This design comes from an exercise in tuning for small area and a short achievable clock period on the open sky130 flow, not from production work.
Function was checked by simulation only, so behaviour that the tests miss may differ from the original.
Some runs may be left out. An edit can pass the tests and still lose a function that they never use.

==> run_1/io_fan.png <==
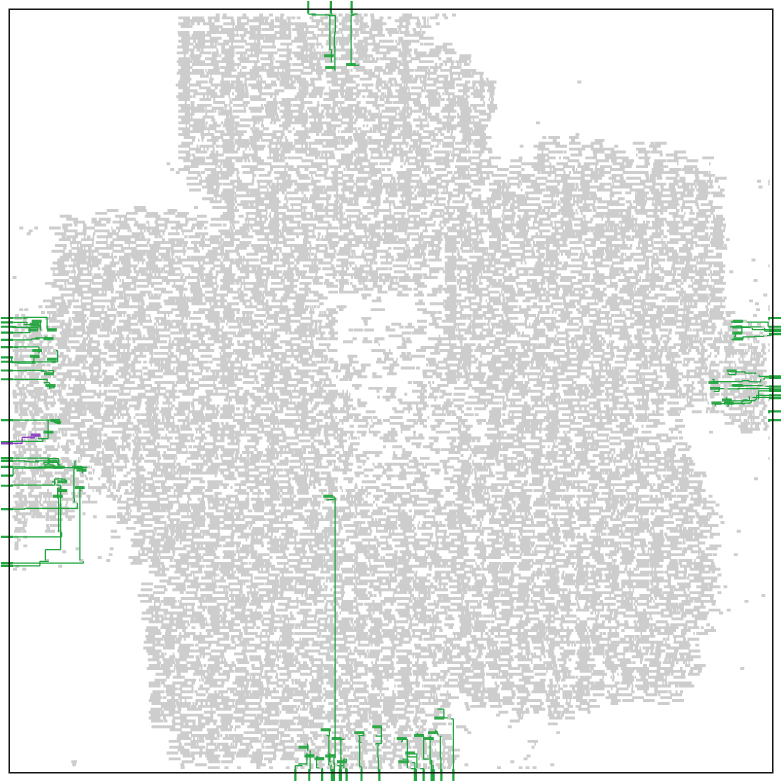
==> run_1/power_grid.png <==
Pins as bars on the die edge. Tap cells in gray.
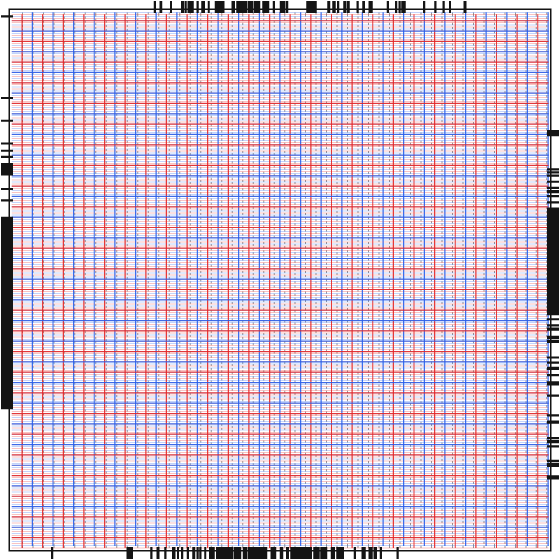
==> run_1/congestion.png <==
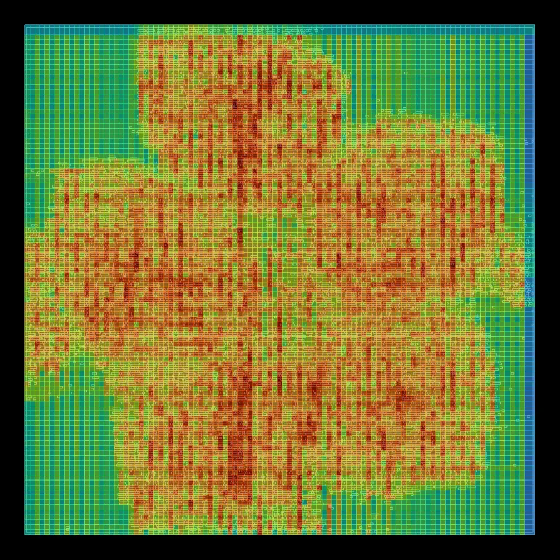
==> run_1/routing.png <==
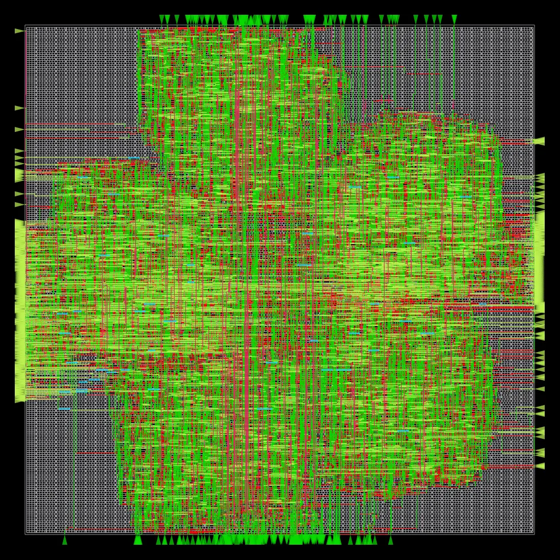
`flow/config.mk`:
```
export PLATFORM = sky130hd
export DESIGN_NAME = Base_Router
export DESIGN_NICKNAME = Base_Router
export VERILOG_FILES = /design/flow/design.v
export SDC_FILE = /design/flow/constraint.sdc
export NUM_CORES = 8
export LEC_CHECK = 0
export CAP_MARGIN = 20
export CORE_MARGIN = 2
export CORE_UTILIZATION = 40
export SLEW_MARGIN = 20
```
`flow/design.v`:
```
module ram (clk,reset, writeEn,readEn,writeAddr,readAddr,dataIn,dataOut);
parameter packetwidth = 55;
parameter addressWidth = 4;
input clk;
input reset;
input writeEn;
input readEn;
input [addressWidth-1:0] writeAddr;
input [addressWidth-1:0] readAddr;
input [packetwidth-1:0] dataIn;
output [packetwidth-1:0] dataOut;
reg [packetwidth-1:0] ram[(1<<addressWidth)-1:0];
reg [packetwidth-1:0] dataOut;
wire [packetwidth-1:0] dataIn;
always @(posedge clk or negedge reset)
  begin
    if( !reset)
		begin
      dataOut 		<= 0;
		end
    else
      begin 
        if (writeEn)
            ram[writeAddr] <= dataIn;
        if (readEn)
            dataOut <= ram[readAddr];
      end
       end
endmodule
`timescale 1ns / 1ps
module FIFO ( clk, reset, reqUpStr , gntUpStr , full, PacketIn,
                         reqInCtr , gntInCtr , empty, PacketOut );
parameter packetwidth = 55;  
parameter addressWidth = 4; 
parameter fifoDepth =  ( ( 1 << addressWidth ) - 1 );  
input clk;
input reset;
input reqUpStr; 
input reqInCtr; 
input [packetwidth-1:0] PacketIn; 
output gntUpStr; 
output gntInCtr; 
output full; 
output empty; 
output [packetwidth-1:0] PacketOut; 
wire clk;
wire reset;
wire reqUpStr; 
reg  gntUpStr; 
wire reqInCtr; 
wire [packetwidth-1:0] PacketIn; 
wire [packetwidth-1:0] PacketOut; 
wire full; 
wire empty; 
reg writeEnable; 
reg readEnable; 
reg gntInCtr; 
reg [addressWidth-1:0] writeAddr; 
reg [addressWidth-1:0] readAddr; 
reg EnableGnt;
ram # (.packetwidth(packetwidth),.addressWidth(addressWidth)) fifoBuffer
(
.clk(clk),
.reset(reset),
.writeEn(writeEnable),
.readEn(readEnable),
.writeAddr(writeAddr),
.readAddr(readAddr),
.dataIn(PacketIn),
.dataOut(PacketOut)
);
always @(posedge clk or negedge reset)
  begin
    if( !reset) 
      begin 
        gntInCtr 	<= 0;
		gntUpStr	<= 0;
		readEnable	<= 0;
		writeEnable <= 0;
        writeAddr 	<= 0;
        readAddr 	<= 0;
		EnableGnt   <= 1;
      end
    else
      begin
			if ( !reqUpStr)
				EnableGnt <= 1;			
			if ( reqUpStr && ! full  && EnableGnt)
				begin
					gntUpStr 	<= 1;
					EnableGnt 	<= 0;
					writeEnable <= 1;
					writeAddr	<= writeAddr + 1'b1;
				end
			else
				begin
					gntUpStr 	<= 0;
					writeEnable <= 0;
				end
			if ( reqInCtr && ! empty )
				begin						
					gntInCtr		<= 1; 
					readEnable  <= 1;
					readAddr 	<= readAddr +1'b1;						
				end
			else 
				begin
					readEnable  <= 0;
					gntInCtr	<= 0;
				end
      end  
  end  
assign full = ( writeAddr == readAddr-1 ); 
assign empty = ( writeAddr == readAddr );
endmodule
`timescale 1ns / 1ps
module InputPortController ( clk, reset, req , gnt , empty , PacketIn,
                           PacketOut );
parameter routerNo  = 8;  
parameter packetwidth = 55; 
parameter Idle = 2'b00,
          Read = 2'b01,
          Route = 2'b10,
          Grant = 2'b11; 		 
input clk;
input reset;
input gnt; 
input empty; 
input [packetwidth-1:0] PacketIn; 
output req; 
output [packetwidth-1:0] PacketOut; 
wire clk;
wire reset;  
wire gnt; 
wire [packetwidth-1:0] PacketIn; 
wire [packetwidth-1:0] PacketOut; 
wire empty; 
reg req, EnableRoute; 
reg [packetwidth-1:0] dataBuf,Temp; 
reg [1:0] State;
always @(posedge clk or negedge reset)
  begin
    if( !reset)
      begin 
		  req 			<= 0;
        dataBuf 		<= 0;
		  Temp 			<= 0;
        State 			<= Idle;
      end
    else
      begin
        case (State) 
          Idle :
			 begin
				 if ( !empty )
					begin
					  State 	<= Read;
					  req 	<= 1;
					end
				else
					begin
						req 	<= 0;
						State <= Idle;
					end
			 end 
          Read : 
			 begin     
				if ( gnt )
					begin
						req <= 0;
						State <= Route;
					end 
				else
					begin
						req <= 0;
						State <= Read;
					end
			 end 
          Route : 
		   begin
            State <= Idle;
				dataBuf <= PacketIn;
           end
       endcase
      end  
  end  
assign PacketOut = dataBuf;
endmodule
`timescale 1ns / 1ps
module InputPort ( clk, reset, reqUpStr , gntUpStr , full, PacketIn, PacketOut );
parameter routerNo 		= 24;  
parameter packetwidth = 55;  
parameter datawidth=25;
parameter addressWidth = 4; 
parameter fifoDepth =  ( ( 1 << addressWidth ) - 1 );  
input clk;
input reset; 
input reqUpStr; 
input [packetwidth-1:0] PacketIn; 
output full;
output gntUpStr; 
output [packetwidth-1:0] PacketOut; 
wire clk;
wire reset;
wire reqUpStr , gntUpStr; 
wire full; 
wire [packetwidth-1:0] PacketIn; 
wire [packetwidth-1:0] PacketOut; 
wire emptyFifoInCntr, reqFifoInCntr, gntFifoInCntr;
wire [packetwidth-1:0] PacketFifoInCntr;
FIFO # (.packetwidth(packetwidth),.addressWidth(addressWidth),
        .fifoDepth(fifoDepth)) fifo
(
.clk(clk),
.reset(reset),
.reqUpStr(reqUpStr),
.gntUpStr(gntUpStr),
.full(full), 
.PacketIn(PacketIn),
.reqInCtr(reqFifoInCntr),
.gntInCtr(gntFifoInCntr),
.empty(emptyFifoInCntr),
.PacketOut(PacketFifoInCntr)
);
InputPortController # (.packetwidth(packetwidth)) InputPortController
(
.clk(clk),
.reset(reset),
.req(reqFifoInCntr),
.gnt(gntFifoInCntr),
.empty(emptyFifoInCntr),
.PacketIn(PacketFifoInCntr),
.PacketOut(PacketOut)
);
endmodule
`timescale 1ns / 1ps
module OutputController( clk, reset, reqDnStr, gntDnStr, full, 
PacketInPort_0, PacketInPort_1, PacketInPort_2 , PacketInPort_3,PacketInPort_4,PacketOut);
parameter routerNo  = 8;  
parameter packetwidth = 55; 
parameter datawidth=25;
parameter direction =3'b000;
parameter SEND_REQ=1'b0, 
				    WAIT_GRANT=1'b1;
input clk;
input reset;
input gntDnStr; 
input full; 
input [packetwidth-1:0] PacketInPort_0, PacketInPort_1, PacketInPort_2, PacketInPort_3,PacketInPort_4;
output reqDnStr; 
output [packetwidth-1:0] PacketOut; 
wire clk;
wire reset;
wire gntDnStr; 
wire full; 
wire [packetwidth-1:0] PacketInPort,PacketInPort_0, PacketInPort_1, PacketInPort_2, PacketInPort_3,PacketInPort_4;
reg  [packetwidth-1:0] PacketOut; 
reg reqDnStr; 
wire [packetwidth-1:0] DataBuff;
reg [1:0] STATE;
assign PacketInPort=PacketInPort_0|PacketInPort_1 | PacketInPort_2 | PacketInPort_3 | PacketInPort_4;
always @(posedge clk or negedge reset)
  begin
    if( !reset) 
      begin 
        reqDnStr  <= 0;
		  PacketOut  <= 0;
		  STATE		<= SEND_REQ;
      end
    else
	 begin
      case(STATE)
			SEND_REQ:
				begin
					if ( (! full) &(PacketInPort[datawidth+2:datawidth]==direction))
						begin
						STATE 		 <= WAIT_GRANT;
						reqDnStr  <= 1;
						PacketOut<= {3'b000,(PacketInPort[packetwidth-1:datawidth+3]),PacketInPort[datawidth-1:0]};
						end
					else if(full)
						begin
						STATE 		<= SEND_REQ;
						end 
				end
		    WAIT_GRANT:
				begin
				if ( gntDnStr )
					begin
					STATE 		<= SEND_REQ;
					reqDnStr 	<= 0;
					end
				else
					begin
					STATE 		<= WAIT_GRANT;
					end
				end
			endcase
		end 
  end  
endmodule
`timescale 1ns / 1ps
module Base_Router(  clk, reset,
							eastReqUpStr,  eastGntUpStr,  eastUpStrFull,  eastPacketIn,
							eastReqDnStr,  eastGntDnStr,  eastDnStrFull,  eastPacketOut,
							northReqUpStr, northGntUpStr, northUpStrFull, northPacketIn,
							northReqDnStr, northGntDnStr, northDnStrFull, northPacketOut,
							westReqUpStr,  westGntUpStr , westUpStrFull,  westPacketIn,
							westReqDnStr,  westGntDnStr,  westDnStrFull,  westPacketOut,
							southReqUpStr, southGntUpStr, southUpStrFull, southPacketIn,
							southReqDnStr, southGntDnStr, southDnStrFull, southPacketOut,
							localReqUpStr, localGntUpStr, localUpStrFull, localPacketIn,
							localReqDnStr, localGntDnStr, localDnStrFull, localPacketOut);
parameter routerID     	= 6'b000_000; 
parameter routerNo 		= 5'b00001;
parameter packetwidth = 55;
parameter datawidth=25;
parameter addressWidth 	= 4;
parameter fifoDepth 	= ((1 << addressWidth) - 1); 
input clk;
input reset;
input eastReqUpStr, northReqUpStr, westReqUpStr, southReqUpStr, localReqUpStr;
input eastDnStrFull,  northDnStrFull, westDnStrFull, southDnStrFull, localDnStrFull ;
input eastGntDnStr, northGntDnStr, westGntDnStr, southGntDnStr, localGntDnStr;
input [packetwidth-1:0] eastPacketIn, northPacketIn, westPacketIn, southPacketIn, localPacketIn;
output eastReqDnStr, northReqDnStr, westReqDnStr, southReqDnStr, localReqDnStr;  
output eastUpStrFull, northUpStrFull, westUpStrFull, southUpStrFull, localUpStrFull;
output eastGntUpStr, northGntUpStr, westGntUpStr, southGntUpStr, localGntUpStr;
output [packetwidth-1:0] eastPacketOut, northPacketOut, westPacketOut, southPacketOut, localPacketOut ;
wire clk;
wire reset;
wire eastReqUpStr, northReqUpStr, westReqUpStr, southReqUpStr, localReqUpStr;
wire eastDnStrFull,  northDnStrFull, westDnStrFull, southDnStrFull, localDnStrFull ;
wire eastGntDnStr, northGntDnStr, westGntDnStr, southGntDnStr, localGntDnStr; 
wire [packetwidth-1:0] eastPacketOut, northPacketOut, westPacketOut, southPacketOut, localPacketOut ;
wire eastReqDnStr, northReqDnStr, westReqDnStr, southReqDnStr, localReqDnStr; 
wire eastUpStrFull, northUpStrFull, westUpStrFull, southUpStrFull, localUpStrFull;
wire  eastGntUpStr,  northGntUpStr, westGntUpStr, southGntUpStr, localGntUpStr;
wire [packetwidth-1:0] eastPacketIn, northPacketIn, westPacketIn, southPacketIn, localPacketIn;
wire [packetwidth-1:0] eastPacket, northPacket, westPacket, southPacket, localPacket ;
InputPort  # (.routerNo(routerNo),.packetwidth(packetwidth),.datawidth(datawidth),.addressWidth(addressWidth) ,
                    .fifoDepth(fifoDepth)) eastInputController
(
.clk(clk),
.reset(reset),
.reqUpStr(eastReqUpStr),  
.gntUpStr(eastGntUpStr), 
.full(eastUpStrFull),  
.PacketIn(eastPacketIn),
.PacketOut(eastPacket)
);
OutputController # (.direction(3'b100),.routerNo(routerNo),.datawidth(datawidth),.packetwidth(packetwidth)) eastOutputController
( 
.clk(clk), 
.reset(reset), 
.reqDnStr(eastReqDnStr),
.gntDnStr(eastGntDnStr),   
.full(eastDnStrFull), 
.PacketInPort_4(localPacket), 
.PacketInPort_3(southPacket), 
.PacketInPort_2(westPacket), 
.PacketInPort_1(northPacket),
.PacketInPort_0(eastPacket), 
.PacketOut(eastPacketOut)
);     	
InputPort  # (.routerNo(routerNo),.packetwidth(packetwidth),.datawidth(datawidth),.addressWidth(addressWidth) ,
                    .fifoDepth(fifoDepth)) northInputController
(
.clk(clk),
.reset(reset),
.reqUpStr(northReqUpStr), 
.gntUpStr(northGntUpStr),
.full(northUpStrFull),  
.PacketIn(northPacketIn), 
.PacketOut(northPacket)
);
OutputController # (.direction(3'b111),.routerNo(routerNo),.datawidth(datawidth),.packetwidth(packetwidth)) northOutputController
( 
.clk(clk), 
.reset(reset), 
.reqDnStr(northReqDnStr), 
.gntDnStr(northGntDnStr), 
.full(northDnStrFull), 
.PacketInPort_4(localPacket), 
.PacketInPort_3(southPacket), 
.PacketInPort_2(westPacket), 
.PacketInPort_1(northPacket),
.PacketInPort_0(eastPacket), 
.PacketOut(northPacketOut)
);
InputPort  # (.routerNo(routerNo),.packetwidth(packetwidth),.datawidth(datawidth),.addressWidth(addressWidth) ,
                    .fifoDepth(fifoDepth)) westInputController
(
.clk(clk),
.reset(reset),
.reqUpStr(westReqUpStr), 
.gntUpStr(westGntUpStr),
.full(westUpStrFull), 
.PacketIn(westPacketIn), 
.PacketOut(westPacket)
);
OutputController # (.direction(3'b110),.routerNo(routerNo),.datawidth(datawidth),.packetwidth(packetwidth)) westOutputController
( 
.clk(clk), 
.reset(reset), 
.reqDnStr(westReqDnStr), 
.gntDnStr(westGntDnStr), 
.full(westDnStrFull), 
.PacketInPort_4(localPacket), 
.PacketInPort_3(southPacket), 
.PacketInPort_2(westPacket), 
.PacketInPort_1(northPacket),
.PacketInPort_0(eastPacket), 
.PacketOut(westPacketOut)
);
InputPort  # (.routerNo(routerNo),.packetwidth(packetwidth),.datawidth(datawidth),.addressWidth(addressWidth) ,
                    .fifoDepth(fifoDepth)) southInputController
(
.clk(clk),
.reset(reset),
.reqUpStr(southReqUpStr),
.gntUpStr(southGntUpStr), 
.full(southUpStrFull), 
.PacketIn(southPacketIn),
.PacketOut(southPacket)
);
OutputController # (.direction(3'b101),.routerNo(routerNo),.datawidth(datawidth),.packetwidth(packetwidth)) southOutputController
( 
.clk(clk), 
.reset(reset), 
.reqDnStr(southReqDnStr),  
.gntDnStr(southGntDnStr), 
.full(southDnStrFull), 
.PacketInPort_4(localPacket), 
.PacketInPort_3(southPacket), 
.PacketInPort_2(westPacket), 
.PacketInPort_1(northPacket),
.PacketInPort_0(eastPacket), 
.PacketOut(southPacketOut)
);
InputPort  # (.routerNo(routerNo),.packetwidth(packetwidth),.datawidth(datawidth),.addressWidth(addressWidth) ,
                    .fifoDepth(fifoDepth)) localInputController
(
.clk(clk),
.reset(reset),
.reqUpStr(localReqUpStr), 
.gntUpStr(localGntUpStr),
.full(localUpStrFull), 
.PacketIn(localPacketIn),
.PacketOut(localPacket) 
);
OutputController # (.direction(3'b000),.routerNo(routerNo),.datawidth(datawidth),.packetwidth(packetwidth)) localOutputController
( 
.clk(clk), 
.reset(reset), 
.reqDnStr(localReqDnStr),
.gntDnStr(localGntDnStr),  
.full(localDnStrFull), 
.PacketInPort_4(localPacket), 
.PacketInPort_3(southPacket), 
.PacketInPort_2(westPacket), 
.PacketInPort_1(northPacket),
.PacketInPort_0(eastPacket), 
.PacketOut(localPacketOut));
endmodule
```
`flow/constraint.sdc`:
```
create_clock -name core_clock -period 5.0 [get_ports {clk}]
set_input_delay 1.0000 -clock core_clock [delete_from_list [all_inputs] [get_ports {clk}]]
set_output_delay 1.0000 -clock core_clock [all_outputs]
set_load 0.01 [all_outputs]
```
`flow/run.sh`:
```
#!/bin/bash
# synth_recipe.tcl (not shown) runs the flow's synth.tcl, then flattens the netlist and writes it again
# the make line also repeats each setting of config.mk as NAME=value (left out here)
make -C /OpenROAD-flow-scripts/flow DESIGN_CONFIG=/design/flow/config.mk WORK_HOME=/design/flow/orfs CLKGATE_MAP_FILE= SYNTH_SCRIPT=/design/flow/synth_recipe.tcl finish
```
==> flow_summary.toml, run 1 <==
[sta]
rsz0062_at_grt = "no"
fin_skew_ns = 0.0477
fin_crit_ns = 4.40
fin_tns_setup_ns = 0
tightest_slew_ns = 1.23
hold_violations = 0
fin_crit_sh_pct = 88.0
max_freq_mhz = 227
slew_violations = 0

[cts]
cts_setup_buffers = 0
cts_resized = 0
clock_path_buffers = 4
htree_levels = 6
cts_root_buf = "clkbuf_16"
path_clk_slew_ns = 0.06
clock_latency_ns = 1.09

[global_routing]
antenna_found_initial = 176
grt_max_degree = 140
grt_pass1_wl_um = 930000
overflow = 0
met3_usage_pct = 7.56
first_global_vias = 116000
busiest_layer = "met2"
grt_util_met1_pct = 35.4

[worst_setup_path]
worst-path-buf-inv = 2
critPathLaunchType = "flop"
critPathMaxStageDelay_ns = 0.64
critPathArrivalTime_ns = 3.40
path_cells = "inv_1, ha_1, xnor2_1, a22oi_1, and3_1, clkdlybuf4s50_1"

[synth]
yosysUniqueCellTypes = 93
synthCells = 12200
avgSynthCellArea_um2 = 16.4
synth_warnings = 9
synth_flop_cell = "edfxtp_1"
netlist_area_um2 = 200000

[final_layout]
fin_area_um2 = 233000
layout.nets = 13200
mostFrequentLayoutCells = "edfxtp_1, dfrtp_1, nand2_1"
area_delta_synth_final_pct = 16.7
drive_gt1_share_pct = 14.2

[run_status]
outcome = "complete, no violations"

[hold_path]
hp-class = "input pin to flop"

[floorplanning]
die_area_um2 = 505000

[routing]
post-route-drc-count = 0
drtAntennaViolNets = 0
wl_um = 672000
vias_per_cell = 6.08

[job]
maxCapViolCount = 0

[place]
place_congestion = 0.821
port_buffers = 566
## Picture notes: io_fan.png
| port | color | direction | end cells | buffers | wire |
|---|---|---|---|---|---|
| northPacketOut | green | output | 55 | 52 | 2,980 um |
| northReqDnStr | purple | output | 1 | 1 | 39.0 um |

## Picture notes: power_grid.png
| net | color |
|---|---|
| VSS | red |
| VDD | blue |
met5 straps: 51
rows: 259
signal pins: 582
Placeable Area: 497,000 um2
Die Span X: 710 um
Die Ht: 710 um

## Picture notes: congestion.png
DR WL/cell: 33.6 um
met2 GRT Util: 39.0%

## Picture notes: routing.png
Max Used Layer: met5
GRT Total Usage: 25.9%

==> run 1: logic make-up (layout without fill, tap and decap cells) <==
kind of cell	after synthesis	count (layout)	share of synthesized area, %
xor gates and xnor gates	64	64	0.281
adders and majority gates	65	65	0.407
AOI/OAI and AO/OA	3346	3346	11.7
DFF	5290	5290	77.3
buffers and inverters	944	2030	2.08
muxes	761	761	4.28
and+or+nand+nor	1701	1701	3.87
other	1	96	0.00188
==> run 1: layout make-up <==
| class | count | area (um2) |
|---|---|---|
| fillers | 42200 | 265000 |
| flip-flops and latches | 5290 | 154000 |
| multi-input cells | 5952 | 42100 |
| clock buffers | 807 | 15800 |
| repair buffers | 945 | 9630 |
| well taps | 6655 | 8330 |
| clock inverters | 214 | 2130 |
| inverters | 64 | 240 |
| diodes | 81 | 203 |
==> run 1: per-layer routing <==
| layer | vias to the layer above | share of wire [%] |
|---|---|---|
| met5 | - | 0.084 |
| met4 | 86 | 4.2 |
| met3 | 1134 | 12 |
| met2 | 7065 | 45 |
| met1 | 63200 | 39 |
| li1 | 50200 | - |
==> run 1: registers in the layout (all words and copies together), names as in the netlist, 880 cells and up <==
| register | flops |
|---|---|
| eastInputController.fifo.fifoBuffer.ram | 880 |
| localInputController.fifo.fifoBuffer.ram | 880 |
| northInputController.fifo.fifoBuffer.ram | 880 |
| southInputController.fifo.fifoBuffer.ram | 880 |
| westInputController.fifo.fifoBuffer.ram | 880 |
==> run 1: metrics by stage <==
step	hold WS, ns
2_1_floorplan	0.439
3_3_place_gp	0.446
3_5_place_dp	0.449
4_1_cts	0.373
5_1_grt	0.430
6_report	0.452
==> run 1: cells in the mapped netlist, types with 253 or more instances <==
cell type / count / share of area, %
nor2_1: 313 / 0.59
o21ai_0: 518 / 1.3
a221oi_1: 333 / 1.5
buf_2: 320 / 0.80
dfrtp_1: 885 / 11
edfxtp_1: 4400 / 66
mux2_2: 482 / 2.7
nand2_1: 711 / 1.3
a22oi_1: 570 / 2.1
a21oi_1: 575 / 1.4
clkbuf_1: 403 / 0.76
mux2i_1: 253 / 1.3
o22ai_1: 332 / 1.0
==> run 1: timing repair <==
item	CTS	global route
setup endpoints to repair	0	0
endpoints found under the hold margin	11	0
hold buffers	1	0
==> run 1: worst paths after layout <==
kind | from | to | slack, ns | cells after the start
worst max-delay path | localInputController.fifo.readAddr[0] | localUpStrFull | 0.60 | 6
worst min-delay path | localReqUpStr | localInputController.fifo.EnableGnt | 0.45 | 2
worst max register to register | northInputController.fifo.readAddr[1] | northInputController.fifo.fifoBuffer.dataOut[43] | 1.55 | 8
worst min register to register | localInputController.fifo.EnableGnt | localInputController.fifo.EnableGnt | 0.46 | 2
max in group asynchronous | reset | localInputController.fifo.fifoBuffer.dataOut[38] | 2.07 | 5
min in group asynchronous | reset | northInputController.fifo.fifoBuffer.dataOut[0] | 0.56 | 2
==> run_1/metal_density.png <==
36 x 36 tiles, from dark blue (low) to red (high), scaled to the fullest tile. Values are wire area over tile area, all layers added.
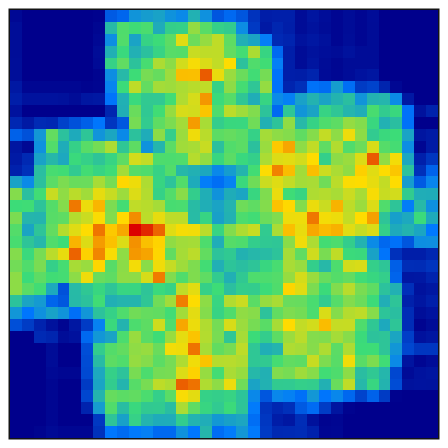

==> run 2: a larger rewrite; changed files in full <==
==> flow/design.v <==
module ram (clk, writeEn, writeAddr, readAddr, dataIn, dataOut);
parameter packetwidth = 55;
parameter addressWidth = 4;
input clk;
input writeEn;
input [addressWidth-1:0] writeAddr;
input [addressWidth-1:0] readAddr;
input [packetwidth-1:0] dataIn;
output [packetwidth-1:0] dataOut;
reg [packetwidth-1:0] mem [0:(1<<addressWidth)-1];
always @(posedge clk)
  if (writeEn)
    mem[writeAddr] <= dataIn;
assign dataOut = mem[readAddr];
endmodule
module FIFO (clk, reset, reqUpStr, gntUpStr, full, rdReq, rdGnt, empty, readAddr,
             PacketIn, PacketOut);
parameter packetwidth = 55;
parameter addressWidth = 4;
input clk;
input reset;
input reqUpStr;
output reg gntUpStr;           
output reg full;
input rdReq;
output rdGnt;
output empty;
output reg [addressWidth-1:0] readAddr;
input [packetwidth-1:0] PacketIn;
output [packetwidth-1:0] PacketOut;
reg [addressWidth-1:0] writeAddr;
reg EnableGnt;
wire wrGnt = reqUpStr & ~full & EnableGnt;
assign empty = (writeAddr == readAddr);
assign rdGnt = rdReq & ~empty;
wire [addressWidth-1:0] writeAddrNext = writeAddr + {{(addressWidth-1){1'b0}}, wrGnt};
wire [addressWidth-1:0] readAddrNext  = readAddr  + {{(addressWidth-1){1'b0}}, rdGnt};
wire fullNext = (readAddrNext != 0) &&
                (writeAddrNext == readAddrNext - {{(addressWidth-1){1'b0}}, 1'b1});
always @(posedge clk or negedge reset)
  if (!reset) begin
    gntUpStr  <= 1'b0;
    writeAddr <= 0;
    readAddr  <= 0;
    EnableGnt <= 1'b1;
    full      <= 1'b0;
  end else begin
    gntUpStr  <= wrGnt;
    writeAddr <= writeAddrNext;
    readAddr  <= readAddrNext;
    EnableGnt <= ~reqUpStr | (EnableGnt & ~wrGnt);
    full      <= fullNext;
  end
ram #(.packetwidth(packetwidth), .addressWidth(addressWidth)) fifoBuffer (
  .clk(clk), .writeEn(gntUpStr), .writeAddr(writeAddr), .readAddr(readAddr),
  .dataIn(PacketIn), .dataOut(PacketOut));
endmodule
module InputPortController (clk, reset, rdReq, rdGnt, empty, PacketIn, valid, PacketOut);
parameter packetwidth = 55;
input clk;
input reset;
output rdReq;
input rdGnt;
input empty;
input [packetwidth-1:0] PacketIn;
output reg valid;                      
output reg [packetwidth-1:0] PacketOut;
localparam IDLE = 3'd0, REQ = 3'd1, WAIT = 3'd2, ROUTE = 3'd3, STUCK = 3'd4;
reg [2:0] State;
assign rdReq = (State == REQ);
always @(posedge clk or negedge reset)
  if (!reset) begin
    State <= IDLE;
    valid <= 1'b0;
  end else begin
    case (State)
      IDLE:    if (!empty) State <= REQ;
      REQ:     State <= rdGnt ? WAIT : STUCK;
      WAIT:    State <= ROUTE;
      ROUTE:   begin State <= IDLE; valid <= 1'b1; end
      default: State <= STUCK;
    endcase
  end
always @(posedge clk)
  if (State == ROUTE)
    PacketOut <= PacketIn;
endmodule
module InputPort (clk, reset, reqUpStr, gntUpStr, full, PacketIn, PacketOut);
parameter packetwidth = 55;
parameter addressWidth = 4;
input clk;
input reset;
input reqUpStr;
output gntUpStr;
output full;
input [packetwidth-1:0] PacketIn;
output [packetwidth-1:0] PacketOut;    
wire rdReq, rdGnt, empty, valid;
wire [addressWidth-1:0] readAddr;
wire [packetwidth-1:0] ramOut, dataBuf;
FIFO #(.packetwidth(packetwidth), .addressWidth(addressWidth)) fifo (
  .clk(clk), .reset(reset), .reqUpStr(reqUpStr), .gntUpStr(gntUpStr), .full(full),
  .rdReq(rdReq), .rdGnt(rdGnt), .empty(empty), .readAddr(readAddr),
  .PacketIn(PacketIn), .PacketOut(ramOut));
InputPortController #(.packetwidth(packetwidth)) InputPortController (
  .clk(clk), .reset(reset), .rdReq(rdReq), .rdGnt(rdGnt), .empty(empty),
  .PacketIn(ramOut), .valid(valid), .PacketOut(dataBuf));
assign PacketOut = dataBuf & {packetwidth{valid}};
endmodule
module OutputController (clk, reset, reqDnStr, gntDnStr, full, PacketIn, PacketOut);
parameter packetwidth = 55;
parameter datawidth = 25;
parameter direction = 3'b000;
input clk;
input reset;
output reg reqDnStr;
input gntDnStr;
input full;
input [packetwidth-1:0] PacketIn;      
output [packetwidth-1:0] PacketOut;
reg [packetwidth-4:0] pkt;
wire load = ~reqDnStr & ~full & (PacketIn[datawidth+2:datawidth] == direction);
always @(posedge clk or negedge reset)
  if (!reset) begin
    reqDnStr <= 1'b0;
    pkt      <= 0;
  end else begin
    reqDnStr <= reqDnStr ? ~gntDnStr : load;
    if (load)
      pkt <= {PacketIn[packetwidth-1:datawidth+3], PacketIn[datawidth-1:0]};
  end
assign PacketOut = {3'b000, pkt};
endmodule
`timescale 1ns / 1ps
module Base_Router(  clk, reset,
							eastReqUpStr,  eastGntUpStr,  eastUpStrFull,  eastPacketIn,
							eastReqDnStr,  eastGntDnStr,  eastDnStrFull,  eastPacketOut,
							northReqUpStr, northGntUpStr, northUpStrFull, northPacketIn,
							northReqDnStr, northGntDnStr, northDnStrFull, northPacketOut,
							westReqUpStr,  westGntUpStr , westUpStrFull,  westPacketIn,
							westReqDnStr,  westGntDnStr,  westDnStrFull,  westPacketOut,
							southReqUpStr, southGntUpStr, southUpStrFull, southPacketIn,
							southReqDnStr, southGntDnStr, southDnStrFull, southPacketOut,
							localReqUpStr, localGntUpStr, localUpStrFull, localPacketIn,
							localReqDnStr, localGntDnStr, localDnStrFull, localPacketOut);
parameter routerID     	= 6'b000_000; 
parameter routerNo 		= 5'b00001;
parameter packetwidth = 55;
parameter datawidth=25;
parameter addressWidth 	= 4;
parameter fifoDepth 	= ((1 << addressWidth) - 1); 
input clk;
input reset;
input eastReqUpStr, northReqUpStr, westReqUpStr, southReqUpStr, localReqUpStr;
input eastDnStrFull,  northDnStrFull, westDnStrFull, southDnStrFull, localDnStrFull ;
input eastGntDnStr, northGntDnStr, westGntDnStr, southGntDnStr, localGntDnStr;
input [packetwidth-1:0] eastPacketIn, northPacketIn, westPacketIn, southPacketIn, localPacketIn;
output eastReqDnStr, northReqDnStr, westReqDnStr, southReqDnStr, localReqDnStr;  
output eastUpStrFull, northUpStrFull, westUpStrFull, southUpStrFull, localUpStrFull;
output eastGntUpStr, northGntUpStr, westGntUpStr, southGntUpStr, localGntUpStr;
output [packetwidth-1:0] eastPacketOut, northPacketOut, westPacketOut, southPacketOut, localPacketOut ;
wire [packetwidth-1:0] eastPacket, northPacket, westPacket, southPacket, localPacket;
wire [packetwidth-1:0] orPacket = eastPacket | northPacket | westPacket | southPacket | localPacket;
InputPort #(.packetwidth(packetwidth), .addressWidth(addressWidth)) eastInputController (
  .clk(clk), .reset(reset), .reqUpStr(eastReqUpStr), .gntUpStr(eastGntUpStr), .full(eastUpStrFull),
  .PacketIn(eastPacketIn), .PacketOut(eastPacket));
OutputController #(.direction(3'b100), .datawidth(datawidth), .packetwidth(packetwidth)) eastOutputController (
  .clk(clk), .reset(reset), .reqDnStr(eastReqDnStr), .gntDnStr(eastGntDnStr), .full(eastDnStrFull),
  .PacketIn(orPacket), .PacketOut(eastPacketOut));
InputPort #(.packetwidth(packetwidth), .addressWidth(addressWidth)) northInputController (
  .clk(clk), .reset(reset), .reqUpStr(northReqUpStr), .gntUpStr(northGntUpStr), .full(northUpStrFull),
  .PacketIn(northPacketIn), .PacketOut(northPacket));
OutputController #(.direction(3'b111), .datawidth(datawidth), .packetwidth(packetwidth)) northOutputController (
  .clk(clk), .reset(reset), .reqDnStr(northReqDnStr), .gntDnStr(northGntDnStr), .full(northDnStrFull),
  .PacketIn(orPacket), .PacketOut(northPacketOut));
InputPort #(.packetwidth(packetwidth), .addressWidth(addressWidth)) westInputController (
  .clk(clk), .reset(reset), .reqUpStr(westReqUpStr), .gntUpStr(westGntUpStr), .full(westUpStrFull),
  .PacketIn(westPacketIn), .PacketOut(westPacket));
OutputController #(.direction(3'b110), .datawidth(datawidth), .packetwidth(packetwidth)) westOutputController (
  .clk(clk), .reset(reset), .reqDnStr(westReqDnStr), .gntDnStr(westGntDnStr), .full(westDnStrFull),
  .PacketIn(orPacket), .PacketOut(westPacketOut));
InputPort #(.packetwidth(packetwidth), .addressWidth(addressWidth)) southInputController (
  .clk(clk), .reset(reset), .reqUpStr(southReqUpStr), .gntUpStr(southGntUpStr), .full(southUpStrFull),
  .PacketIn(southPacketIn), .PacketOut(southPacket));
OutputController #(.direction(3'b101), .datawidth(datawidth), .packetwidth(packetwidth)) southOutputController (
  .clk(clk), .reset(reset), .reqDnStr(southReqDnStr), .gntDnStr(southGntDnStr), .full(southDnStrFull),
  .PacketIn(orPacket), .PacketOut(southPacketOut));
InputPort #(.packetwidth(packetwidth), .addressWidth(addressWidth)) localInputController (
  .clk(clk), .reset(reset), .reqUpStr(localReqUpStr), .gntUpStr(localGntUpStr), .full(localUpStrFull),
  .PacketIn(localPacketIn), .PacketOut(localPacket));
OutputController #(.direction(3'b000), .datawidth(datawidth), .packetwidth(packetwidth)) localOutputController (
  .clk(clk), .reset(reset), .reqDnStr(localReqDnStr), .gntDnStr(localGntDnStr), .full(localDnStrFull),
  .PacketIn(orPacket), .PacketOut(localPacketOut));
endmodule
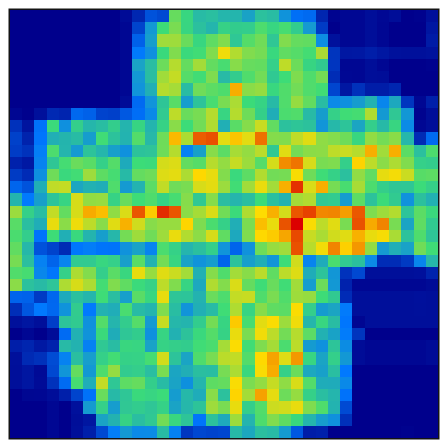
(run_2/metal_density.png)
35 x 35 tiles, from dark blue (low) to red (high), scaled to the fullest tile. Values are wire area over tile area, all layers added.
mean over tiles: 0.19
emptiest ninth of the die: upper left
fullest tile: 0.49

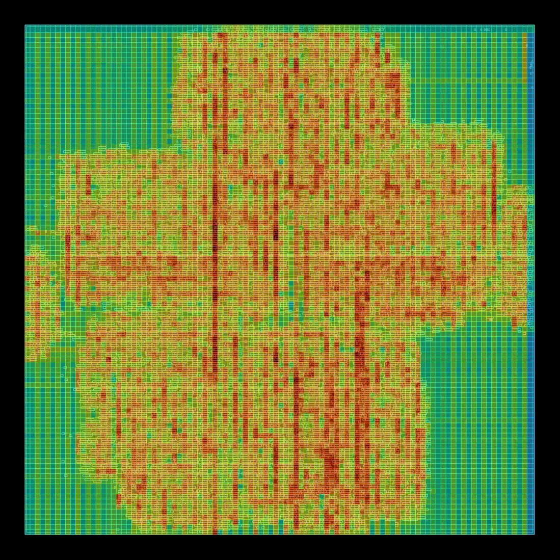
(run_2/congestion.png)
met3 usage: 6.30%
GR Util met1: 29.1%
Core Util, Final: 46.8%
met2 GRT Util: 33.7%

==> run 2 against run 1 <==
Compared with the run above: count of clock-buffer cells in the layout fell by 91; core utilization fell by 0.066 points; global-route usage fell by 4.3 points; highest routed layer unchanged; setup slack improved by 0.88 ns; first-iteration DRC count fell by 31%.
==> flow_summary.toml, run 2 <==
[run_status]
outcome = "complete, no violations"

[sta]
slew_violations = 0
max_freq_mhz = 284
fin_skew_ns = 0.0380
fin_crit_ns = 3.52
hold_violations = 0
tightest_slew_ns = 1.13
rsz0062_at_grt = "no"

[routing]
post-route-drc-count = 0
wl_met1_um = 210000
met3_length_um = 54100
drtAntennaViolNets = 0
dr.max_layer_used = "met5"
routedWlPerCell_um = 32.3

[final_layout]
regArea_um2 = 149000
fin_area_um2 = 222000
drive_gt1_share_pct = 23.5

[synth]
netlist_area_um2 = 190000
synth_top_area_share_pct = 73.9
synth_xor_area_share_pct = 0.325
synth-simple-area-share_pct = 1.08
yosysMostFrequentCell = "edfxtp_1"
synth_flop_cell = "edfxtp_1"
synthAdderAreaFrac_pct = 0.184
netlist_top_cells_area = "edfxtp_1, mux4_2, dfrtp_1"
synth_top_area_cell = "edfxtp_1"
synthTopCellsByCount = "edfxtp_1, mux4_2, mux2i_1"
synth_warnings = 8
avgSynthCellArea_um2 = 21.5

[worst_setup_path]
critPathLaunchType = "flop"
regToRegStartpoint = "eastInputController.fifo.readAddr[0]"
r2r_slack_ns = 1.48
worst-r2r-cell-count = 12
critPathCapture = "eastInputController.fifo.full"
critPathArrivalTime_ns = 4.48

[cts]
clock_path_buffers = 4
htree_levels = 6
path_clk_slew_ns = 0.07
clock_latency_ns = 1.06

[floorplanning]
core_um2 = 474000
die_x_um = 693
die_h_um = 693
die_area_um2 = 480000

[global_routing]
overflow = 0
grt_pass1_wl_um = 734000
antenna_found_initial = 181
first_global_vias = 95000

[hold_path]
hp-class = "flop to flop"

[place]
place_congestion = 0.810
-- run 2: kinds of logic after synthesis --
| group | Yosys count |
|---|---|
| flops | 5015 |
| mux | 1805 |
| compound gates | 965 |
| buf+inv | 505 |
| simple gates | 457 |
| xor+xnor | 67 |
| fa+ha+maj | 28 |
| other cells | 1 |
-- run 2: worst min-delay path by stage --
stage | end | startpoint | cells past startpoint | slack [ns]
5_1_grt | eastInputController.fifo.EnableGnt | eastReqUpStr | 2 | 0.46
2_1_floorplan | flop | flop | 1 | 0.44
3_5_place_dp | westInputController.fifo.EnableGnt | westInputController.fifo.EnableGnt | 2 | 0.46
3_3_place_gp | flop | flop | 1 | 0.46
6_report | eastInputController.fifo.EnableGnt | eastInputController.fifo.EnableGnt | 2 | 0.47
4_1_cts | eastInputController.fifo.EnableGnt | eastReqUpStr | 2 | 0.38
-- run 2: metrics by stage --
| step | hold WS, ns | utilization, % | setup slack, ns |
|---|---|---|---|
| 2_1_floorplan | 0.443 | - | 0.00883 |
| 3_3_place_gp | 0.456 | 43.2 | 1.24 |
| 3_5_place_dp | 0.460 | 43.2 | 1.54 |
| 4_1_cts | 0.379 | 46.7 | 1.52 |
| 5_1_grt | 0.458 | 46.7 | 1.20 |
| 6_report | 0.470 | 46.8 | 1.48 |
-- run 2: final cells by class --
cell class | count | area share (%)
Sequential cell | 5015 | 67.2
Multi-Input combinational cell | 3337 | 17.9
Timing Repair Buffer | 798 | 3.74
Antenna cell | 60 | 0.0678
Inverter | 17 | 0.0288
Tap cell | 6247 | 3.53
Clock inverter | 233 | 0.956
Clock buffer | 716 | 6.56
-- run 2: repair_timing --
item | CTS | global route
hold buffers | 1 | 0
gates resized for setup | 0 | 0
buffers inserted | 0 | 0
hold endpoints to repair | 40 | 0
setup endpoints to repair | 0 | 0
-- run 2: worst max-delay path, cell delays in order (launching register included) --
cell and delay, ns:
dfrtp_4 0.81, xor2_1 0.18, nor4_1 0.50, nor4b_1 0.13, ha_1 0.23, ha_1 0.34
inv_1 0.08, ha_1 0.28, xor2_1 0.21, nand3_1 0.10, o21ai_0 0.21, a21oi_1 0.10
a211oi_1 0.26
-- run 2: metal layers --
layer / global-route usage, % / vias up
met5: 0 / -
met4: 6.96 / 108
met3: 6.30 / 892
met2: 33.7 / 4203
met1: 29.1 / 50600
li1: - / 38700
==> run_2/routing.png <==
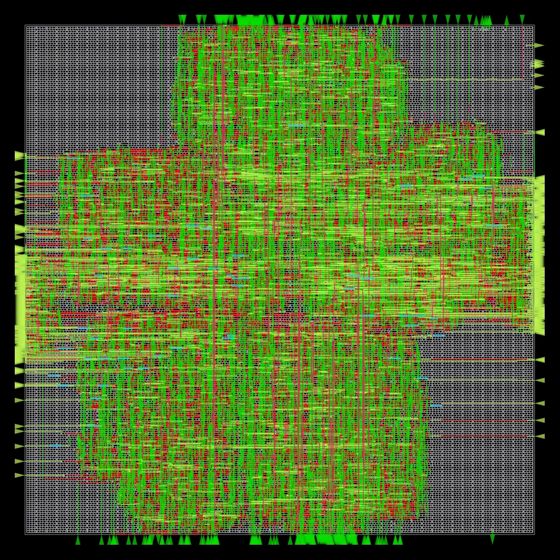

==> run 3: a larger rewrite; changed files in full <==
removed: flow/run.sh
==> flow/design.v <==
module ram (clk, writeSel, readSel, dataIn, dataOut);
parameter packetwidth = 55;
parameter addressWidth = 4;
input clk;
input [(1<<addressWidth)-1:0] writeSel;   
input [(1<<addressWidth)-1:0] readSel;    
input [packetwidth-1:0] dataIn;
output [packetwidth-1:0] dataOut;
reg [packetwidth-1:0] mem [0:(1<<addressWidth)-1];
integer j;
always @(posedge clk)
  for (j = 0; j < (1<<addressWidth); j = j + 1)
    if (writeSel[j])
      mem[j] <= dataIn;
reg [packetwidth-1:0] rd;
integer i;
always @* begin
  rd = {packetwidth{1'b0}};
  for (i = 0; i < (1<<addressWidth); i = i + 1)
    rd = rd | (mem[i] & {packetwidth{readSel[i]}});
end
assign dataOut = rd;
endmodule
module FIFO (clk, reset, reqUpStr, gntUpStr, full, rdReq, rdGnt, empty, readAddr,
             PacketIn, PacketOut);
parameter packetwidth = 55;
parameter addressWidth = 4;
input clk;
input reset;
input reqUpStr;
output reg gntUpStr;           
output reg full;
input rdReq;
output rdGnt;
output reg empty;
output reg [addressWidth-1:0] readAddr;
input [packetwidth-1:0] PacketIn;
output [packetwidth-1:0] PacketOut;
reg [addressWidth-1:0] writeAddr;
reg EnableGnt;
reg [(1<<addressWidth)-1:0] readSel;    
reg [(1<<addressWidth)-1:0] writeSel;
wire wrGnt = reqUpStr & ~full & EnableGnt;
assign rdGnt = rdReq & ~empty;
wire [addressWidth-1:0] one = {{(addressWidth-1){1'b0}}, 1'b1};
wire wEqRm1 = (writeAddr == readAddr - one);            
wire wEqRm2 = (writeAddr == readAddr - one - one);      
wire wEqRp1 = (writeAddr == readAddr + one);            
wire fullNext  = wrGnt ? (rdGnt ? wEqRm1 : (wEqRm2 & (readAddr != 0)))
                       : (rdGnt ? 1'b0 : full);
wire emptyNext = wrGnt ? (rdGnt ? 1'b0 : wEqRm1)
                       : (rdGnt ? wEqRp1 : empty);
wire [addressWidth-1:0] writeAddrInc = writeAddr + one;
always @(posedge clk)
  writeSel <= {{((1<<addressWidth)-1){1'b0}}, wrGnt} << writeAddrInc;
always @(posedge clk or negedge reset)
  if (!reset) begin
    gntUpStr  <= 1'b0;
    writeAddr <= 0;
    readAddr  <= 0;
    EnableGnt <= 1'b1;
    full      <= 1'b0;
    empty     <= 1'b1;
    readSel   <= {{((1<<addressWidth)-1){1'b0}}, 1'b1};
  end else begin
    gntUpStr  <= wrGnt;
    if (wrGnt) writeAddr <= writeAddrInc;
    if (rdGnt) readAddr  <= readAddr + one;
    if (rdGnt) readSel   <= {readSel[(1<<addressWidth)-2:0], readSel[(1<<addressWidth)-1]};
    EnableGnt <= ~reqUpStr | (EnableGnt & ~wrGnt);
    full      <= fullNext;
    empty     <= emptyNext;
  end
ram #(.packetwidth(packetwidth), .addressWidth(addressWidth)) fifoBuffer (
  .clk(clk), .writeSel(writeSel), .readSel(readSel),
  .dataIn(PacketIn), .dataOut(PacketOut));
endmodule
module InputPortController (clk, reset, rdReq, rdGnt, empty, PacketIn, valid, PacketOut, hopNext);
parameter packetwidth = 55;
input clk;
input reset;
output rdReq;
input rdGnt;
input empty;
input [packetwidth-1:0] PacketIn;
output reg valid;                      
output reg [packetwidth-1:0] PacketOut;
output [2:0] hopNext;                  
parameter datawidth = 25;
localparam IDLE = 3'd0, REQ = 3'd1, WAIT = 3'd2, ROUTE = 3'd3, STUCK = 3'd4;
reg [2:0] State;
assign rdReq = (State == REQ);
always @(posedge clk or negedge reset)
  if (!reset) begin
    State <= IDLE;
    valid <= 1'b0;
  end else begin
    case (State)
      IDLE:    if (!empty) State <= REQ;
      REQ:     State <= rdGnt ? WAIT : STUCK;
      WAIT:    State <= ROUTE;
      ROUTE:   begin State <= IDLE; valid <= 1'b1; end
      default: State <= STUCK;
    endcase
  end
always @(posedge clk)
  if (State == ROUTE)
    PacketOut <= PacketIn;
reg [2:0] hopPre;
always @(posedge clk)
  if (State == WAIT)
    hopPre <= PacketIn[datawidth+2:datawidth];
assign hopNext = (State == ROUTE) ? hopPre :
                 (PacketOut[datawidth+2:datawidth] & {3{valid}});
endmodule
module InputPort (clk, reset, reqUpStr, gntUpStr, full, PacketIn, PacketOut, hopNext);
parameter packetwidth = 55;
parameter addressWidth = 4;
input clk;
input reset;
input reqUpStr;
output gntUpStr;
output full;
input [packetwidth-1:0] PacketIn;
output [packetwidth-1:0] PacketOut;    
output [2:0] hopNext;
wire rdReq, rdGnt, empty, valid;
wire [addressWidth-1:0] readAddr;
wire [packetwidth-1:0] ramOut, dataBuf;
FIFO #(.packetwidth(packetwidth), .addressWidth(addressWidth)) fifo (
  .clk(clk), .reset(reset), .reqUpStr(reqUpStr), .gntUpStr(gntUpStr), .full(full),
  .rdReq(rdReq), .rdGnt(rdGnt), .empty(empty), .readAddr(readAddr),
  .PacketIn(PacketIn), .PacketOut(ramOut));
InputPortController #(.packetwidth(packetwidth)) InputPortController (
  .clk(clk), .reset(reset), .rdReq(rdReq), .rdGnt(rdGnt), .empty(empty),
  .PacketIn(ramOut), .valid(valid), .PacketOut(dataBuf), .hopNext(hopNext));
assign PacketOut = dataBuf & {packetwidth{valid}};
endmodule
module OutputController (clk, reset, reqDnStr, gntDnStr, full, PacketIn, hopNext, PacketOut);
parameter packetwidth = 55;
parameter datawidth = 25;
parameter direction = 3'b000;
input clk;
input reset;
output reg reqDnStr;
input gntDnStr;
input full;
input [packetwidth-1:0] PacketIn;      
input [2:0] hopNext;                   
output [packetwidth-1:0] PacketOut;
reg [packetwidth-4:0] pkt;
reg match;                             
wire load = ~reqDnStr & ~full & match;
always @(posedge clk or negedge reset)
  if (!reset) begin
    reqDnStr <= 1'b0;
    pkt      <= 0;
    match    <= (direction == 3'b000);
  end else begin
    match    <= (hopNext == direction);
    reqDnStr <= reqDnStr ? ~gntDnStr : load;
    if (load)
      pkt <= {PacketIn[packetwidth-1:datawidth+3], PacketIn[datawidth-1:0]};
  end
assign PacketOut = {3'b000, pkt};
endmodule
`timescale 1ns / 1ps
module Base_Router(  clk, reset,
							eastReqUpStr,  eastGntUpStr,  eastUpStrFull,  eastPacketIn,
							eastReqDnStr,  eastGntDnStr,  eastDnStrFull,  eastPacketOut,
							northReqUpStr, northGntUpStr, northUpStrFull, northPacketIn,
							northReqDnStr, northGntDnStr, northDnStrFull, northPacketOut,
							westReqUpStr,  westGntUpStr , westUpStrFull,  westPacketIn,
							westReqDnStr,  westGntDnStr,  westDnStrFull,  westPacketOut,
							southReqUpStr, southGntUpStr, southUpStrFull, southPacketIn,
							southReqDnStr, southGntDnStr, southDnStrFull, southPacketOut,
							localReqUpStr, localGntUpStr, localUpStrFull, localPacketIn,
							localReqDnStr, localGntDnStr, localDnStrFull, localPacketOut);
parameter routerID     	= 6'b000_000; 
parameter routerNo 		= 5'b00001;
parameter packetwidth = 55;
parameter datawidth=25;
parameter addressWidth 	= 4;
parameter fifoDepth 	= ((1 << addressWidth) - 1); 
input clk;
input reset;
input eastReqUpStr, northReqUpStr, westReqUpStr, southReqUpStr, localReqUpStr;
input eastDnStrFull,  northDnStrFull, westDnStrFull, southDnStrFull, localDnStrFull ;
input eastGntDnStr, northGntDnStr, westGntDnStr, southGntDnStr, localGntDnStr;
input [packetwidth-1:0] eastPacketIn, northPacketIn, westPacketIn, southPacketIn, localPacketIn;
output eastReqDnStr, northReqDnStr, westReqDnStr, southReqDnStr, localReqDnStr;  
output eastUpStrFull, northUpStrFull, westUpStrFull, southUpStrFull, localUpStrFull;
output eastGntUpStr, northGntUpStr, westGntUpStr, southGntUpStr, localGntUpStr;
output [packetwidth-1:0] eastPacketOut, northPacketOut, westPacketOut, southPacketOut, localPacketOut ;
wire [packetwidth-1:0] eastPacket, northPacket, westPacket, southPacket, localPacket;
wire [packetwidth-1:0] orPacket = eastPacket | northPacket | westPacket | southPacket | localPacket;
wire [2:0] eastHop, northHop, westHop, southHop, localHop;
wire [2:0] orHopNext = eastHop | northHop | westHop | southHop | localHop;
InputPort #(.packetwidth(packetwidth), .addressWidth(addressWidth)) eastInputController (
  .clk(clk), .reset(reset), .reqUpStr(eastReqUpStr), .gntUpStr(eastGntUpStr), .full(eastUpStrFull),
  .PacketIn(eastPacketIn), .PacketOut(eastPacket), .hopNext(eastHop));
OutputController #(.direction(3'b100), .datawidth(datawidth), .packetwidth(packetwidth)) eastOutputController (
  .clk(clk), .reset(reset), .reqDnStr(eastReqDnStr), .gntDnStr(eastGntDnStr), .full(eastDnStrFull),
  .PacketIn(orPacket), .hopNext(orHopNext), .PacketOut(eastPacketOut));
InputPort #(.packetwidth(packetwidth), .addressWidth(addressWidth)) northInputController (
  .clk(clk), .reset(reset), .reqUpStr(northReqUpStr), .gntUpStr(northGntUpStr), .full(northUpStrFull),
  .PacketIn(northPacketIn), .PacketOut(northPacket), .hopNext(northHop));
OutputController #(.direction(3'b111), .datawidth(datawidth), .packetwidth(packetwidth)) northOutputController (
  .clk(clk), .reset(reset), .reqDnStr(northReqDnStr), .gntDnStr(northGntDnStr), .full(northDnStrFull),
  .PacketIn(orPacket), .hopNext(orHopNext), .PacketOut(northPacketOut));
InputPort #(.packetwidth(packetwidth), .addressWidth(addressWidth)) westInputController (
  .clk(clk), .reset(reset), .reqUpStr(westReqUpStr), .gntUpStr(westGntUpStr), .full(westUpStrFull),
  .PacketIn(westPacketIn), .PacketOut(westPacket), .hopNext(westHop));
OutputController #(.direction(3'b110), .datawidth(datawidth), .packetwidth(packetwidth)) westOutputController (
  .clk(clk), .reset(reset), .reqDnStr(westReqDnStr), .gntDnStr(westGntDnStr), .full(westDnStrFull),
  .PacketIn(orPacket), .hopNext(orHopNext), .PacketOut(westPacketOut));
InputPort #(.packetwidth(packetwidth), .addressWidth(addressWidth)) southInputController (
  .clk(clk), .reset(reset), .reqUpStr(southReqUpStr), .gntUpStr(southGntUpStr), .full(southUpStrFull),
  .PacketIn(southPacketIn), .PacketOut(southPacket), .hopNext(southHop));
OutputController #(.direction(3'b101), .datawidth(datawidth), .packetwidth(packetwidth)) southOutputController (
  .clk(clk), .reset(reset), .reqDnStr(southReqDnStr), .gntDnStr(southGntDnStr), .full(southDnStrFull),
  .PacketIn(orPacket), .hopNext(orHopNext), .PacketOut(southPacketOut));
InputPort #(.packetwidth(packetwidth), .addressWidth(addressWidth)) localInputController (
  .clk(clk), .reset(reset), .reqUpStr(localReqUpStr), .gntUpStr(localGntUpStr), .full(localUpStrFull),
  .PacketIn(localPacketIn), .PacketOut(localPacket), .hopNext(localHop));
OutputController #(.direction(3'b000), .datawidth(datawidth), .packetwidth(packetwidth)) localOutputController (
  .clk(clk), .reset(reset), .reqDnStr(localReqDnStr), .gntDnStr(localGntDnStr), .full(localDnStrFull),
  .PacketIn(orPacket), .hopNext(orHopNext), .PacketOut(localPacketOut));
endmodule
==> flow/flow/run.sh <==
#!/bin/bash
# Own layout flow: the standard ORFS flow (standard.sh), with
#  - output flip-flops pulled next to their output ports after global placement
#    (move_out_flops.tcl), so the clock-to-output paths are short;
#  - port buffers of a fixed type, free resizing, and timing repair aimed at the
#    worst paths only.
# Each stage's full output goes to log_<stage>.txt in the work folder.
set -uo pipefail
W=$(pwd)
F=$W/flow
ARGS=(
  "POST_GLOBAL_PLACE_TCL=$F/move_out_flops.tcl"
  "BUFFER_PORTS_ARGS=-buffer_cell sky130_fd_sc_hd__buf_2"
  "MATCH_CELL_FOOTPRINT=0"
)
for stage in synth floorplan place cts route finish; do
  echo "=== $stage $(date)"
  if ! bash standard.sh "${ARGS[@]}" $stage > "$W/log_$stage.txt" 2>&1; then
    echo "stage $stage failed"; tail -30 "$W/log_$stage.txt"; exit 1
  fi
done
ls -la out/
==> flow/flow/move_out_flops.tcl <==
# After global placement: pull each output port's buffer, the flip-flop driving it
# and that flip-flop's data-input gate next to the port, so the path from the
# flip-flop to the output is short. Detailed placement legalises afterwards.
set block [ord::get_db_block]
set die [$block getDieArea]
set W [$die xMax]; set H [$die yMax]
set um 1000
set moved 0
proc drv_of {net} {
  if {$net == "NULL"} { return "" }
  foreach it [$net getITerms] { if {[$it isOutputSignal]} { return [$it getInst] } }
  return ""
}
proc place_at {inst x y} {
  $inst setLocation [expr {int($x)}] [expr {int($y)}]
  $inst setPlacementStatus PLACED
}
foreach bt [$block getBTerms] {
  if {[$bt getIoType] != "OUTPUT"} continue
  set net [$bt getNet]
  set buf [drv_of $net]
  if {$buf == ""} continue
  if {[llength [$net getITerms]] != 1} continue
  set in ""
  foreach it [$buf getITerms] { if {[$it isInputSignal]} { set in [$it getNet] } }
  if {$in == ""} continue
  set ff [drv_of $in]
  if {$ff == ""} continue
  if {![string match "*df*" [[$ff getMaster] getName]]} continue
  set bb [$bt getBBox]
  set px [expr {([$bb xMin] + [$bb xMax]) / 2}]
  set py [expr {([$bb yMin] + [$bb yMax]) / 2}]
  # inward unit vector
  set dx 0; set dy 0
  if {$py <= 1000} { set dy 1 } elseif {$py >= $H - 1000} { set dy -1 } elseif {$px <= 1000} { set dx 1 } else { set dx -1 }
  place_at $buf [expr {$px + $dx*4*$um}] [expr {$py + $dy*4*$um}]
  place_at $ff  [expr {$px + $dx*10*$um}] [expr {$py + $dy*10*$um}]
  # the gate driving the flip-flop's D pin, if it drives only that pin
  foreach it [$ff getITerms] {
    if {[$it isInputSignal] && [[$it getMTerm] getName] == "D"} {
      set dn [$it getNet]
      set g [drv_of $dn]
      if {$g != "" && [llength [$dn getITerms]] == 2 && ![string match "*df*" [[$g getMaster] getName]]} {
        place_at $g [expr {$px + $dx*16*$um}] [expr {$py + $dy*16*$um}]
      }
    }
  }
  incr moved
}
puts "move_out_flops: moved $moved output flip-flops next to their ports"
==> flow/standard.sh <==
#!/bin/bash
# synth_recipe.tcl (not shown) runs the flow's synth.tcl, then flattens the netlist and writes it again
# the make line also repeats each setting of config.mk as NAME=value (left out here)
make -C /OpenROAD-flow-scripts/flow DESIGN_CONFIG=/design/flow/config.mk WORK_HOME=/design/flow/orfs CLKGATE_MAP_FILE= SYNTH_SCRIPT=/design/flow/synth_recipe.tcl "${@:-finish}"
==> flow/config.mk <==
export PLATFORM = sky130hd
export DESIGN_NAME = Base_Router
export DESIGN_NICKNAME = Base_Router
export VERILOG_FILES = /design/flow/design.v
export SDC_FILE = /design/flow/constraint.sdc
export NUM_CORES = 8
export LEC_CHECK = 0
export ABC_AREA = 1
export CAP_MARGIN = 20
export CORE_MARGIN = 2
export CORE_UTILIZATION = 60
export CTS_CLUSTER_DIAMETER = 80
export CTS_CLUSTER_SIZE = 24
export SETUP_SLACK_MARGIN = 2.8
export SLEW_MARGIN = 20
export TNS_END_PERCENT = 5
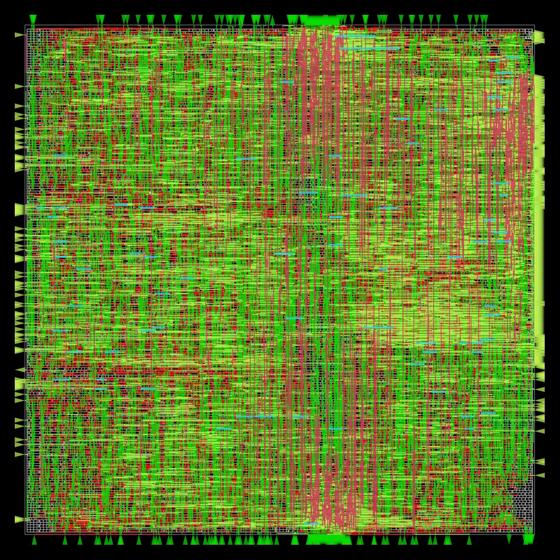
(run_3/routing.png)
Total Wirelength: 640,000 um
Routed met2 length: 283,000 um

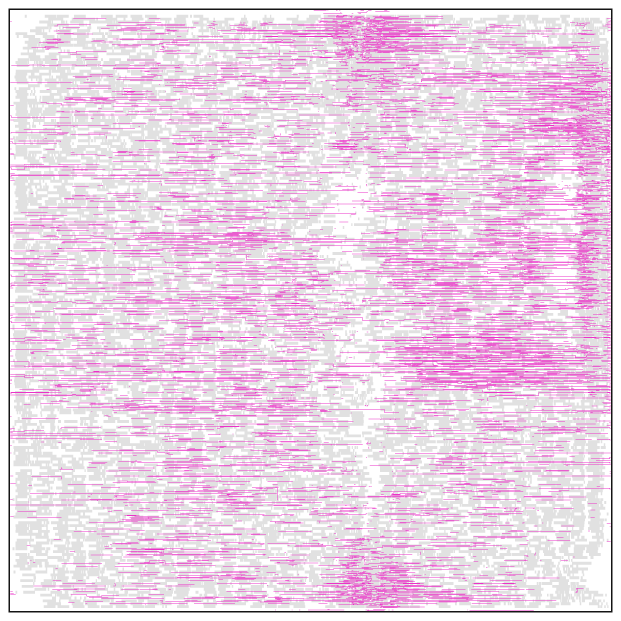
(run_3/layer_met3.png)
Cells faint in the background.
longest straight run: 233 um
nets with wire on the layer: 2,048

==> run 3 against run 2 <==
Compared with the run above: non-clock buffer count grew 190; hold slack lost 0.44 ns; setup slack gained 0.71 ns; flip-flop and latch count grew 185; register-to-register slack gained 0.71 ns; synthesized cell count grew 41%; largest cell class unchanged.
==> flow_summary.toml, run 3 <==
[floorplanning]
die_x_um = 565
die_area_um2 = 319000
core_um2 = 312000
die_h_um = 565
placementRows = 205
pin_count = 582
initial_core_util_pct = 60.4

[global_routing]
overflow = 0
grt_max_degree = 106
track_usage_pct = 39.9
first_global_vias = 106000
antenna_found_initial = 254
grt_pass1_wl_um = 867000

[cts]
cts_root_buf = "clkbuf_16"
clock_path_buffers = 4
clock_latency_ns = 1.02
clkSinkCount = 5200
cts_hold_buf = 0
htree_levels = 4
path_clk_slew_ns = 0.10
numCtsBuffers = 241
cts_tree = "done"

[sta]
fin_crit_ns = 2.82
max_freq_mhz = 355
fin_skew_ns = 0.0752
rsz0062_at_grt = "yes"
hold_ws_ns = 0.0273
hold_violations = 0
fin_crit_sh_pct = 56.3
slew_headroom_pct = 15.1
setup_violations = 0
fin_tns_setup_ns = 0
tightest_slew_ns = 1.27
slew_violations = 0

[worst_setup_path]
worstPathMaxFanout = 64
regToRegStartpoint = "localOutputController.match"
worstSetupStartpoint = "localOutputController.match"
critPathArrivalTime_ns = 3.67
worstPathRequired_ns = 5.86
critPathLaunchType = "flop"
path_class = "flop to flop"
r2r_slack_ns = 2.18
end_kind = "flop"
worst-r2r-cell-count = 4
r2r_end = "localOutputController.pkt[7]"

[synth]
yosysUniqueCellTypes = 46
synth-seq-cells = 5200
netlist_area_um2 = 189000
netlist_top_cells_area = "edfxtp_1, nand2_1, dfrtp_1"
async_flop_share_pct = 8.27
synthCells = 12500
synth_top_area_cell = "edfxtp_1"
synth_edf_count = 4690
yosysMostFrequentCell = "edfxtp_1"
yosysSeqAreaShare_pct = 81.2
synth_flop_cell = "edfxtp_1"
avgSynthCellArea_um2 = 15.1
synth_top_area_share_pct = 74.6
synth_warnings = 9
synthTopCellsByCount = "edfxtp_1, nand2_1, a221oi_1"

[final_layout]
mostFrequentLayoutCells = "edfxtp_1, nand2_1, a221oi_1"
fin_cells = 17600
area_delta_synth_final_pct = 9.52
fin_area_um2 = 207000
final_common_cell = "edfxtp_1"
drive_gt1_share_pct = 12.6
layout.nets = 13500

[routing]
vias_per_cell = 6.67
drtAntennaViolNets = 0
dr.first_iter.drc_count = 19300
vias = 117000
firstDrtPassIters = 13
routedWlPerCell_um = 36.4
post-route-drc-count = 0

[place]
post_dp_cell_area_um2 = 197000
dp_hpwl_um = 377000
port_buffers = 566
numPlacedInstances = 16900

[job]
maxCapViolCount = 0

[run_status]
outcome = "complete, no violations"

[hold_path]
hp-class = "input pin to async pin"
-- run 3: cell types whose count changed in the layout (fill, tap and decap cells not counted), moves of 198 or more --
cell / before / now
a221oi_1: 165 / 607
mux2i_1: 500 / 0
mux4_2: 874 / 0
nor2_1: 18 / 236
clkbuf_16: 546 / 246
nand2_1: 252 / 3888
a22o_1: 0 / 205
nand4_1: 3 / 374
a22oi_1: 222 / 0
buf_4: 159 / 357
mux2_2: 412 / 0
nand3_1: 18 / 502
clkdlybuf4s50_1: 565 / 0
buf_2: 2 / 525
-- run 3: worst max-delay path by stage --
stage	to	slack, ns	cells past startpoint
3_5_place_dp	eastOutputController.pkt[5]	1.60	6
2_1_floorplan	southOutputController.match	2.50	10
4_1_cts	westPacketOut[40]	2.36	1
3_3_place_gp	southOutputController.pkt[25]	2.15	6
5_1_grt	southOutputController.pkt[38]	2.21	4
6_report	localOutputController.pkt[7]	2.18	4
-- run 3: per-stage QoR --
| stage | util, % | setup slack [ns] |
|---|---|---|
| final | 66.2 | 2.18 |
| after global routing | 66.1 | 2.21 |
| after CTS | 65.8 | 2.36 |
| after detailed placement | 63.1 | 1.60 |
| after global placement | 63.0 | 2.15 |
| after floorplan | - | 2.50 |
-- run 3: per-layer routing --
layer | share of wire (%) | track usage, % | vias up
met3 | 14 | 13.9 | 1923
met2 | 44 | 57.8 | 8605
met5 | 0.16 | 0.908 | -
met1 | 35 | 51.8 | 59000
met4 | 7.2 | 24.9 | 146
li1 | - | - | 47600
-- run 3: critical path, cell delays in order, from the launching register on --
cell and delay [ns]:
dfstp_2 0.76, nand2_4 0.55, buf_4 0.61, nand2_1 0.35, o21ai_0 0.16
-- run 3: kinds of logic (layout without fill, tap and decap cells) --
kind of cell / after synthesis / count (layout) / synth area share [%]
other: 1 / 159 / 0.00199
buffers and inverters: 763 / 1538 / 1.68
adders and majority gates: 22 / 22 / 0.146
AOI/OAI and AO/OA: 1355 / 1355 / 5.60
DFF: 5200 / 5200 / 81.2
and+or+nand+nor: 5100 / 5103 / 11.1
xor gates and xnor gates: 59 / 59 / 0.306
-- run 3: layout make-up --
| type | instances | area, um2 |
|---|---|---|
| fillers | 21400 | 106000 |
| repair buffers | 988 | 6930 |
| clock inverters | 21 | 240 |
| clock buffers | 373 | 6620 |
| diodes | 144 | 360 |
| well taps | 4140 | 5180 |
| flip-flops and latches | 5200 | 154000 |
| inverters | 153 | 603 |
| repair inverters | 3 | 17.5 |
| multi-input cells | 6554 | 32900 |
-- run 3: timing repair --
item,4_1_cts,5_1_grt
setup buffers,126,30
endpoints found under the hold margin,0,0
pin swaps,3,5
setup endpoints to repair,900,947
gates resized for setup,180,52
cloned,1,5
==> run_3/metal_density.png <==
28 x 28 tiles, from dark blue (low) to red (high), scaled to the fullest tile. Values are wire area over tile area, all layers added.
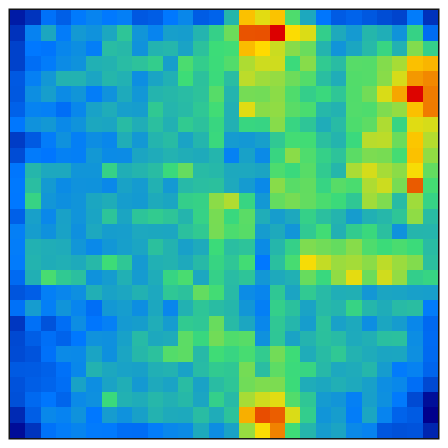

==> run 4, diff against run 3 <==
--- a/flow/design.v
+++ b/flow/design.v
@@ -55,63 +55,65 @@
   writeSel <= {{((1<<addressWidth)-1){1'b0}}, wrGnt} << writeAddrInc;
 always @(posedge clk or negedge reset)
   if (!reset) begin
-    gntUpStr  <= 1'b0;
     writeAddr <= 0;
     readAddr  <= 0;
     EnableGnt <= 1'b1;
-    full      <= 1'b0;
     empty     <= 1'b1;
-    readSel   <= {{((1<<addressWidth)-1){1'b0}}, 1'b1};
-  end else begin
-    gntUpStr  <= wrGnt;
+    readSel   <= 0;
+  end else begin
     if (wrGnt) writeAddr <= writeAddrInc;
     if (rdGnt) readAddr  <= readAddr + one;
-    if (rdGnt) readSel   <= {readSel[(1<<addressWidth)-2:0], readSel[(1<<addressWidth)-1]};
+    if (rdGnt) readSel   <= {{((1<<addressWidth)-1){1'b0}}, 1'b1} << (readAddr + one);
     EnableGnt <= ~reqUpStr | (EnableGnt & ~wrGnt);
-    full      <= fullNext;
     empty     <= emptyNext;
+  end
+always @(posedge clk)
+  if (!reset) begin
+    gntUpStr <= 1'b0;
+    full     <= 1'b0;
+  end else begin
+    gntUpStr <= wrGnt;
+    full     <= fullNext;
   end
 ram #(.packetwidth(packetwidth), .addressWidth(addressWidth)) fifoBuffer (
   .clk(clk), .writeSel(writeSel), .readSel(readSel),
   .dataIn(PacketIn), .dataOut(PacketOut));
 endmodule
-module InputPortController (clk, reset, rdReq, rdGnt, empty, PacketIn, valid, PacketOut, hopNext);
-parameter packetwidth = 55;
+module InputPortController (clk, reset, rdReq, rdGnt, empty, PacketIn, PacketOut, hopNext);
+parameter packetwidth = 55;
+parameter datawidth = 25;
 input clk;
 input reset;
 output rdReq;
 input rdGnt;
 input empty;
 input [packetwidth-1:0] PacketIn;
-output reg valid;                      
 output reg [packetwidth-1:0] PacketOut;
 output [2:0] hopNext;                  
-parameter datawidth = 25;
-localparam IDLE = 3'd0, REQ = 3'd1, WAIT = 3'd2, ROUTE = 3'd3, STUCK = 3'd4;
-reg [2:0] State;
-assign rdReq = (State == REQ);
+reg sIdle, sReq, sWait, sRoute, sStuck;
+assign rdReq = sReq;
 always @(posedge clk or negedge reset)
   if (!reset) begin
-    State <= IDLE;
-    valid <= 1'b0;
-  end else begin
-    case (State)
-      IDLE:    if (!empty) State <= REQ;
-      REQ:     State <= rdGnt ? WAIT : STUCK;
-      WAIT:    State <= ROUTE;
-      ROUTE:   begin State <= IDLE; valid <= 1'b1; end
-      default: State <= STUCK;
-    endcase
-  end
-always @(posedge clk)
-  if (State == ROUTE)
+    sIdle  <= 1'b1;
+    sReq   <= 1'b0;
+    sWait  <= 1'b0;
+    sRoute <= 1'b0;
+    sStuck <= 1'b0;
+  end else begin
+    sIdle  <= (sIdle & empty) | sRoute;
+    sReq   <= sIdle & ~empty;
+    sWait  <= sReq & rdGnt;
+    sRoute <= sWait;
+    sStuck <= sStuck | (sReq & ~rdGnt);
+  end
+always @(posedge clk)
+  if (sRoute | ~reset)
     PacketOut <= PacketIn;
 reg [2:0] hopPre;
 always @(posedge clk)
-  if (State == WAIT)
+  if (sWait)
     hopPre <= PacketIn[datawidth+2:datawidth];
-assign hopNext = (State == ROUTE) ? hopPre :
-                 (PacketOut[datawidth+2:datawidth] & {3{valid}});
+assign hopNext = sRoute ? hopPre : PacketOut[datawidth+2:datawidth];
 endmodule
 module InputPort (clk, reset, reqUpStr, gntUpStr, full, PacketIn, PacketOut, hopNext);
 parameter packetwidth = 55;
@@ -124,7 +126,7 @@
 input [packetwidth-1:0] PacketIn;
 output [packetwidth-1:0] PacketOut;    
 output [2:0] hopNext;
-wire rdReq, rdGnt, empty, valid;
+wire rdReq, rdGnt, empty;
 wire [addressWidth-1:0] readAddr;
 wire [packetwidth-1:0] ramOut, dataBuf;
 FIFO #(.packetwidth(packetwidth), .addressWidth(addressWidth)) fifo (
@@ -133,8 +135,8 @@
   .PacketIn(PacketIn), .PacketOut(ramOut));
 InputPortController #(.packetwidth(packetwidth)) InputPortController (
   .clk(clk), .reset(reset), .rdReq(rdReq), .rdGnt(rdGnt), .empty(empty),
-  .PacketIn(ramOut), .valid(valid), .PacketOut(dataBuf), .hopNext(hopNext));
-assign PacketOut = dataBuf & {packetwidth{valid}};
+  .PacketIn(ramOut), .PacketOut(dataBuf), .hopNext(hopNext));
+assign PacketOut = dataBuf;
 endmodule
 module OutputController (clk, reset, reqDnStr, gntDnStr, full, PacketIn, hopNext, PacketOut);
 parameter packetwidth = 55;
@@ -152,12 +154,15 @@
 reg match;                             
 wire load = ~reqDnStr & ~full & match;
 always @(posedge clk or negedge reset)
+  if (!reset)
+    match <= (direction == 3'b000);
+  else
+    match <= (hopNext == direction);
+always @(posedge clk)
   if (!reset) begin
     reqDnStr <= 1'b0;
     pkt      <= 0;
-    match    <= (direction == 3'b000);
-  end else begin
-    match    <= (hopNext == direction);
+  end else begin
     reqDnStr <= reqDnStr ? ~gntDnStr : load;
     if (load)
       pkt <= {PacketIn[packetwidth-1:datawidth+3], PacketIn[datawidth-1:0]};
==> flow/config.mk (replaced) <==
export PLATFORM = sky130hd
export DESIGN_NAME = Base_Router
export DESIGN_NICKNAME = Base_Router
export VERILOG_FILES = /design/flow/design.v
export SDC_FILE = /design/flow/constraint.sdc
export NUM_CORES = 8
export LEC_CHECK = 0
export CAP_MARGIN = 20
export CORE_MARGIN = 2
export CORE_UTILIZATION = 60
export CTS_CLUSTER_DIAMETER = 80
export CTS_CLUSTER_SIZE = 24
export SETUP_SLACK_MARGIN = 2.45
export SLEW_MARGIN = 20
export TNS_END_PERCENT = 100
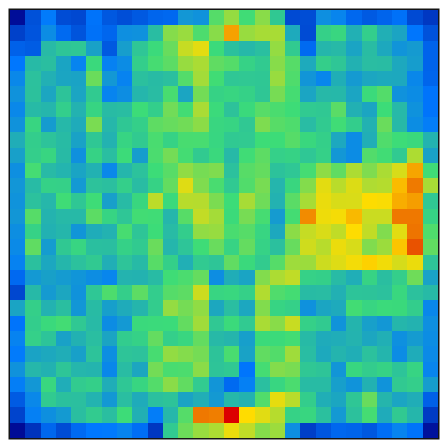
(run_4/metal_density.png)
28 x 28 tiles, from dark blue (low) to red (high), scaled to the fullest tile. Values are wire area over tile area, all layers added.
DR WL/cell: 42.8 um
Total Wirelength: 617,000 um
GRT Total Usage: 39.2%

==> run 4 against run 3 <==
Compared with the run above: flip-flop and latch count stayed put; synthesized cell count is 23% lower; wire length down 3.5%; synthesized area decreased by 3.0%; critical endpoint is now westOutputController.pkt[36]; largest cell class unchanged; highest routed layer unchanged.
==> flow_summary.toml, run 4 <==
[synth]
yosysUniqueCellTypes = 54
netlist_area_um2 = 183000
yosysMostFrequentCell = "edfxtp_1"
synth_edf_count = 4690
synth_flop_cell = "edfxtp_1"
async_flop_share_pct = 2.98
yosysSeqAreaShare_pct = 82.9
synth_top_area_cell = "edfxtp_1"
synth-seq-cells = 5200
synth_top_area_share_pct = 76.9
synthCells = 9618
netlist_top_cells_area = "edfxtp_1, a22o_1, a221oi_1"
synthTopCellsByCount = "edfxtp_1, a22o_1, a221oi_1"
synth_warnings = 9
avgSynthCellArea_um2 = 19.0

[routing]
drtAntennaViolNets = 0
post-route-drc-count = 0
firstDrtPassIters = 10
vias = 106000
dr.first_iter.drc_count = 17500
vias_per_cell = 7.38

[sta]
slew_violations = 0
final.setup.worst_slack_ns = 2.30
max_freq_mhz = 370
tightest_slew_ns = 1.30
slew_headroom_pct = 13.2
fin_crit_sh_pct = 54.0
fin_skew_ns = 0.0409
hold_violations = 0
setup_violations = 0
fin_tns_setup_ns = 0
fin_crit_ns = 2.70
rsz0062_at_grt = "yes"

[final_layout]
layout.nets = 10500
mostFrequentLayoutCells = "edfxtp_1, a22o_1, a221oi_1"
drive_gt1_share_pct = 14.5
final_common_cell = "edfxtp_1"
fin_util_pct = 65.9
fin_cells = 14400
area_delta_synth_final_pct = 9.21
n_fill_cell = 20200

[global_routing]
overflow = 0
antenna_found_initial = 168
grt_pass1_wl_um = 827000
grt_max_degree = 143
first_global_vias = 98600

[worst_setup_path]
path_class = "flop to flop"
worst-r2r-cell-count = 3
worstPathMaxFanout = 5
worstPathRequired_ns = 5.77
path_cells = "or4_1, nor2_1, a211oi_1"
r2r_end = "westOutputController.pkt[36]"
critPathArrivalTime_ns = 3.47
end_kind = "flop"
slowest_stage = "nor2_1"
critPathMaxStageDelay_ns = 0.88
critPathLaunchType = "flop"
r2r_slack_ns = 2.30

[cts]
numCtsBuffers = 241
clock_latency_ns = 0.99
htree_levels = 4
cts_tree = "done"
path_clk_slew_ns = 0.09
clkSinkCount = 5200
clock_path_buffers = 4
cts_root_buf = "clkbuf_16"

[run_status]
outcome = "complete, no violations"

[hold_path]
worstHoldEndpoint = "southInputController.fifo.EnableGnt"
holdCritStartpoint = "southReqUpStr"
min_path_cells = 2
hp-class = "input pin to flop"

[floorplanning]
die_h_um = 556
initial_core_util_pct = 60.4
die_area_um2 = 310000
pin_count = 582
placementRows = 202
die_x_um = 556
core_um2 = 303000

[place]
port_buffers = 566
dp_hpwl_um = 364000
numPlacedInstances = 13800
dpl_worst_slack_ns = 1.37

[job]
maxCapViolCount = 0
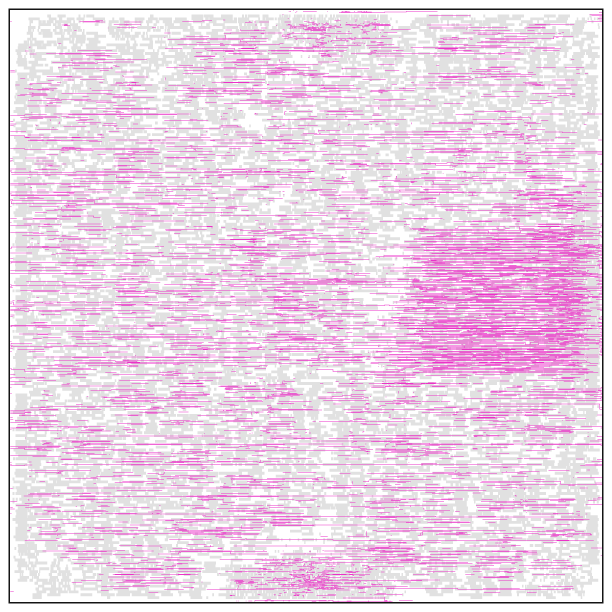
(run_4/layer_met3.png)
Cells faint in the background.
nets with wire on the layer: 1,658
main direction: horizontal
longest straight run: 259 um
share of all routed wire: 13%
wire length on this layer: 81.2 mm

run 4: cell count changes in the layout (fill, tap and decap cells not counted), moves of 163 or more:
cell / change
nand2_1: -3758
a22o_1: +943
a221oi_1: +492
nand3_1: -483
o21ai_0: -275
a211oi_1: +180
dfxtp_1: +179
dfrtp_1: -164
nor2_1: +163
run 4: kinds of logic (layout without fill, tap and decap cells):
family                     Yosys count  after routing  share of synthesized area (%)
DFF                               5200           5200                           82.9
other                                1            134                        0.00205
muxes                               12             12                         0.0670
xor gates and xnor gates           112            112                          0.544
AOI/OAI and AO/OA                 2593           2593                           12.1
and+or+nand+nor                   1009           1009                           2.69
adders and majority gates           38             38                          0.260
buffers and inverters              653           1337                           1.39
run 4: how the worst max path moves through the flow:
stage,cells past startpoint,from,to
after floorplan,4,eastDnStrFull,eastOutputController.pkt[32]
after global placement,4,localInputController.InputPortController.sRoute,southOutputController.match
after detailed placement,5,reset,eastInputController.fifo.full
after CTS,1,northInputController.fifo.full,northUpStrFull
after global routing,6,westInputController.InputPortController.sRoute,eastOutputController.match
final,3,flop,westOutputController.pkt[36]
run 4: what timing repair did:
item | 4_1_cts | 5_1_grt
endpoints found under the hold margin | 0 | 19
hold buffers | 0 | 5
endpoints found under the setup margin | 155 | 58
cloned | 0 | 0
buffers inserted | 67 | 21
pin swaps | 17 | 16
gates resized for setup | 224 | 40
run 4: cell type report:
class                   instances  area, um2  area share, %
flip-flops and latches       5200     153000           76.3
multi-input cells            3779      29000           14.5
clock buffers                 413       6800           3.40
repair buffers                885       5960           2.98
well taps                    3978       4980           2.49
diodes                        119        298          0.149
clock inverters                13        158         0.0789
inverters                      26        105         0.0526
run 4: per-stage QoR:
stage	area, um2	hold WS, ns
6_report	200000	0.177
5_1_grt	200000	0.171
4_1_cts	199000	0.0448
2_1_floorplan	183000	0.418
3_5_place_dp	191000	0.445
3_3_place_gp	191000	0.445
run 4: per-layer routing:
metal	wire, um	part of all wire, %	track usage [%]	up-vias
met4	35300	5.7	18.9	92
met1	218000	35	52.4	55600
met5	584	0.095	0.0469	-
met3	81200	13	12.0	1502
li1	-	-	-	41500
met2	282000	46	59.1	7618
run 4: worst max-delay path: cells and delay by family, from the launching register on:
kind,cells,cell delay [ns]
AND/OR/NAND/NOR,2,1.54
flip-flops,1,0.65
AO/OA/AOI/OAI,1,0.28
==> run_4/power_grid.png <==
Pins as bars on the die edge. Tap cells in gray.
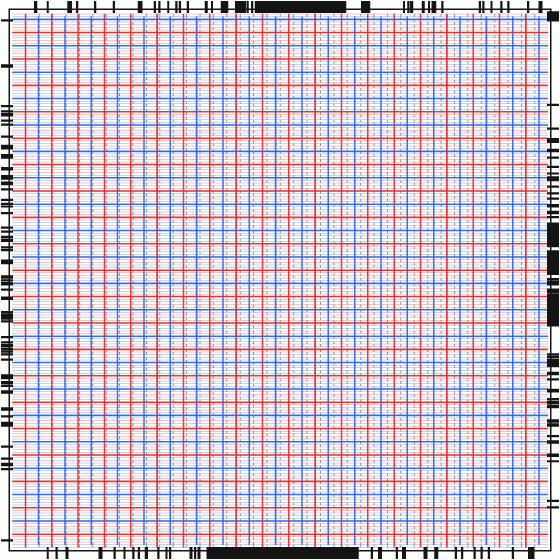

==> run 5, diff against run 4 <==
--- a/flow/design.v
+++ b/flow/design.v
@@ -29,7 +29,8 @@
 input reset;
 input reqUpStr;
 output reg gntUpStr;           
-output reg full;
+output reg full;               
+reg fullInt;                   
 input rdReq;
 output rdGnt;
 output reg empty;
@@ -40,14 +41,15 @@
 reg EnableGnt;
 reg [(1<<addressWidth)-1:0] readSel;    
 reg [(1<<addressWidth)-1:0] writeSel;
-wire wrGnt = reqUpStr & ~full & EnableGnt;
+wire wrGnt = reqUpStr & ~fullInt & EnableGnt;
 assign rdGnt = rdReq & ~empty;
 wire [addressWidth-1:0] one = {{(addressWidth-1){1'b0}}, 1'b1};
 wire wEqRm1 = (writeAddr == readAddr - one);            
 wire wEqRm2 = (writeAddr == readAddr - one - one);      
 wire wEqRp1 = (writeAddr == readAddr + one);            
-wire fullNext  = wrGnt ? (rdGnt ? wEqRm1 : (wEqRm2 & (readAddr != 0)))
-                       : (rdGnt ? 1'b0 : full);
+wire fullMove  = wrGnt ? (rdGnt ? wEqRm1 : (wEqRm2 & (readAddr != 0))) : 1'b0;
+wire fullNext  = fullMove | (~wrGnt & ~rdGnt & fullInt);
+wire fullNextOut = fullMove | (~wrGnt & ~rdGnt & full);    
 wire emptyNext = wrGnt ? (rdGnt ? 1'b0 : wEqRm1)
                        : (rdGnt ? wEqRp1 : empty);
 wire [addressWidth-1:0] writeAddrInc = writeAddr + one;
@@ -71,9 +73,11 @@
   if (!reset) begin
     gntUpStr <= 1'b0;
     full     <= 1'b0;
+    fullInt  <= 1'b0;
   end else begin
     gntUpStr <= wrGnt;
-    full     <= fullNext;
+    full     <= fullNextOut;
+    fullInt  <= fullNext;
   end
 ram #(.packetwidth(packetwidth), .addressWidth(addressWidth)) fifoBuffer (
   .clk(clk), .writeSel(writeSel), .readSel(readSel),
@@ -144,7 +148,7 @@
 parameter direction = 3'b000;
 input clk;
 input reset;
-output reg reqDnStr;
+output reg reqDnStr;                   
 input gntDnStr;
 input full;
 input [packetwidth-1:0] PacketIn;      
@@ -152,7 +156,8 @@
 output [packetwidth-1:0] PacketOut;
 reg [packetwidth-4:0] pkt;
 reg match;                             
-wire load = ~reqDnStr & ~full & match;
+reg waitGnt;                           
+wire load = ~waitGnt & ~full & match;
 always @(posedge clk or negedge reset)
   if (!reset)
     match <= (direction == 3'b000);
@@ -161,9 +166,11 @@
 always @(posedge clk)
   if (!reset) begin
     reqDnStr <= 1'b0;
+    waitGnt  <= 1'b0;
     pkt      <= 0;
   end else begin
     reqDnStr <= reqDnStr ? ~gntDnStr : load;
+    waitGnt  <= waitGnt ? ~gntDnStr : load;
     if (load)
       pkt <= {PacketIn[packetwidth-1:datawidth+3], PacketIn[datawidth-1:0]};
   end
--- a/flow/config.mk
+++ b/flow/config.mk
@@ -7,9 +7,9 @@
 export LEC_CHECK = 0
 export CAP_MARGIN = 20
 export CORE_MARGIN = 2
-export CORE_UTILIZATION = 60
+export CORE_UTILIZATION = 65
 export CTS_CLUSTER_DIAMETER = 80
 export CTS_CLUSTER_SIZE = 24
-export SETUP_SLACK_MARGIN = 2.45
+export SETUP_SLACK_MARGIN = 2.5
 export SLEW_MARGIN = 20
 export TNS_END_PERCENT = 100
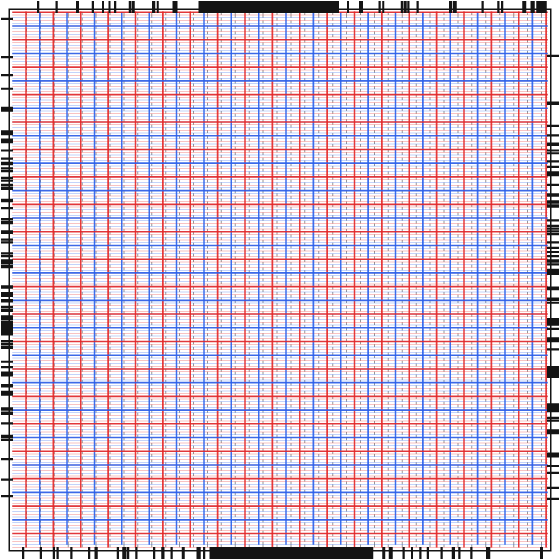
(run_5/power_grid.png)
Pins as bars on the die edge. Tap cells in gray.
| net | color |
|---|---|
| VDD | blue |
| VSS | red |
signal pins: 582
met5 straps: 39
rows: 195
tap cells: 3,743
met1 rails: 196

==> run 5 against run 4 <==
Compared with the run above: count of clock-buffer cells in the layout shrank 37; highest routed layer unchanged; hold slack lost 0.15 ns; non-clock buffer count grew 15; flip-flop and latch count grew 10; via count grew 0.17%; wire length shrank 5.9%; register-to-register slack lost 0.22 ns; setup slack lost 0.22 ns.
==> flow_summary.toml, run 5 <==
[run_status]
outcome = "complete, no violations"

[worst_setup_path]
r2r_end = "northOutputController.pkt[10]"
critPathCapture = "northOutputController.pkt[10]"
worstSetupStartpoint = "northOutputController.match"
worstPathMaxFanout = 105
critPathMaxStageDelay_ns = 0.61
slowest_stage = "a211oi_1"
r2r_slack_ns = 2.08
path_class = "flop to flop"
path_cells = "nor3b_2, buf_12, nor2_1, a211oi_1"

[floorplanning]
initial_core_util_pct = 65.2
die_area_um2 = 287000
placementRows = 195

[synth]
synth_xor_area_share_pct = 0.543
synth_compound_area_share_pct = 12.1
netlist_top_cells_area = "edfxtp_1, a22o_1, a221oi_1"
synth_top_family_by_area = "compound AO/OA/AOI/OAI gates"
yosysMostFrequentCell = "edfxtp_1"
synth_flop_cell = "edfxtp_1"
synthTopCellsByCount = "edfxtp_1, a22o_1, a221oi_1"
synth_top_area_share_pct = 76.7
synth-seq-cells = 5210
avgSynthCellArea_um2 = 19.0
synth_warnings = 9
synthAdderAreaFrac_pct = 0.259
yosysUniqueCellTypes = 55
synthMuxAreaShare_pct = 0.111
netlist_area_um2 = 184000

[global_routing]
first_global_vias = 98300
overflow = 0
grt_max_degree = 116
antenna_found_initial = 197

[sta]
fin_crit_ns = 2.92
slew_violations = 0
fin_crit_sh_pct = 58.4
fin_tns_setup_ns = 0
fin_skew_ns = 0.0503
slew_headroom_pct = 11.4

[final_layout]
mostFrequentLayoutCells = "edfxtp_1, a22o_1, a221oi_1"
fin_util_pct = 71.1
layout.nets = 10500
drive_gt1_share_pct = 15.9

[cts]
htree_levels = 4
cts_root_buf = "clkbuf_16"
path_clk_slew_ns = 0.11
numCtsBuffers = 240

[routing]
dr.first_iter.drc_count = 17000
wl_um = 580000
vias_per_cell = 7.50
vias = 106000
routedWlPerCell_um = 40.9
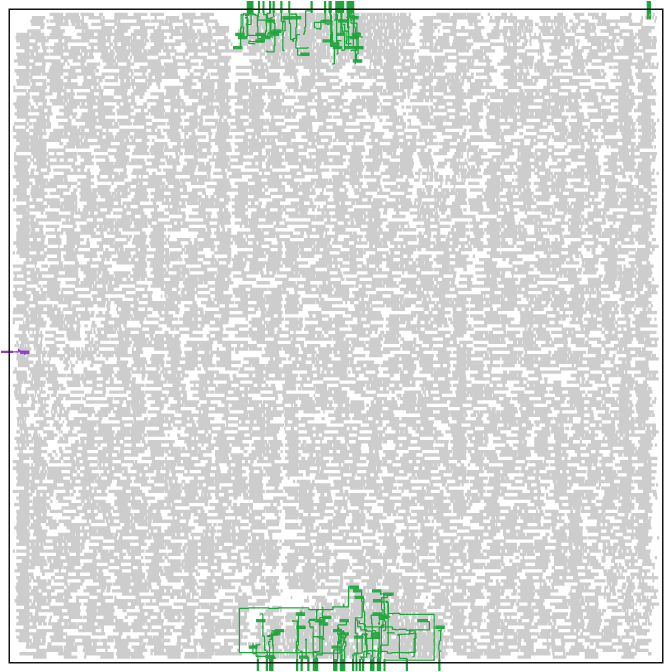
(run_5/io_fan.png)
| port | color | direction | end cells | buffers | wire |
|---|---|---|---|---|---|
| northPacketOut | green | output | 55 | 52 | 2,910 um |
| northReqDnStr | purple | output | 1 | 1 | 22.5 um |
I/O pin count: 582
Port Buffers: 566

[run 5: changes by cell type after synthesis, sizes merged, moves of 5 or more]
cell / before / now
clkbuf: 443 / 465
nand2: 130 / 109
o21ai: 38 / 21
a22o: 1148 / 1164
buf: 184 / 169
a21oi: 11 / 24
nor2: 440 / 451
dfxtp: 355 / 365
nand3: 22 / 32
mux2i: 10 / 17
a311oi: 0 / 5
[run 5: critical path, delay by kind of cell, from the launching register on]
family          cells  cell delay [ns]
compound gates      1             0.61
flops               1             0.49
buf+inv             1             0.26
simple gates        2             0.79
[run 5: cells by family after synthesis]
group | Yosys count
buffers and inverters | 657
muxes | 20
adders and majority gates | 38
DFF | 5210
and+or+nand+nor | 1017
AOI/OAI and AO/OA | 2602
xor gates and xnor gates | 112
other | 1
[run 5: metal layers]
metal	GRT usage, %	wire [um]	vias up
li1	-	-	41700
met1	54.4	199000	54600
met2	60.3	265000	8288
met3	11.3	78900	1793
met4	20.3	36300	124
met5	0.666	831	-
[run 5: what timing repair did]
action | 4_1_cts | 5_1_grt
pin swaps | 7 | 8
endpoints found under the setup margin | 269 | 165
endpoints found under the hold margin | 0 | 0
resized for setup | 279 | 121
setup buffers | 49 | 52
gates cloned | 2 | 0
[run 5: worst min-delay path by stage]
| stage | slack (ns) | end | start |
|---|---|---|---|
| 3_3_place_gp | 0.42 | localInputController.fifo.EnableGnt | localInputController.fifo.fullInt |
| 3_5_place_dp | 0.42 | southInputController.fifo.EnableGnt | southInputController.fifo.fullInt |
| 2_1_floorplan | 0.39 | southInputController.fifo.EnableGnt | southInputController.fifo.fullInt |
| 6_report | 0.03 | westInputController.fifo.readSel[14] | reset |
| 5_1_grt | 0.02 | westInputController.fifo.readSel[12] | reset |
| 4_1_cts | 0.0002 | westInputController.fifo.readSel[12] | reset |
[run 5: final cells by class]
class,instances,area [um2],share of cell area (%)
timing repair buffer,900,6130,3.07
clock inverter,13,153,0.0763
sequential,5210,153000,76.4
clock buffer,376,6660,3.33
inverter,23,97.6,0.0488
antenna,133,333,0.166
multi-input combinational,3806,29200,14.6
tap,3743,4680,2.34
[run 5: stage by stage]
stage / cell area (um2) / cells
floorplan: 184000 / 9671
global route: 200000 / 14100
global placement: 191000 / 13600
finish: 200000 / 14200
detailed placement: 191000 / 13600
CTS: 199000 / 14000
==> run_5/congestion.png <==
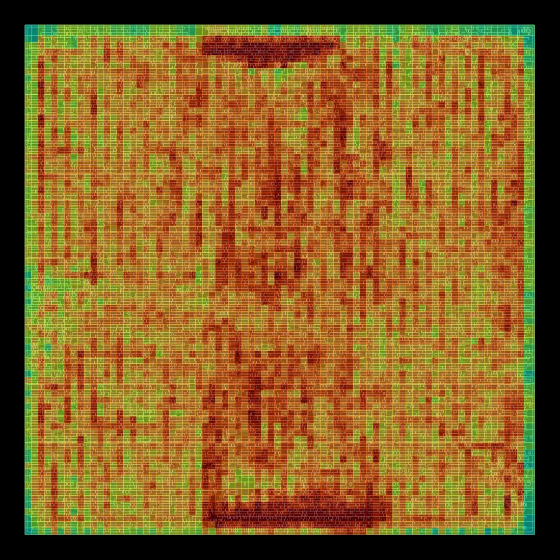

==> run 6, diff against run 5 <==
--- a/flow/config.mk
+++ b/flow/config.mk
@@ -5,11 +5,11 @@
 export SDC_FILE = /design/flow/constraint.sdc
 export NUM_CORES = 8
 export LEC_CHECK = 0
-export CAP_MARGIN = 20
+export CAP_MARGIN = 50
 export CORE_MARGIN = 2
 export CORE_UTILIZATION = 65
 export CTS_CLUSTER_DIAMETER = 80
 export CTS_CLUSTER_SIZE = 24
 export SETUP_SLACK_MARGIN = 2.5
-export SLEW_MARGIN = 20
+export SLEW_MARGIN = 50
 export TNS_END_PERCENT = 100
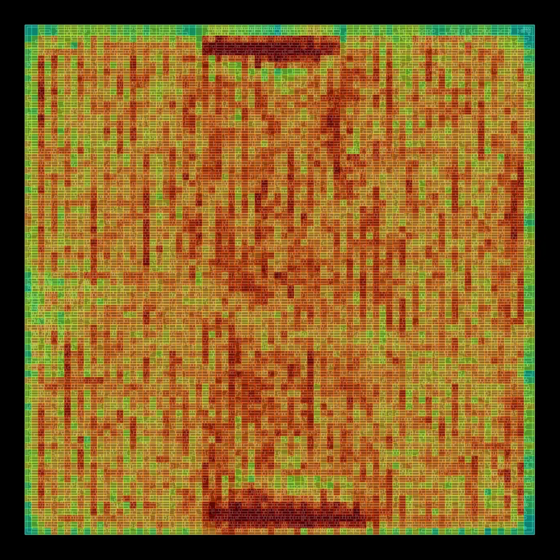
(run_6/congestion.png)
GR peak layer: met2
met3 usage: 10.7%
GR Util met1: 54.1%
DR WL/cell: 40.5 um

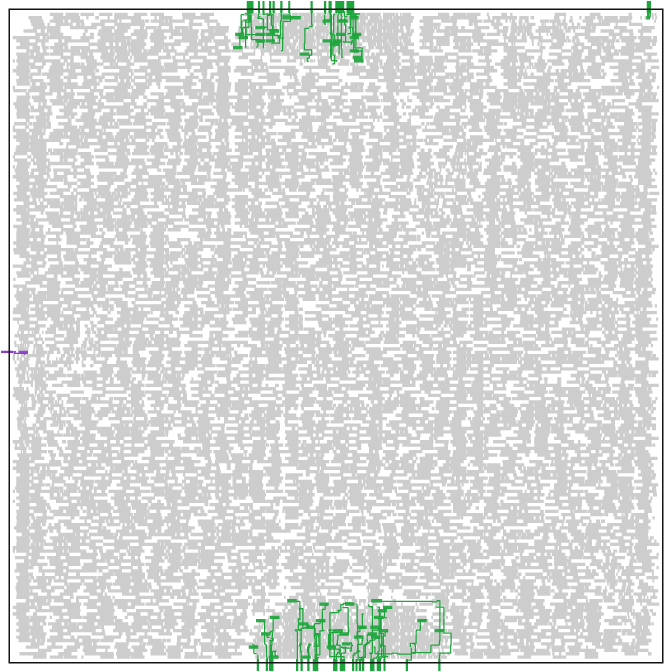
(run_6/io_fan.png)
| port | color | direction | end cells | buffers | wire |
|---|---|---|---|---|---|
| northReqDnStr | purple | output | 1 | 1 | 18.1 um |
| northPacketOut | green | output | 55 | 52 | 2,480 um |

==> run 6 against run 5 <==
Compared with the run above: cell area up 0.32%; hold slack better by 0.11 ns; synthesized area unchanged; sequential share of layout area down 0.22 points; count of clock-buffer cells in the layout up 2; critical path depth up 1; setup slack better by 0.36 ns; critical path type unchanged.
==> flow_summary.toml, run 6 <==
[synth]
yosysUniqueCellTypes = 55
synth_flop_cell = "edfxtp_1"
synth_top_area_share_pct = 76.7
synth_warnings = 9
synthMuxAreaShare_pct = 0.111
synthTopCellsByCount = "edfxtp_1, a22o_1, a221oi_1"
synth-simple-area-share_pct = 2.72
synth_xor_area_share_pct = 0.543
netlist_top_cells_area = "edfxtp_1, a22o_1, a221oi_1"
netlist_area_um2 = 184000
synth_top_family_by_area = "compound AO/OA/AOI/OAI gates"
synthAdderAreaFrac_pct = 0.259
synth-seq-cells = 5210
avgSynthCellArea_um2 = 19.0
yosysMostFrequentCell = "edfxtp_1"
synth_compound_area_share_pct = 12.1
synthCells = 9657

[worst_setup_path]
worstSetupStartpoint = "northInputController.fifo.readSel[10]"
worstPathRequired_ns = 5.56
regToRegStartpoint = "northInputController.fifo.readSel[10]"
path_class = "flop to flop"
end_kind = "flop"
worstPathMaxFanout = 37

[floorplanning]
die_area_um2 = 287000
initial_core_util_pct = 65.2
placementRows = 195
die_h_um = 535
pin_count = 582

[sta]
fin_tns_setup_ns = 0
fin_crit_ns = 2.56
setup_violations = 0
slew_headroom_pct = 43.9
max_freq_mhz = 391
fin_skew_ns = 0.0363
slew_violations = 0
tightest_slew_ns = 0.841
fin_crit_sh_pct = 51.1
hold_violations = 0

[global_routing]
first_global_vias = 98400
grt_max_degree = 116
antenna_found_initial = 183
overflow = 0

[final_layout]
drive_gt1_share_pct = 16.1
regArea_um2 = 153000
layout.nets = 10500
mostFrequentLayoutCells = "edfxtp_1, a22o_1, a221oi_1"
multi_input_comb_area_um2 = 29400

[place]
dp_hpwl_um = 337000
port_buffers = 566

[cts]
htree_levels = 4
numCtsBuffers = 240
clkSinkCount = 5210
cts_root_buf = "clkbuf_16"
path_clk_slew_ns = 0.10
clock_latency_ns = 0.98
clock_path_buffers = 4

[routing]
post-route-drc-count = 0
dr.first_iter.drc_count = 17000
vias = 106000
drtAntennaViolNets = 0
vias_per_cell = 7.46
wl_um = 575000

[run_status]
outcome = "complete, no violations"

[job]
maxCapViolCount = 0
==> run 6: critical path, cell delays in order, from the launching register on <==
cell and delay [ns]:
dfrtp_2 0.47, buf_4 0.25, buf_4 0.38, a22o_1 0.29, a221oi_1 0.28, nand4_1 0.44
==> run 6: kinds of logic after synthesis <==
kind of cell	count (synthesis)
buffers and inverters	657
AND/OR/NAND/NOR	1017
XOR/XNOR	112
multiplexers	20
other	1
flip-flops	5210
AO/OA/AOI/OAI	2602
adder cells (fa/ha/maj)	38
==> run 6: path summary, 6_finish.rpt <==
check / cells past startpoint / to / slack (ns)
setup / recovery: 5 / flop / 2.44
hold / removal: 1 / westInputController.InputPortController.sIdle / 0.14
setup reg to reg: 5 / flop / 2.44
hold reg to reg: 2 / localInputController.fifo.EnableGnt / 0.44
max in group asynchronous: 2 / westInputController.fifo.readSel[12] / 3.66
min in group core_clock: 2 / southInputController.fifo.EnableGnt / 0.16
==> run 6: cell type report <==
type,count,share of cell area (%)
Sequential cell,5210,76.1
Antenna cell,144,0.180
Clock inverter,10,0.0623
Tap cell,3743,2.33
Clock buffer,378,3.36
Multi-Input combinational cell,3804,14.7
Inverter,23,0.0511
Timing Repair Buffer,888,3.21
==> run 6: layer usage <==
| layer | part of all wire [%] | GRT usage (%) | vias up |
|---|---|---|---|
| li1 | - | - | 41600 |
| met1 | 35 | 54.1 | 54600 |
| met2 | 46 | 60.1 | 7982 |
| met3 | 13 | 10.7 | 1628 |
| met4 | 5.8 | 19.9 | 116 |
| met5 | 0.16 | 0.616 | - |
==> run 6: timing repair <==
action,4_1_cts,5_1_grt
endpoints found under the setup margin,246,33
pin swaps,4,9
gates resized for setup,293,16
hold buffers,0,1
hold endpoints to repair,0,7
buffers inserted,36,15
==> run 6: per-stage QoR <==
| step | std cells | hold WS, ns | util, % | instance area [um2] |
|---|---|---|---|---|
| 3_5_place_dp | 13600 | 0.427 | 68.2 | 192000 |
| 3_3_place_gp | 13600 | 0.417 | 67.8 | 191000 |
| 6_report | 14200 | 0.141 | 71.3 | 201000 |
| 4_1_cts | 14000 | 0.00391 | 71.0 | 200000 |
| 2_1_floorplan | 9671 | 0.392 | - | 184000 |
| 5_1_grt | 14100 | 0.113 | 71.2 | 201000 |
==> run_6/routing.png <==
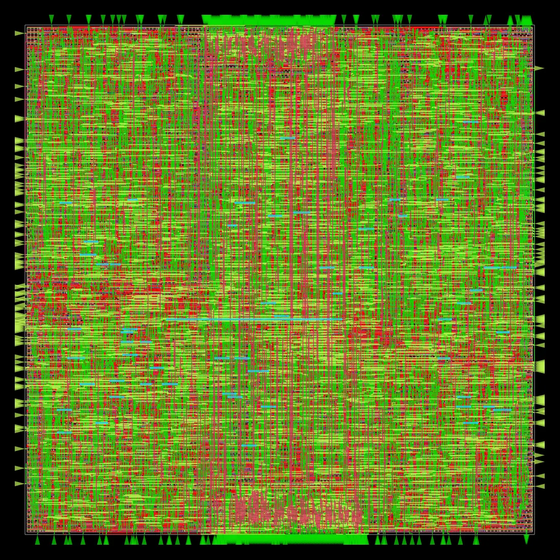

==> run 7, diff against run 6 <==
==> flow/flow/run.sh (replaced) <==
#!/bin/bash
# Own layout flow: the standard ORFS flow (standard.sh), with
#  - output flip-flops (and the gates driving their D pins) placed in the rows
#    next to their output ports before global placement and held there while
#    the rest is placed (place_out_cells.tcl, unfix_out_cells.tcl), so the
#    clock-to-output paths are short;
#  - port buffers of a fixed type, free resizing, and timing repair aimed at the
#    worst paths only.
# Each stage's full output goes to log_<stage>.txt in the work folder.
set -uo pipefail
W=$(pwd)
F=$W/flow
ARGS=(
  "PRE_GLOBAL_PLACE_TCL=$F/place_out_cells.tcl"
  "POST_GLOBAL_PLACE_TCL=$F/unfix_out_cells.tcl"
  "BUFFER_PORTS_ARGS=-buffer_cell sky130_fd_sc_hd__buf_2"
  "MATCH_CELL_FOOTPRINT=0"
)
for stage in synth floorplan place cts route finish; do
  echo "=== $stage $(date)"
  if ! bash standard.sh "${ARGS[@]}" $stage > "$W/log_$stage.txt" 2>&1; then
    echo "stage $stage failed"; tail -30 "$W/log_$stage.txt"; exit 1
  fi
done
ls -la out/
==> flow/flow/place_out_cells.tcl (new file) <==
# Before global placement: put each output port's flip-flop, and the gate that
# drives its D pin, in a legal spot in the rows next to the port, and hold them
# there (FIXED) while the global placer places everything else around them.
# unfix_out_cells.tcl releases them afterwards so later steps may resize them.
namespace eval place_out {
set block [ord::get_db_block]
set die [$block getDieArea]
set W [$die xMax]; set H [$die yMax]

proc drv_iterm {net} {
  if {$net == "NULL"} { return "" }
  foreach it [$net getITerms] { if {[$it isOutputSignal]} { return $it } }
  return ""
}

# rows: y -> {x0 x1 sitew}
set rows {}
foreach row [$block getRows] {
  set bb [$row getBBox]
  lappend rows [list [$bb yMin] [$bb xMin] [$bb xMax] [[$row getSite] getWidth] [[$row getSite] getHeight]]
}
set rows [lsort -integer -index 0 $rows]
set nrows [llength $rows]
set rowH [lindex $rows 0 4]
set siteW [lindex $rows 0 3]
set coreX0 [lindex $rows 0 1]; set coreX1 [lindex $rows 0 2]
set coreY0 [lindex $rows 0 0]; set coreY1 [expr {[lindex $rows end 0] + $rowH}]

# occupied intervals per row index (fixed cells already there: tap cells)
array set occ {}
for {set r 0} {$r < $nrows} {incr r} { set occ($r) {} }
foreach inst [$block getInsts] {
  if {[$inst getPlacementStatus] != "FIRM" && [$inst getPlacementStatus] != "FIXED" && [$inst getPlacementStatus] != "LOCKED"} continue
  set bb [$inst getBBox]
  set r [expr {([$bb yMin] - $coreY0) / $rowH}]
  if {$r >= 0 && $r < $nrows} { lappend occ($r) [list [$bb xMin] [$bb xMax]] }
}
proc free_x {r x w} {
  # first x' >= x where [x', x'+w) hits no occupied interval of row r
  variable occ
  set moved 1
  while {$moved} {
    set moved 0
    foreach iv $occ($r) {
      lassign $iv a b
      if {$x < $b && [expr {$x + $w}] > $a} { set x $b; set moved 1 }
    }
  }
  return $x
}
proc snap {x} { variable coreX0; variable siteW; return [expr {$coreX0 + (($x - $coreX0 + $siteW - 1) / $siteW) * $siteW}] }

# collect output units: {side pos flop gate}
set units {}
foreach bt [$block getBTerms] {
  if {[$bt getIoType] != "OUTPUT"} continue
  set dit [drv_iterm [$bt getNet]]
  if {$dit == ""} continue
  set ff [$dit getInst]
  if {![string match "*df*" [[$ff getMaster] getName]]} continue
  set gate ""
  foreach it [$ff getITerms] {
    if {[$it isInputSignal] && [[$it getMTerm] getName] == "D"} {
      set g [drv_iterm [$it getNet]]
      if {$g != "" && [llength [[$it getNet] getITerms]] == 2} {
        set gi [$g getInst]
        if {![string match "*df*" [[$gi getMaster] getName]]} { set gate $gi }
      }
    }
  }
  set bb [$bt getBBox]
  set px [expr {([$bb xMin] + [$bb xMax]) / 2}]
  set py [expr {([$bb yMin] + [$bb yMax]) / 2}]
  if {$py <= [$die yMin] + 1000} { set side B; set pos $px } \
  elseif {$py >= $H - 1000} { set side T; set pos $px } \
  elseif {$px <= [$die xMin] + 1000} { set side L; set pos $py } \
  else { set side R; set pos $py }
  lappend units [list $side $pos $ff $gate]
}

proc unit_w {u} {
  set w [[[lindex $u 2] getMaster] getWidth]
  if {[lindex $u 3] != ""} { set w [expr {$w + [[[lindex $u 3] getMaster] getWidth]}] }
  return $w
}
proc put {u x y} {
  set ff [lindex $u 2]; set g [lindex $u 3]
  $ff setLocation $x $y; $ff setPlacementStatus FIRM
  if {$g != ""} { $g setLocation [expr {$x + [[$ff getMaster] getWidth]}] $y; $g setPlacementStatus FIRM }
}
proc add_occ {r a b} { variable occ; lappend occ($r) [list $a $b] }

set depth 3 ;# rows kept free next to the edge for the port buffers (horizontal sides)
set placed 0
foreach side {B T} {
  set us [lsort -integer -index 1 [lsearch -all -inline -index 0 $units $side]]
  if {$side == "B"} { set rlist {}; for {set k 1} {$k <= 8} {incr k} { lappend rlist $k } } \
  else { set rlist {}; for {set k 2} {$k <= 9} {incr k} { lappend rlist [expr {$nrows - $k}] } }
  foreach u $us {
    set w [unit_w $u]
    set want [snap [expr {[lindex $u 1] - $w / 2}]]
    set best ""; set bestc 1e18
    set k 0
    foreach r $rlist {
      set x [snap [free_x $r $want $w]]
      set x [snap [free_x $r $x $w]]
      if {$x + $w <= $coreX1} {
        set c [expr {abs($x - $want) + $k * 3000}]
        if {$c < $bestc} { set bestc $c; set best [list $r $x] }
      }
      incr k
    }
    if {$best == ""} continue
    lassign $best r x
    put $u $x [expr {$coreY0 + $r * $rowH}]
    add_occ $r $x [expr {$x + $w}]
    incr placed
  }
}
foreach side {L R} {
  set us [lsort -integer -index 1 [lsearch -all -inline -index 0 $units $side]]
  foreach u $us {
    set w [unit_w $u]
    set r0 [expr {([lindex $u 1] - $coreY0) / $rowH}]
    set best ""; set bestc 1e18
    for {set r [expr {$r0 - 4}]} {$r <= $r0 + 4} {incr r} {
      if {$r < 0 || $r >= $nrows} continue
      if {$side == "L"} {
        set x [snap [free_x $r [expr {$coreX0 + 4000}] $w]]
        set c [expr {($x - $coreX0) + abs($r - $r0) * $rowH}]
      } else {
        # from the right edge inwards
        set x [expr {[snap [expr {$coreX1 - 4000 - $w}]] - $siteW}]
        set guard 0
        while {[free_x $r $x $w] != $x && $guard < 400} { set x [expr {$x - $siteW}]; incr guard }
        set c [expr {($coreX1 - $x) + abs($r - $r0) * $rowH}]
      }
      if {$c < $bestc} { set bestc $c; set best [list $r $x] }
    }
    if {$best == ""} continue
    lassign $best r x
    put $u $x [expr {$coreY0 + $r * $rowH}]
    add_occ $r $x [expr {$x + $w}]
    incr placed
  }
}
puts "place_out_cells: fixed $placed of [llength $units] output flip-flops (and their D gates) next to their ports"

}
namespace delete place_out
==> flow/flow/unfix_out_cells.tcl (new file) <==
# Release the cells place_out_cells.tcl held in place during global placement.
set n 0
foreach inst [[ord::get_db_block] getInsts] {
  if {[$inst getPlacementStatus] == "FIRM" && ![string match "*tap*" [[$inst getMaster] getName]]} {
    $inst setPlacementStatus PLACED; incr n
  }
}
puts "unfix_out_cells: released $n cells"
removed: flow/flow/move_out_flops.tcl
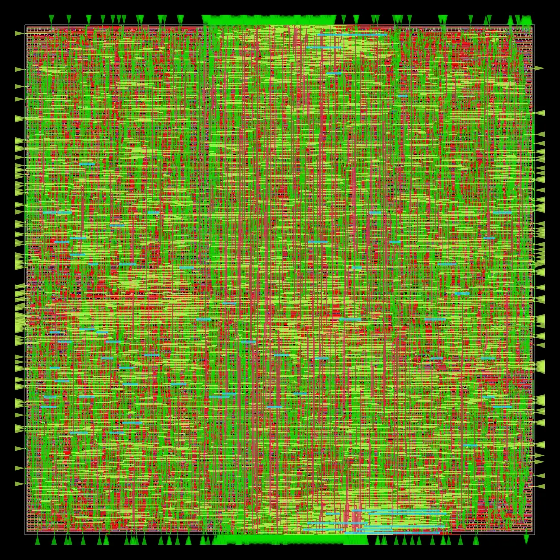
(run_7/routing.png)
Total Wirelength: 566,000 um
GRT Total Usage: 39.0%
Routed met2 length: 261,000 um

==> run 7 against run 6 <==
Compared with the run above: global-route usage decreased by 0.75 points; synthesized cell count unchanged; first-iteration DRC count grew 1.0%; via count decreased by 1.3%; core utilization is 0.24 points lower; still clean; hold slack improved by 0.036 ns.
==> flow_summary.toml, run 7 <==
[final_layout]
fin_area_um2 = 200000
drive_gt1_share_pct = 14.8
layout.nets = 10500
fin_cells = 14100

[synth]
synth-seq-cells = 5210
synthTopCellsByCount = "edfxtp_1, a22o_1, a221oi_1"
synth_top_area_share_pct = 76.7
netlist_area_um2 = 184000
yosysMostFrequentCell = "edfxtp_1"
netlist_top_cells_area = "edfxtp_1, a22o_1, a221oi_1"
synthCells = 9657
synth_warnings = 9
yosysUniqueCellTypes = 55

[worst_setup_path]
worstPathRequired_ns = 5.55
slowest_stage = "dfrtp_2"
worstPathMaxFanout = 23
worstSetupStartpoint = "southInputController.fifo.readSel[11]"
crit_family = "flip-flops"
worst-path-buf-inv = 1
worst-r2r-cell-count = 4
end_kind = "flop"
regToRegStartpoint = "southInputController.fifo.readSel[11]"
path_depth = 4

[sta]
max_freq_mhz = 397
hold_violations = 0
fin_crit_sh_pct = 50.4
fin_skew_ns = 0.0266
slew_violations = 0
fin_tns_setup_ns = 0
setup_violations = 0
fin_crit_ns = 2.52
tightest_slew_ns = 0.820
hold_ws_ns = 0.177

[floorplanning]
die_h_um = 535
die_area_um2 = 287000
pin_count = 582
initial_core_util_pct = 65.2
placementRows = 195

[global_routing]
overflow = 0
grt_util_met1_pct = 54.5
grt_max_degree = 107
antenna_found_initial = 169
use_met2_pct = 59.3
busiest_layer = "met2"

[cts]
cts_root_buf = "clkbuf_16"
clkSinkCount = 5210
htree_levels = 4
numCtsBuffers = 239
clock_latency_ns = 0.97

[routing]
post-route-drc-count = 0
routedWlPerCell_um = 40.1
dr.first_iter.drc_count = 17200
vias_per_cell = 7.40

[run_status]
outcome = "complete, no violations"

[place]
post_dp_cell_area_um2 = 192000
dp_hpwl_um = 338000
numPlacedInstances = 13600
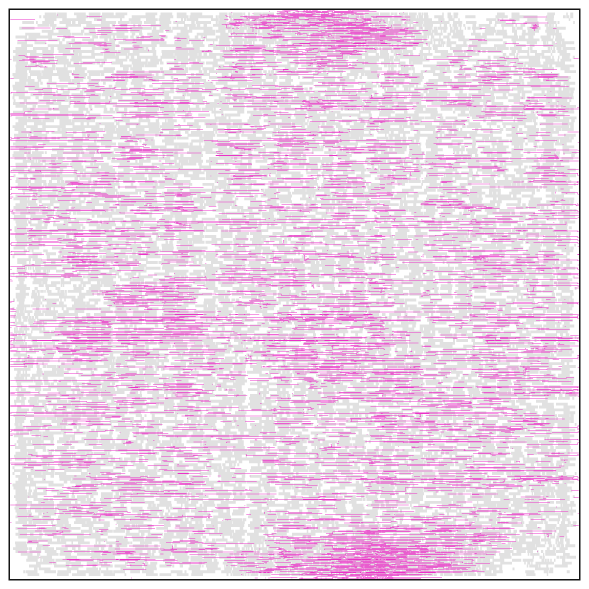
(run_7/layer_met3.png)
Cells faint in the background.
met3 usage: 9.66%
via count: 105,000

[run 7: cell counts after synthesis]
Identical to the previous run, type by type.
[run 7: cell type report]
| class | instances | area [um2] | area share, % |
|---|---|---|---|
| clock inverter | 7 | 58.8 | 0.0294 |
| timing repair buffer | 843 | 6330 | 3.16 |
| tap | 3743 | 4680 | 2.34 |
| sequential | 5210 | 153000 | 76.3 |
| inverter | 23 | 93.8 | 0.0469 |
| clock buffer | 376 | 6640 | 3.32 |
| multi-input combinational | 3804 | 29300 | 14.6 |
| antenna | 113 | 283 | 0.141 |
[run 7: how the worst min path moves through the flow]
stage,from,endpoint,cells after the start
4_1_cts,southReqUpStr,southInputController.fifo.EnableGnt,2
3_5_place_dp,southInputController.fifo.fullInt,southInputController.fifo.EnableGnt,2
2_1_floorplan,southInputController.fifo.fullInt,southInputController.fifo.EnableGnt,2
3_3_place_gp,southInputController.fifo.fullInt,southInputController.fifo.EnableGnt,2
5_1_grt,southReqUpStr,southInputController.fifo.EnableGnt,2
6_report,southReqUpStr,southInputController.fifo.EnableGnt,2
[run 7: kinds of logic (layout without fill, tap and decap cells)]
kind of cell | after synthesis | count (layout) | synth area share [%]
DFF | 5210 | 5210 | 82.8
AOI/OAI and AO/OA | 2602 | 2602 | 12.1
and+or+nand+nor | 1017 | 1017 | 2.72
buffers and inverters | 657 | 1249 | 1.39
xor gates and xnor gates | 112 | 112 | 0.543
adders and majority gates | 38 | 38 | 0.259
muxes | 20 | 20 | 0.111
other | 1 | 128 | 0.00204
[run 7: repair_timing]
item                       CTS  global route
hold endpoints to repair    13             0
pin swaps                    1             2
setup buffers               10             1
setup endpoints to repair  217            17
gates resized for setup    373            18
hold buffers                 1             0
[run 7: per-layer routing]
layer / routed length (um) / vias up
met2: 261000 / 7412
met1: 202000 / 54300
li1: - / 41500
met3: 73600 / 1214
met5: 1340 / -
met4: 28000 / 130
[run 7: metrics by stage]
step / util, % / setup slack [ns]
after floorplan: - / 2.10
after global placement: 67.9 / 2.04
after detailed placement: 68.2 / 2.29
after CTS: 70.9 / 2.47
after global routing: 71.0 / 2.49
final: 71.1 / 2.48
[run 7: worst reg2reg max path, cell delays in order (launching register included)]
cell	delay (ns)
dfrtp_2	0.66
buf_4	0.43
a22o_1	0.28
a221oi_1	0.27
nand4_1	0.46

==> layout pictures side by side <==
Met3 routing.
Cells faint in the background.
panel A
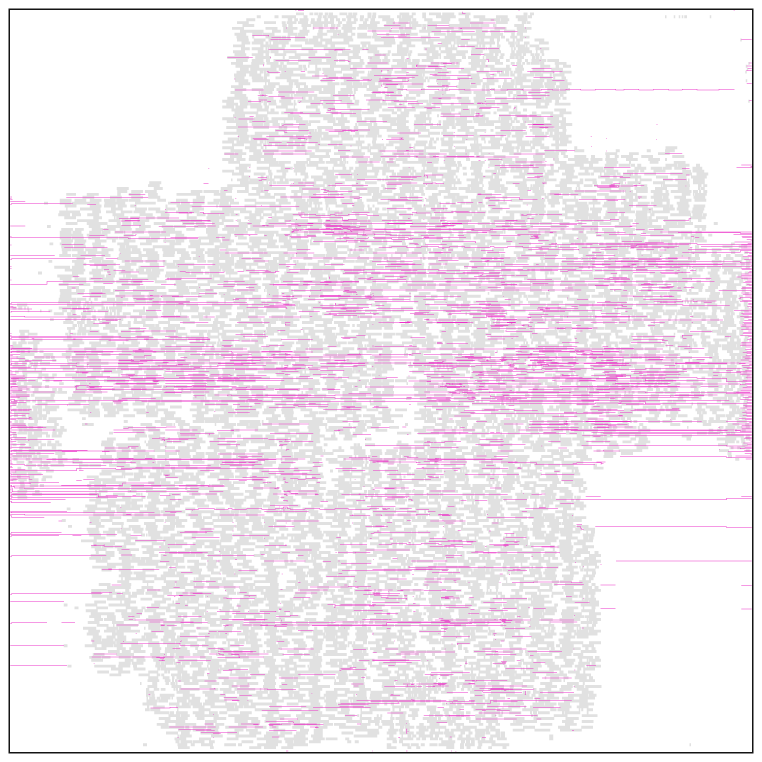
panel B
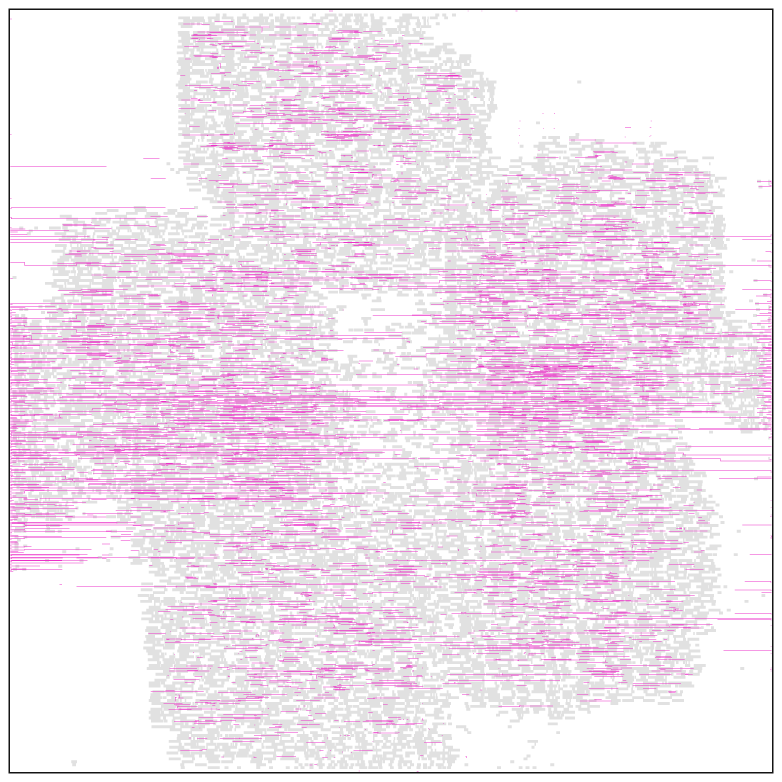
panel C
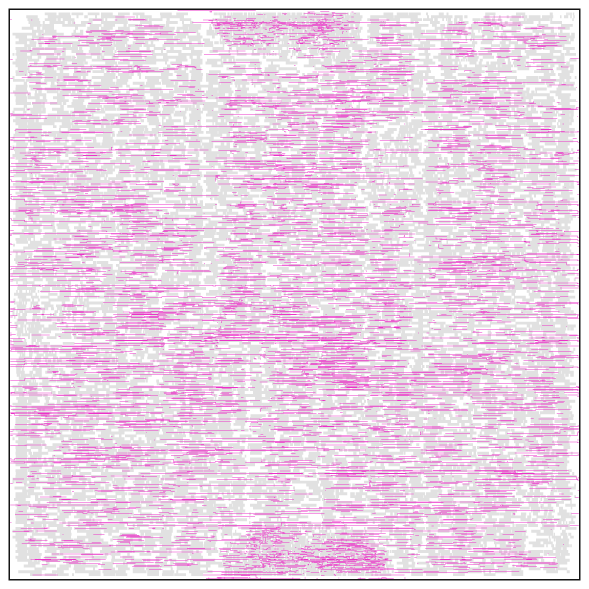
- panel B = run 1
- panel A = run 2
- panel C = run 6

Key to panel A:
nets with wire on the layer: 1,190
share of all routed wire: 10%
wire length on this layer: 54.1 mm
longest straight run: 319 um
main direction: horizontal


## Gallery

Port wiring.
picture 1
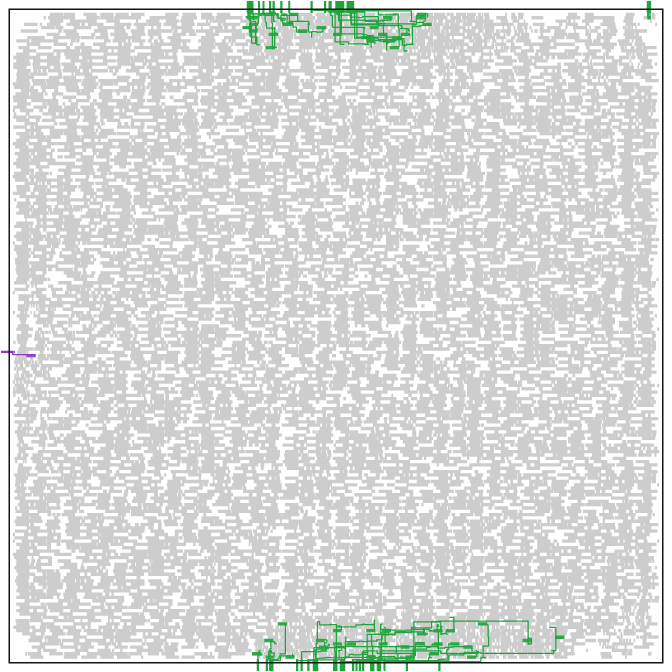
picture 2
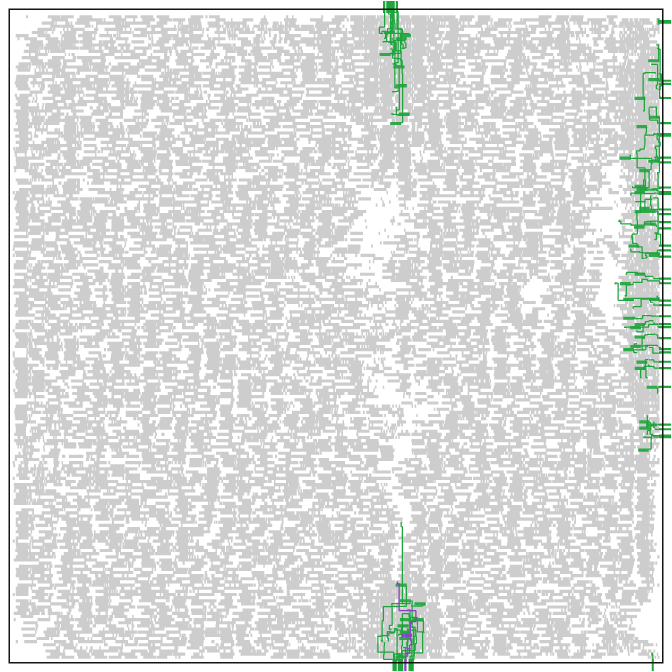
picture 3
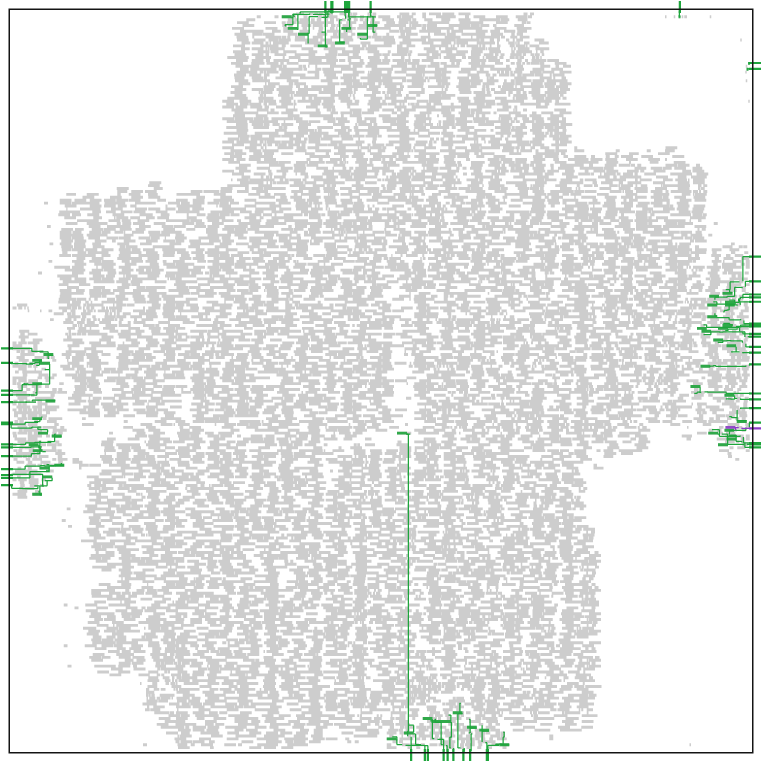
picture 4
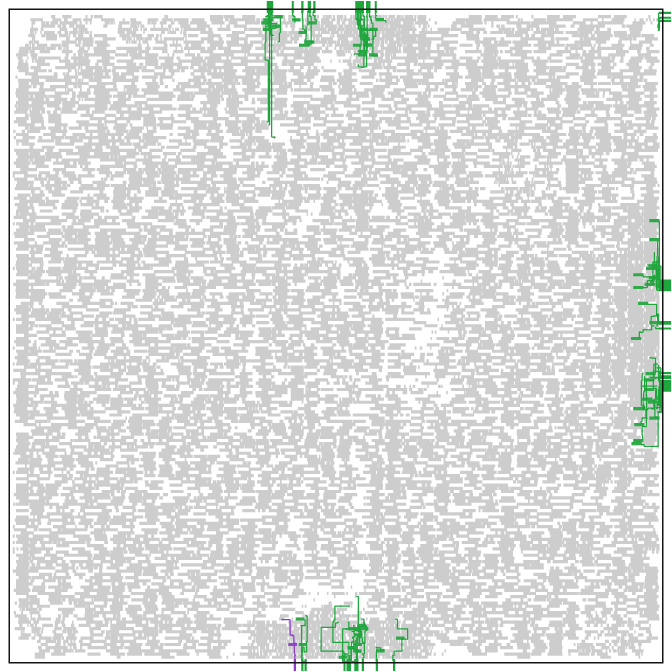
| picture | from |
|---|---|
| picture 1 | run 7 |
| picture 4 | run 4 |
| picture 3 | run 2 |
| picture 2 | run 3 |

[afterwards: timing with drivers on the ports]
No port has a modelled driver above. Below, the same layouts with a new extraction and two added sets of constraints.
Step 1: set_driving_cell puts a clkbuf_16 on clk and a buf_2 on each other input, an assumption about the parent block.
Step 2 also shifts input and output timing later by t, the mid clock arrival at the registers, as if the neighbouring blocks saw the same clock.
Three values: ideal, step 1, step 2; two values: the first two.
run | shift t [ns] | slack for setup (ns) | hold slack, ns | worst setup path at the end | worst register clock-pin slew, ns
run 1 | 1.195 | 0.598 / 0.471 / 0.662 | 0.452 / 0.359 / 0.458 | input to register | 0.07 / 0.07
run 2 | 1.169 | 1.478 / 1.478 / 1.436 | 0.470 / 0.368 / 0.470 | input to register | 0.07 / 0.07
run 3 | 1.104 | 2.184 / 2.184 / 1.531 | 0.027 / 0.017 / 0.463 | input to register | 0.11 / 0.11
run 4 | 1.078 | 2.300 / 2.300 / 1.917 | 0.177 / 0.091 / 0.460 | input to register | 0.11 / 0.11
run 5 | 1.089 | 2.081 / 2.081 / 1.404 | 0.030 / -0.033 / 0.439 | input to register | 0.11 / 0.11
run 6 | 1.069 | 2.444 / 2.355 / 1.622 | 0.141 / 0.090 / 0.442 | input to register | 0.10 / 0.10
run 7 | 1.071 | 2.480 / 2.369 / 1.641 | 0.177 / 0.076 / 0.433 | input to register | 0.10 / 0.10
After both steps every run listed still meets setup and hold. The setup slack of run 7, which loses most, moves by -0.111 ns with the drivers and by -0.839 ns with both steps.
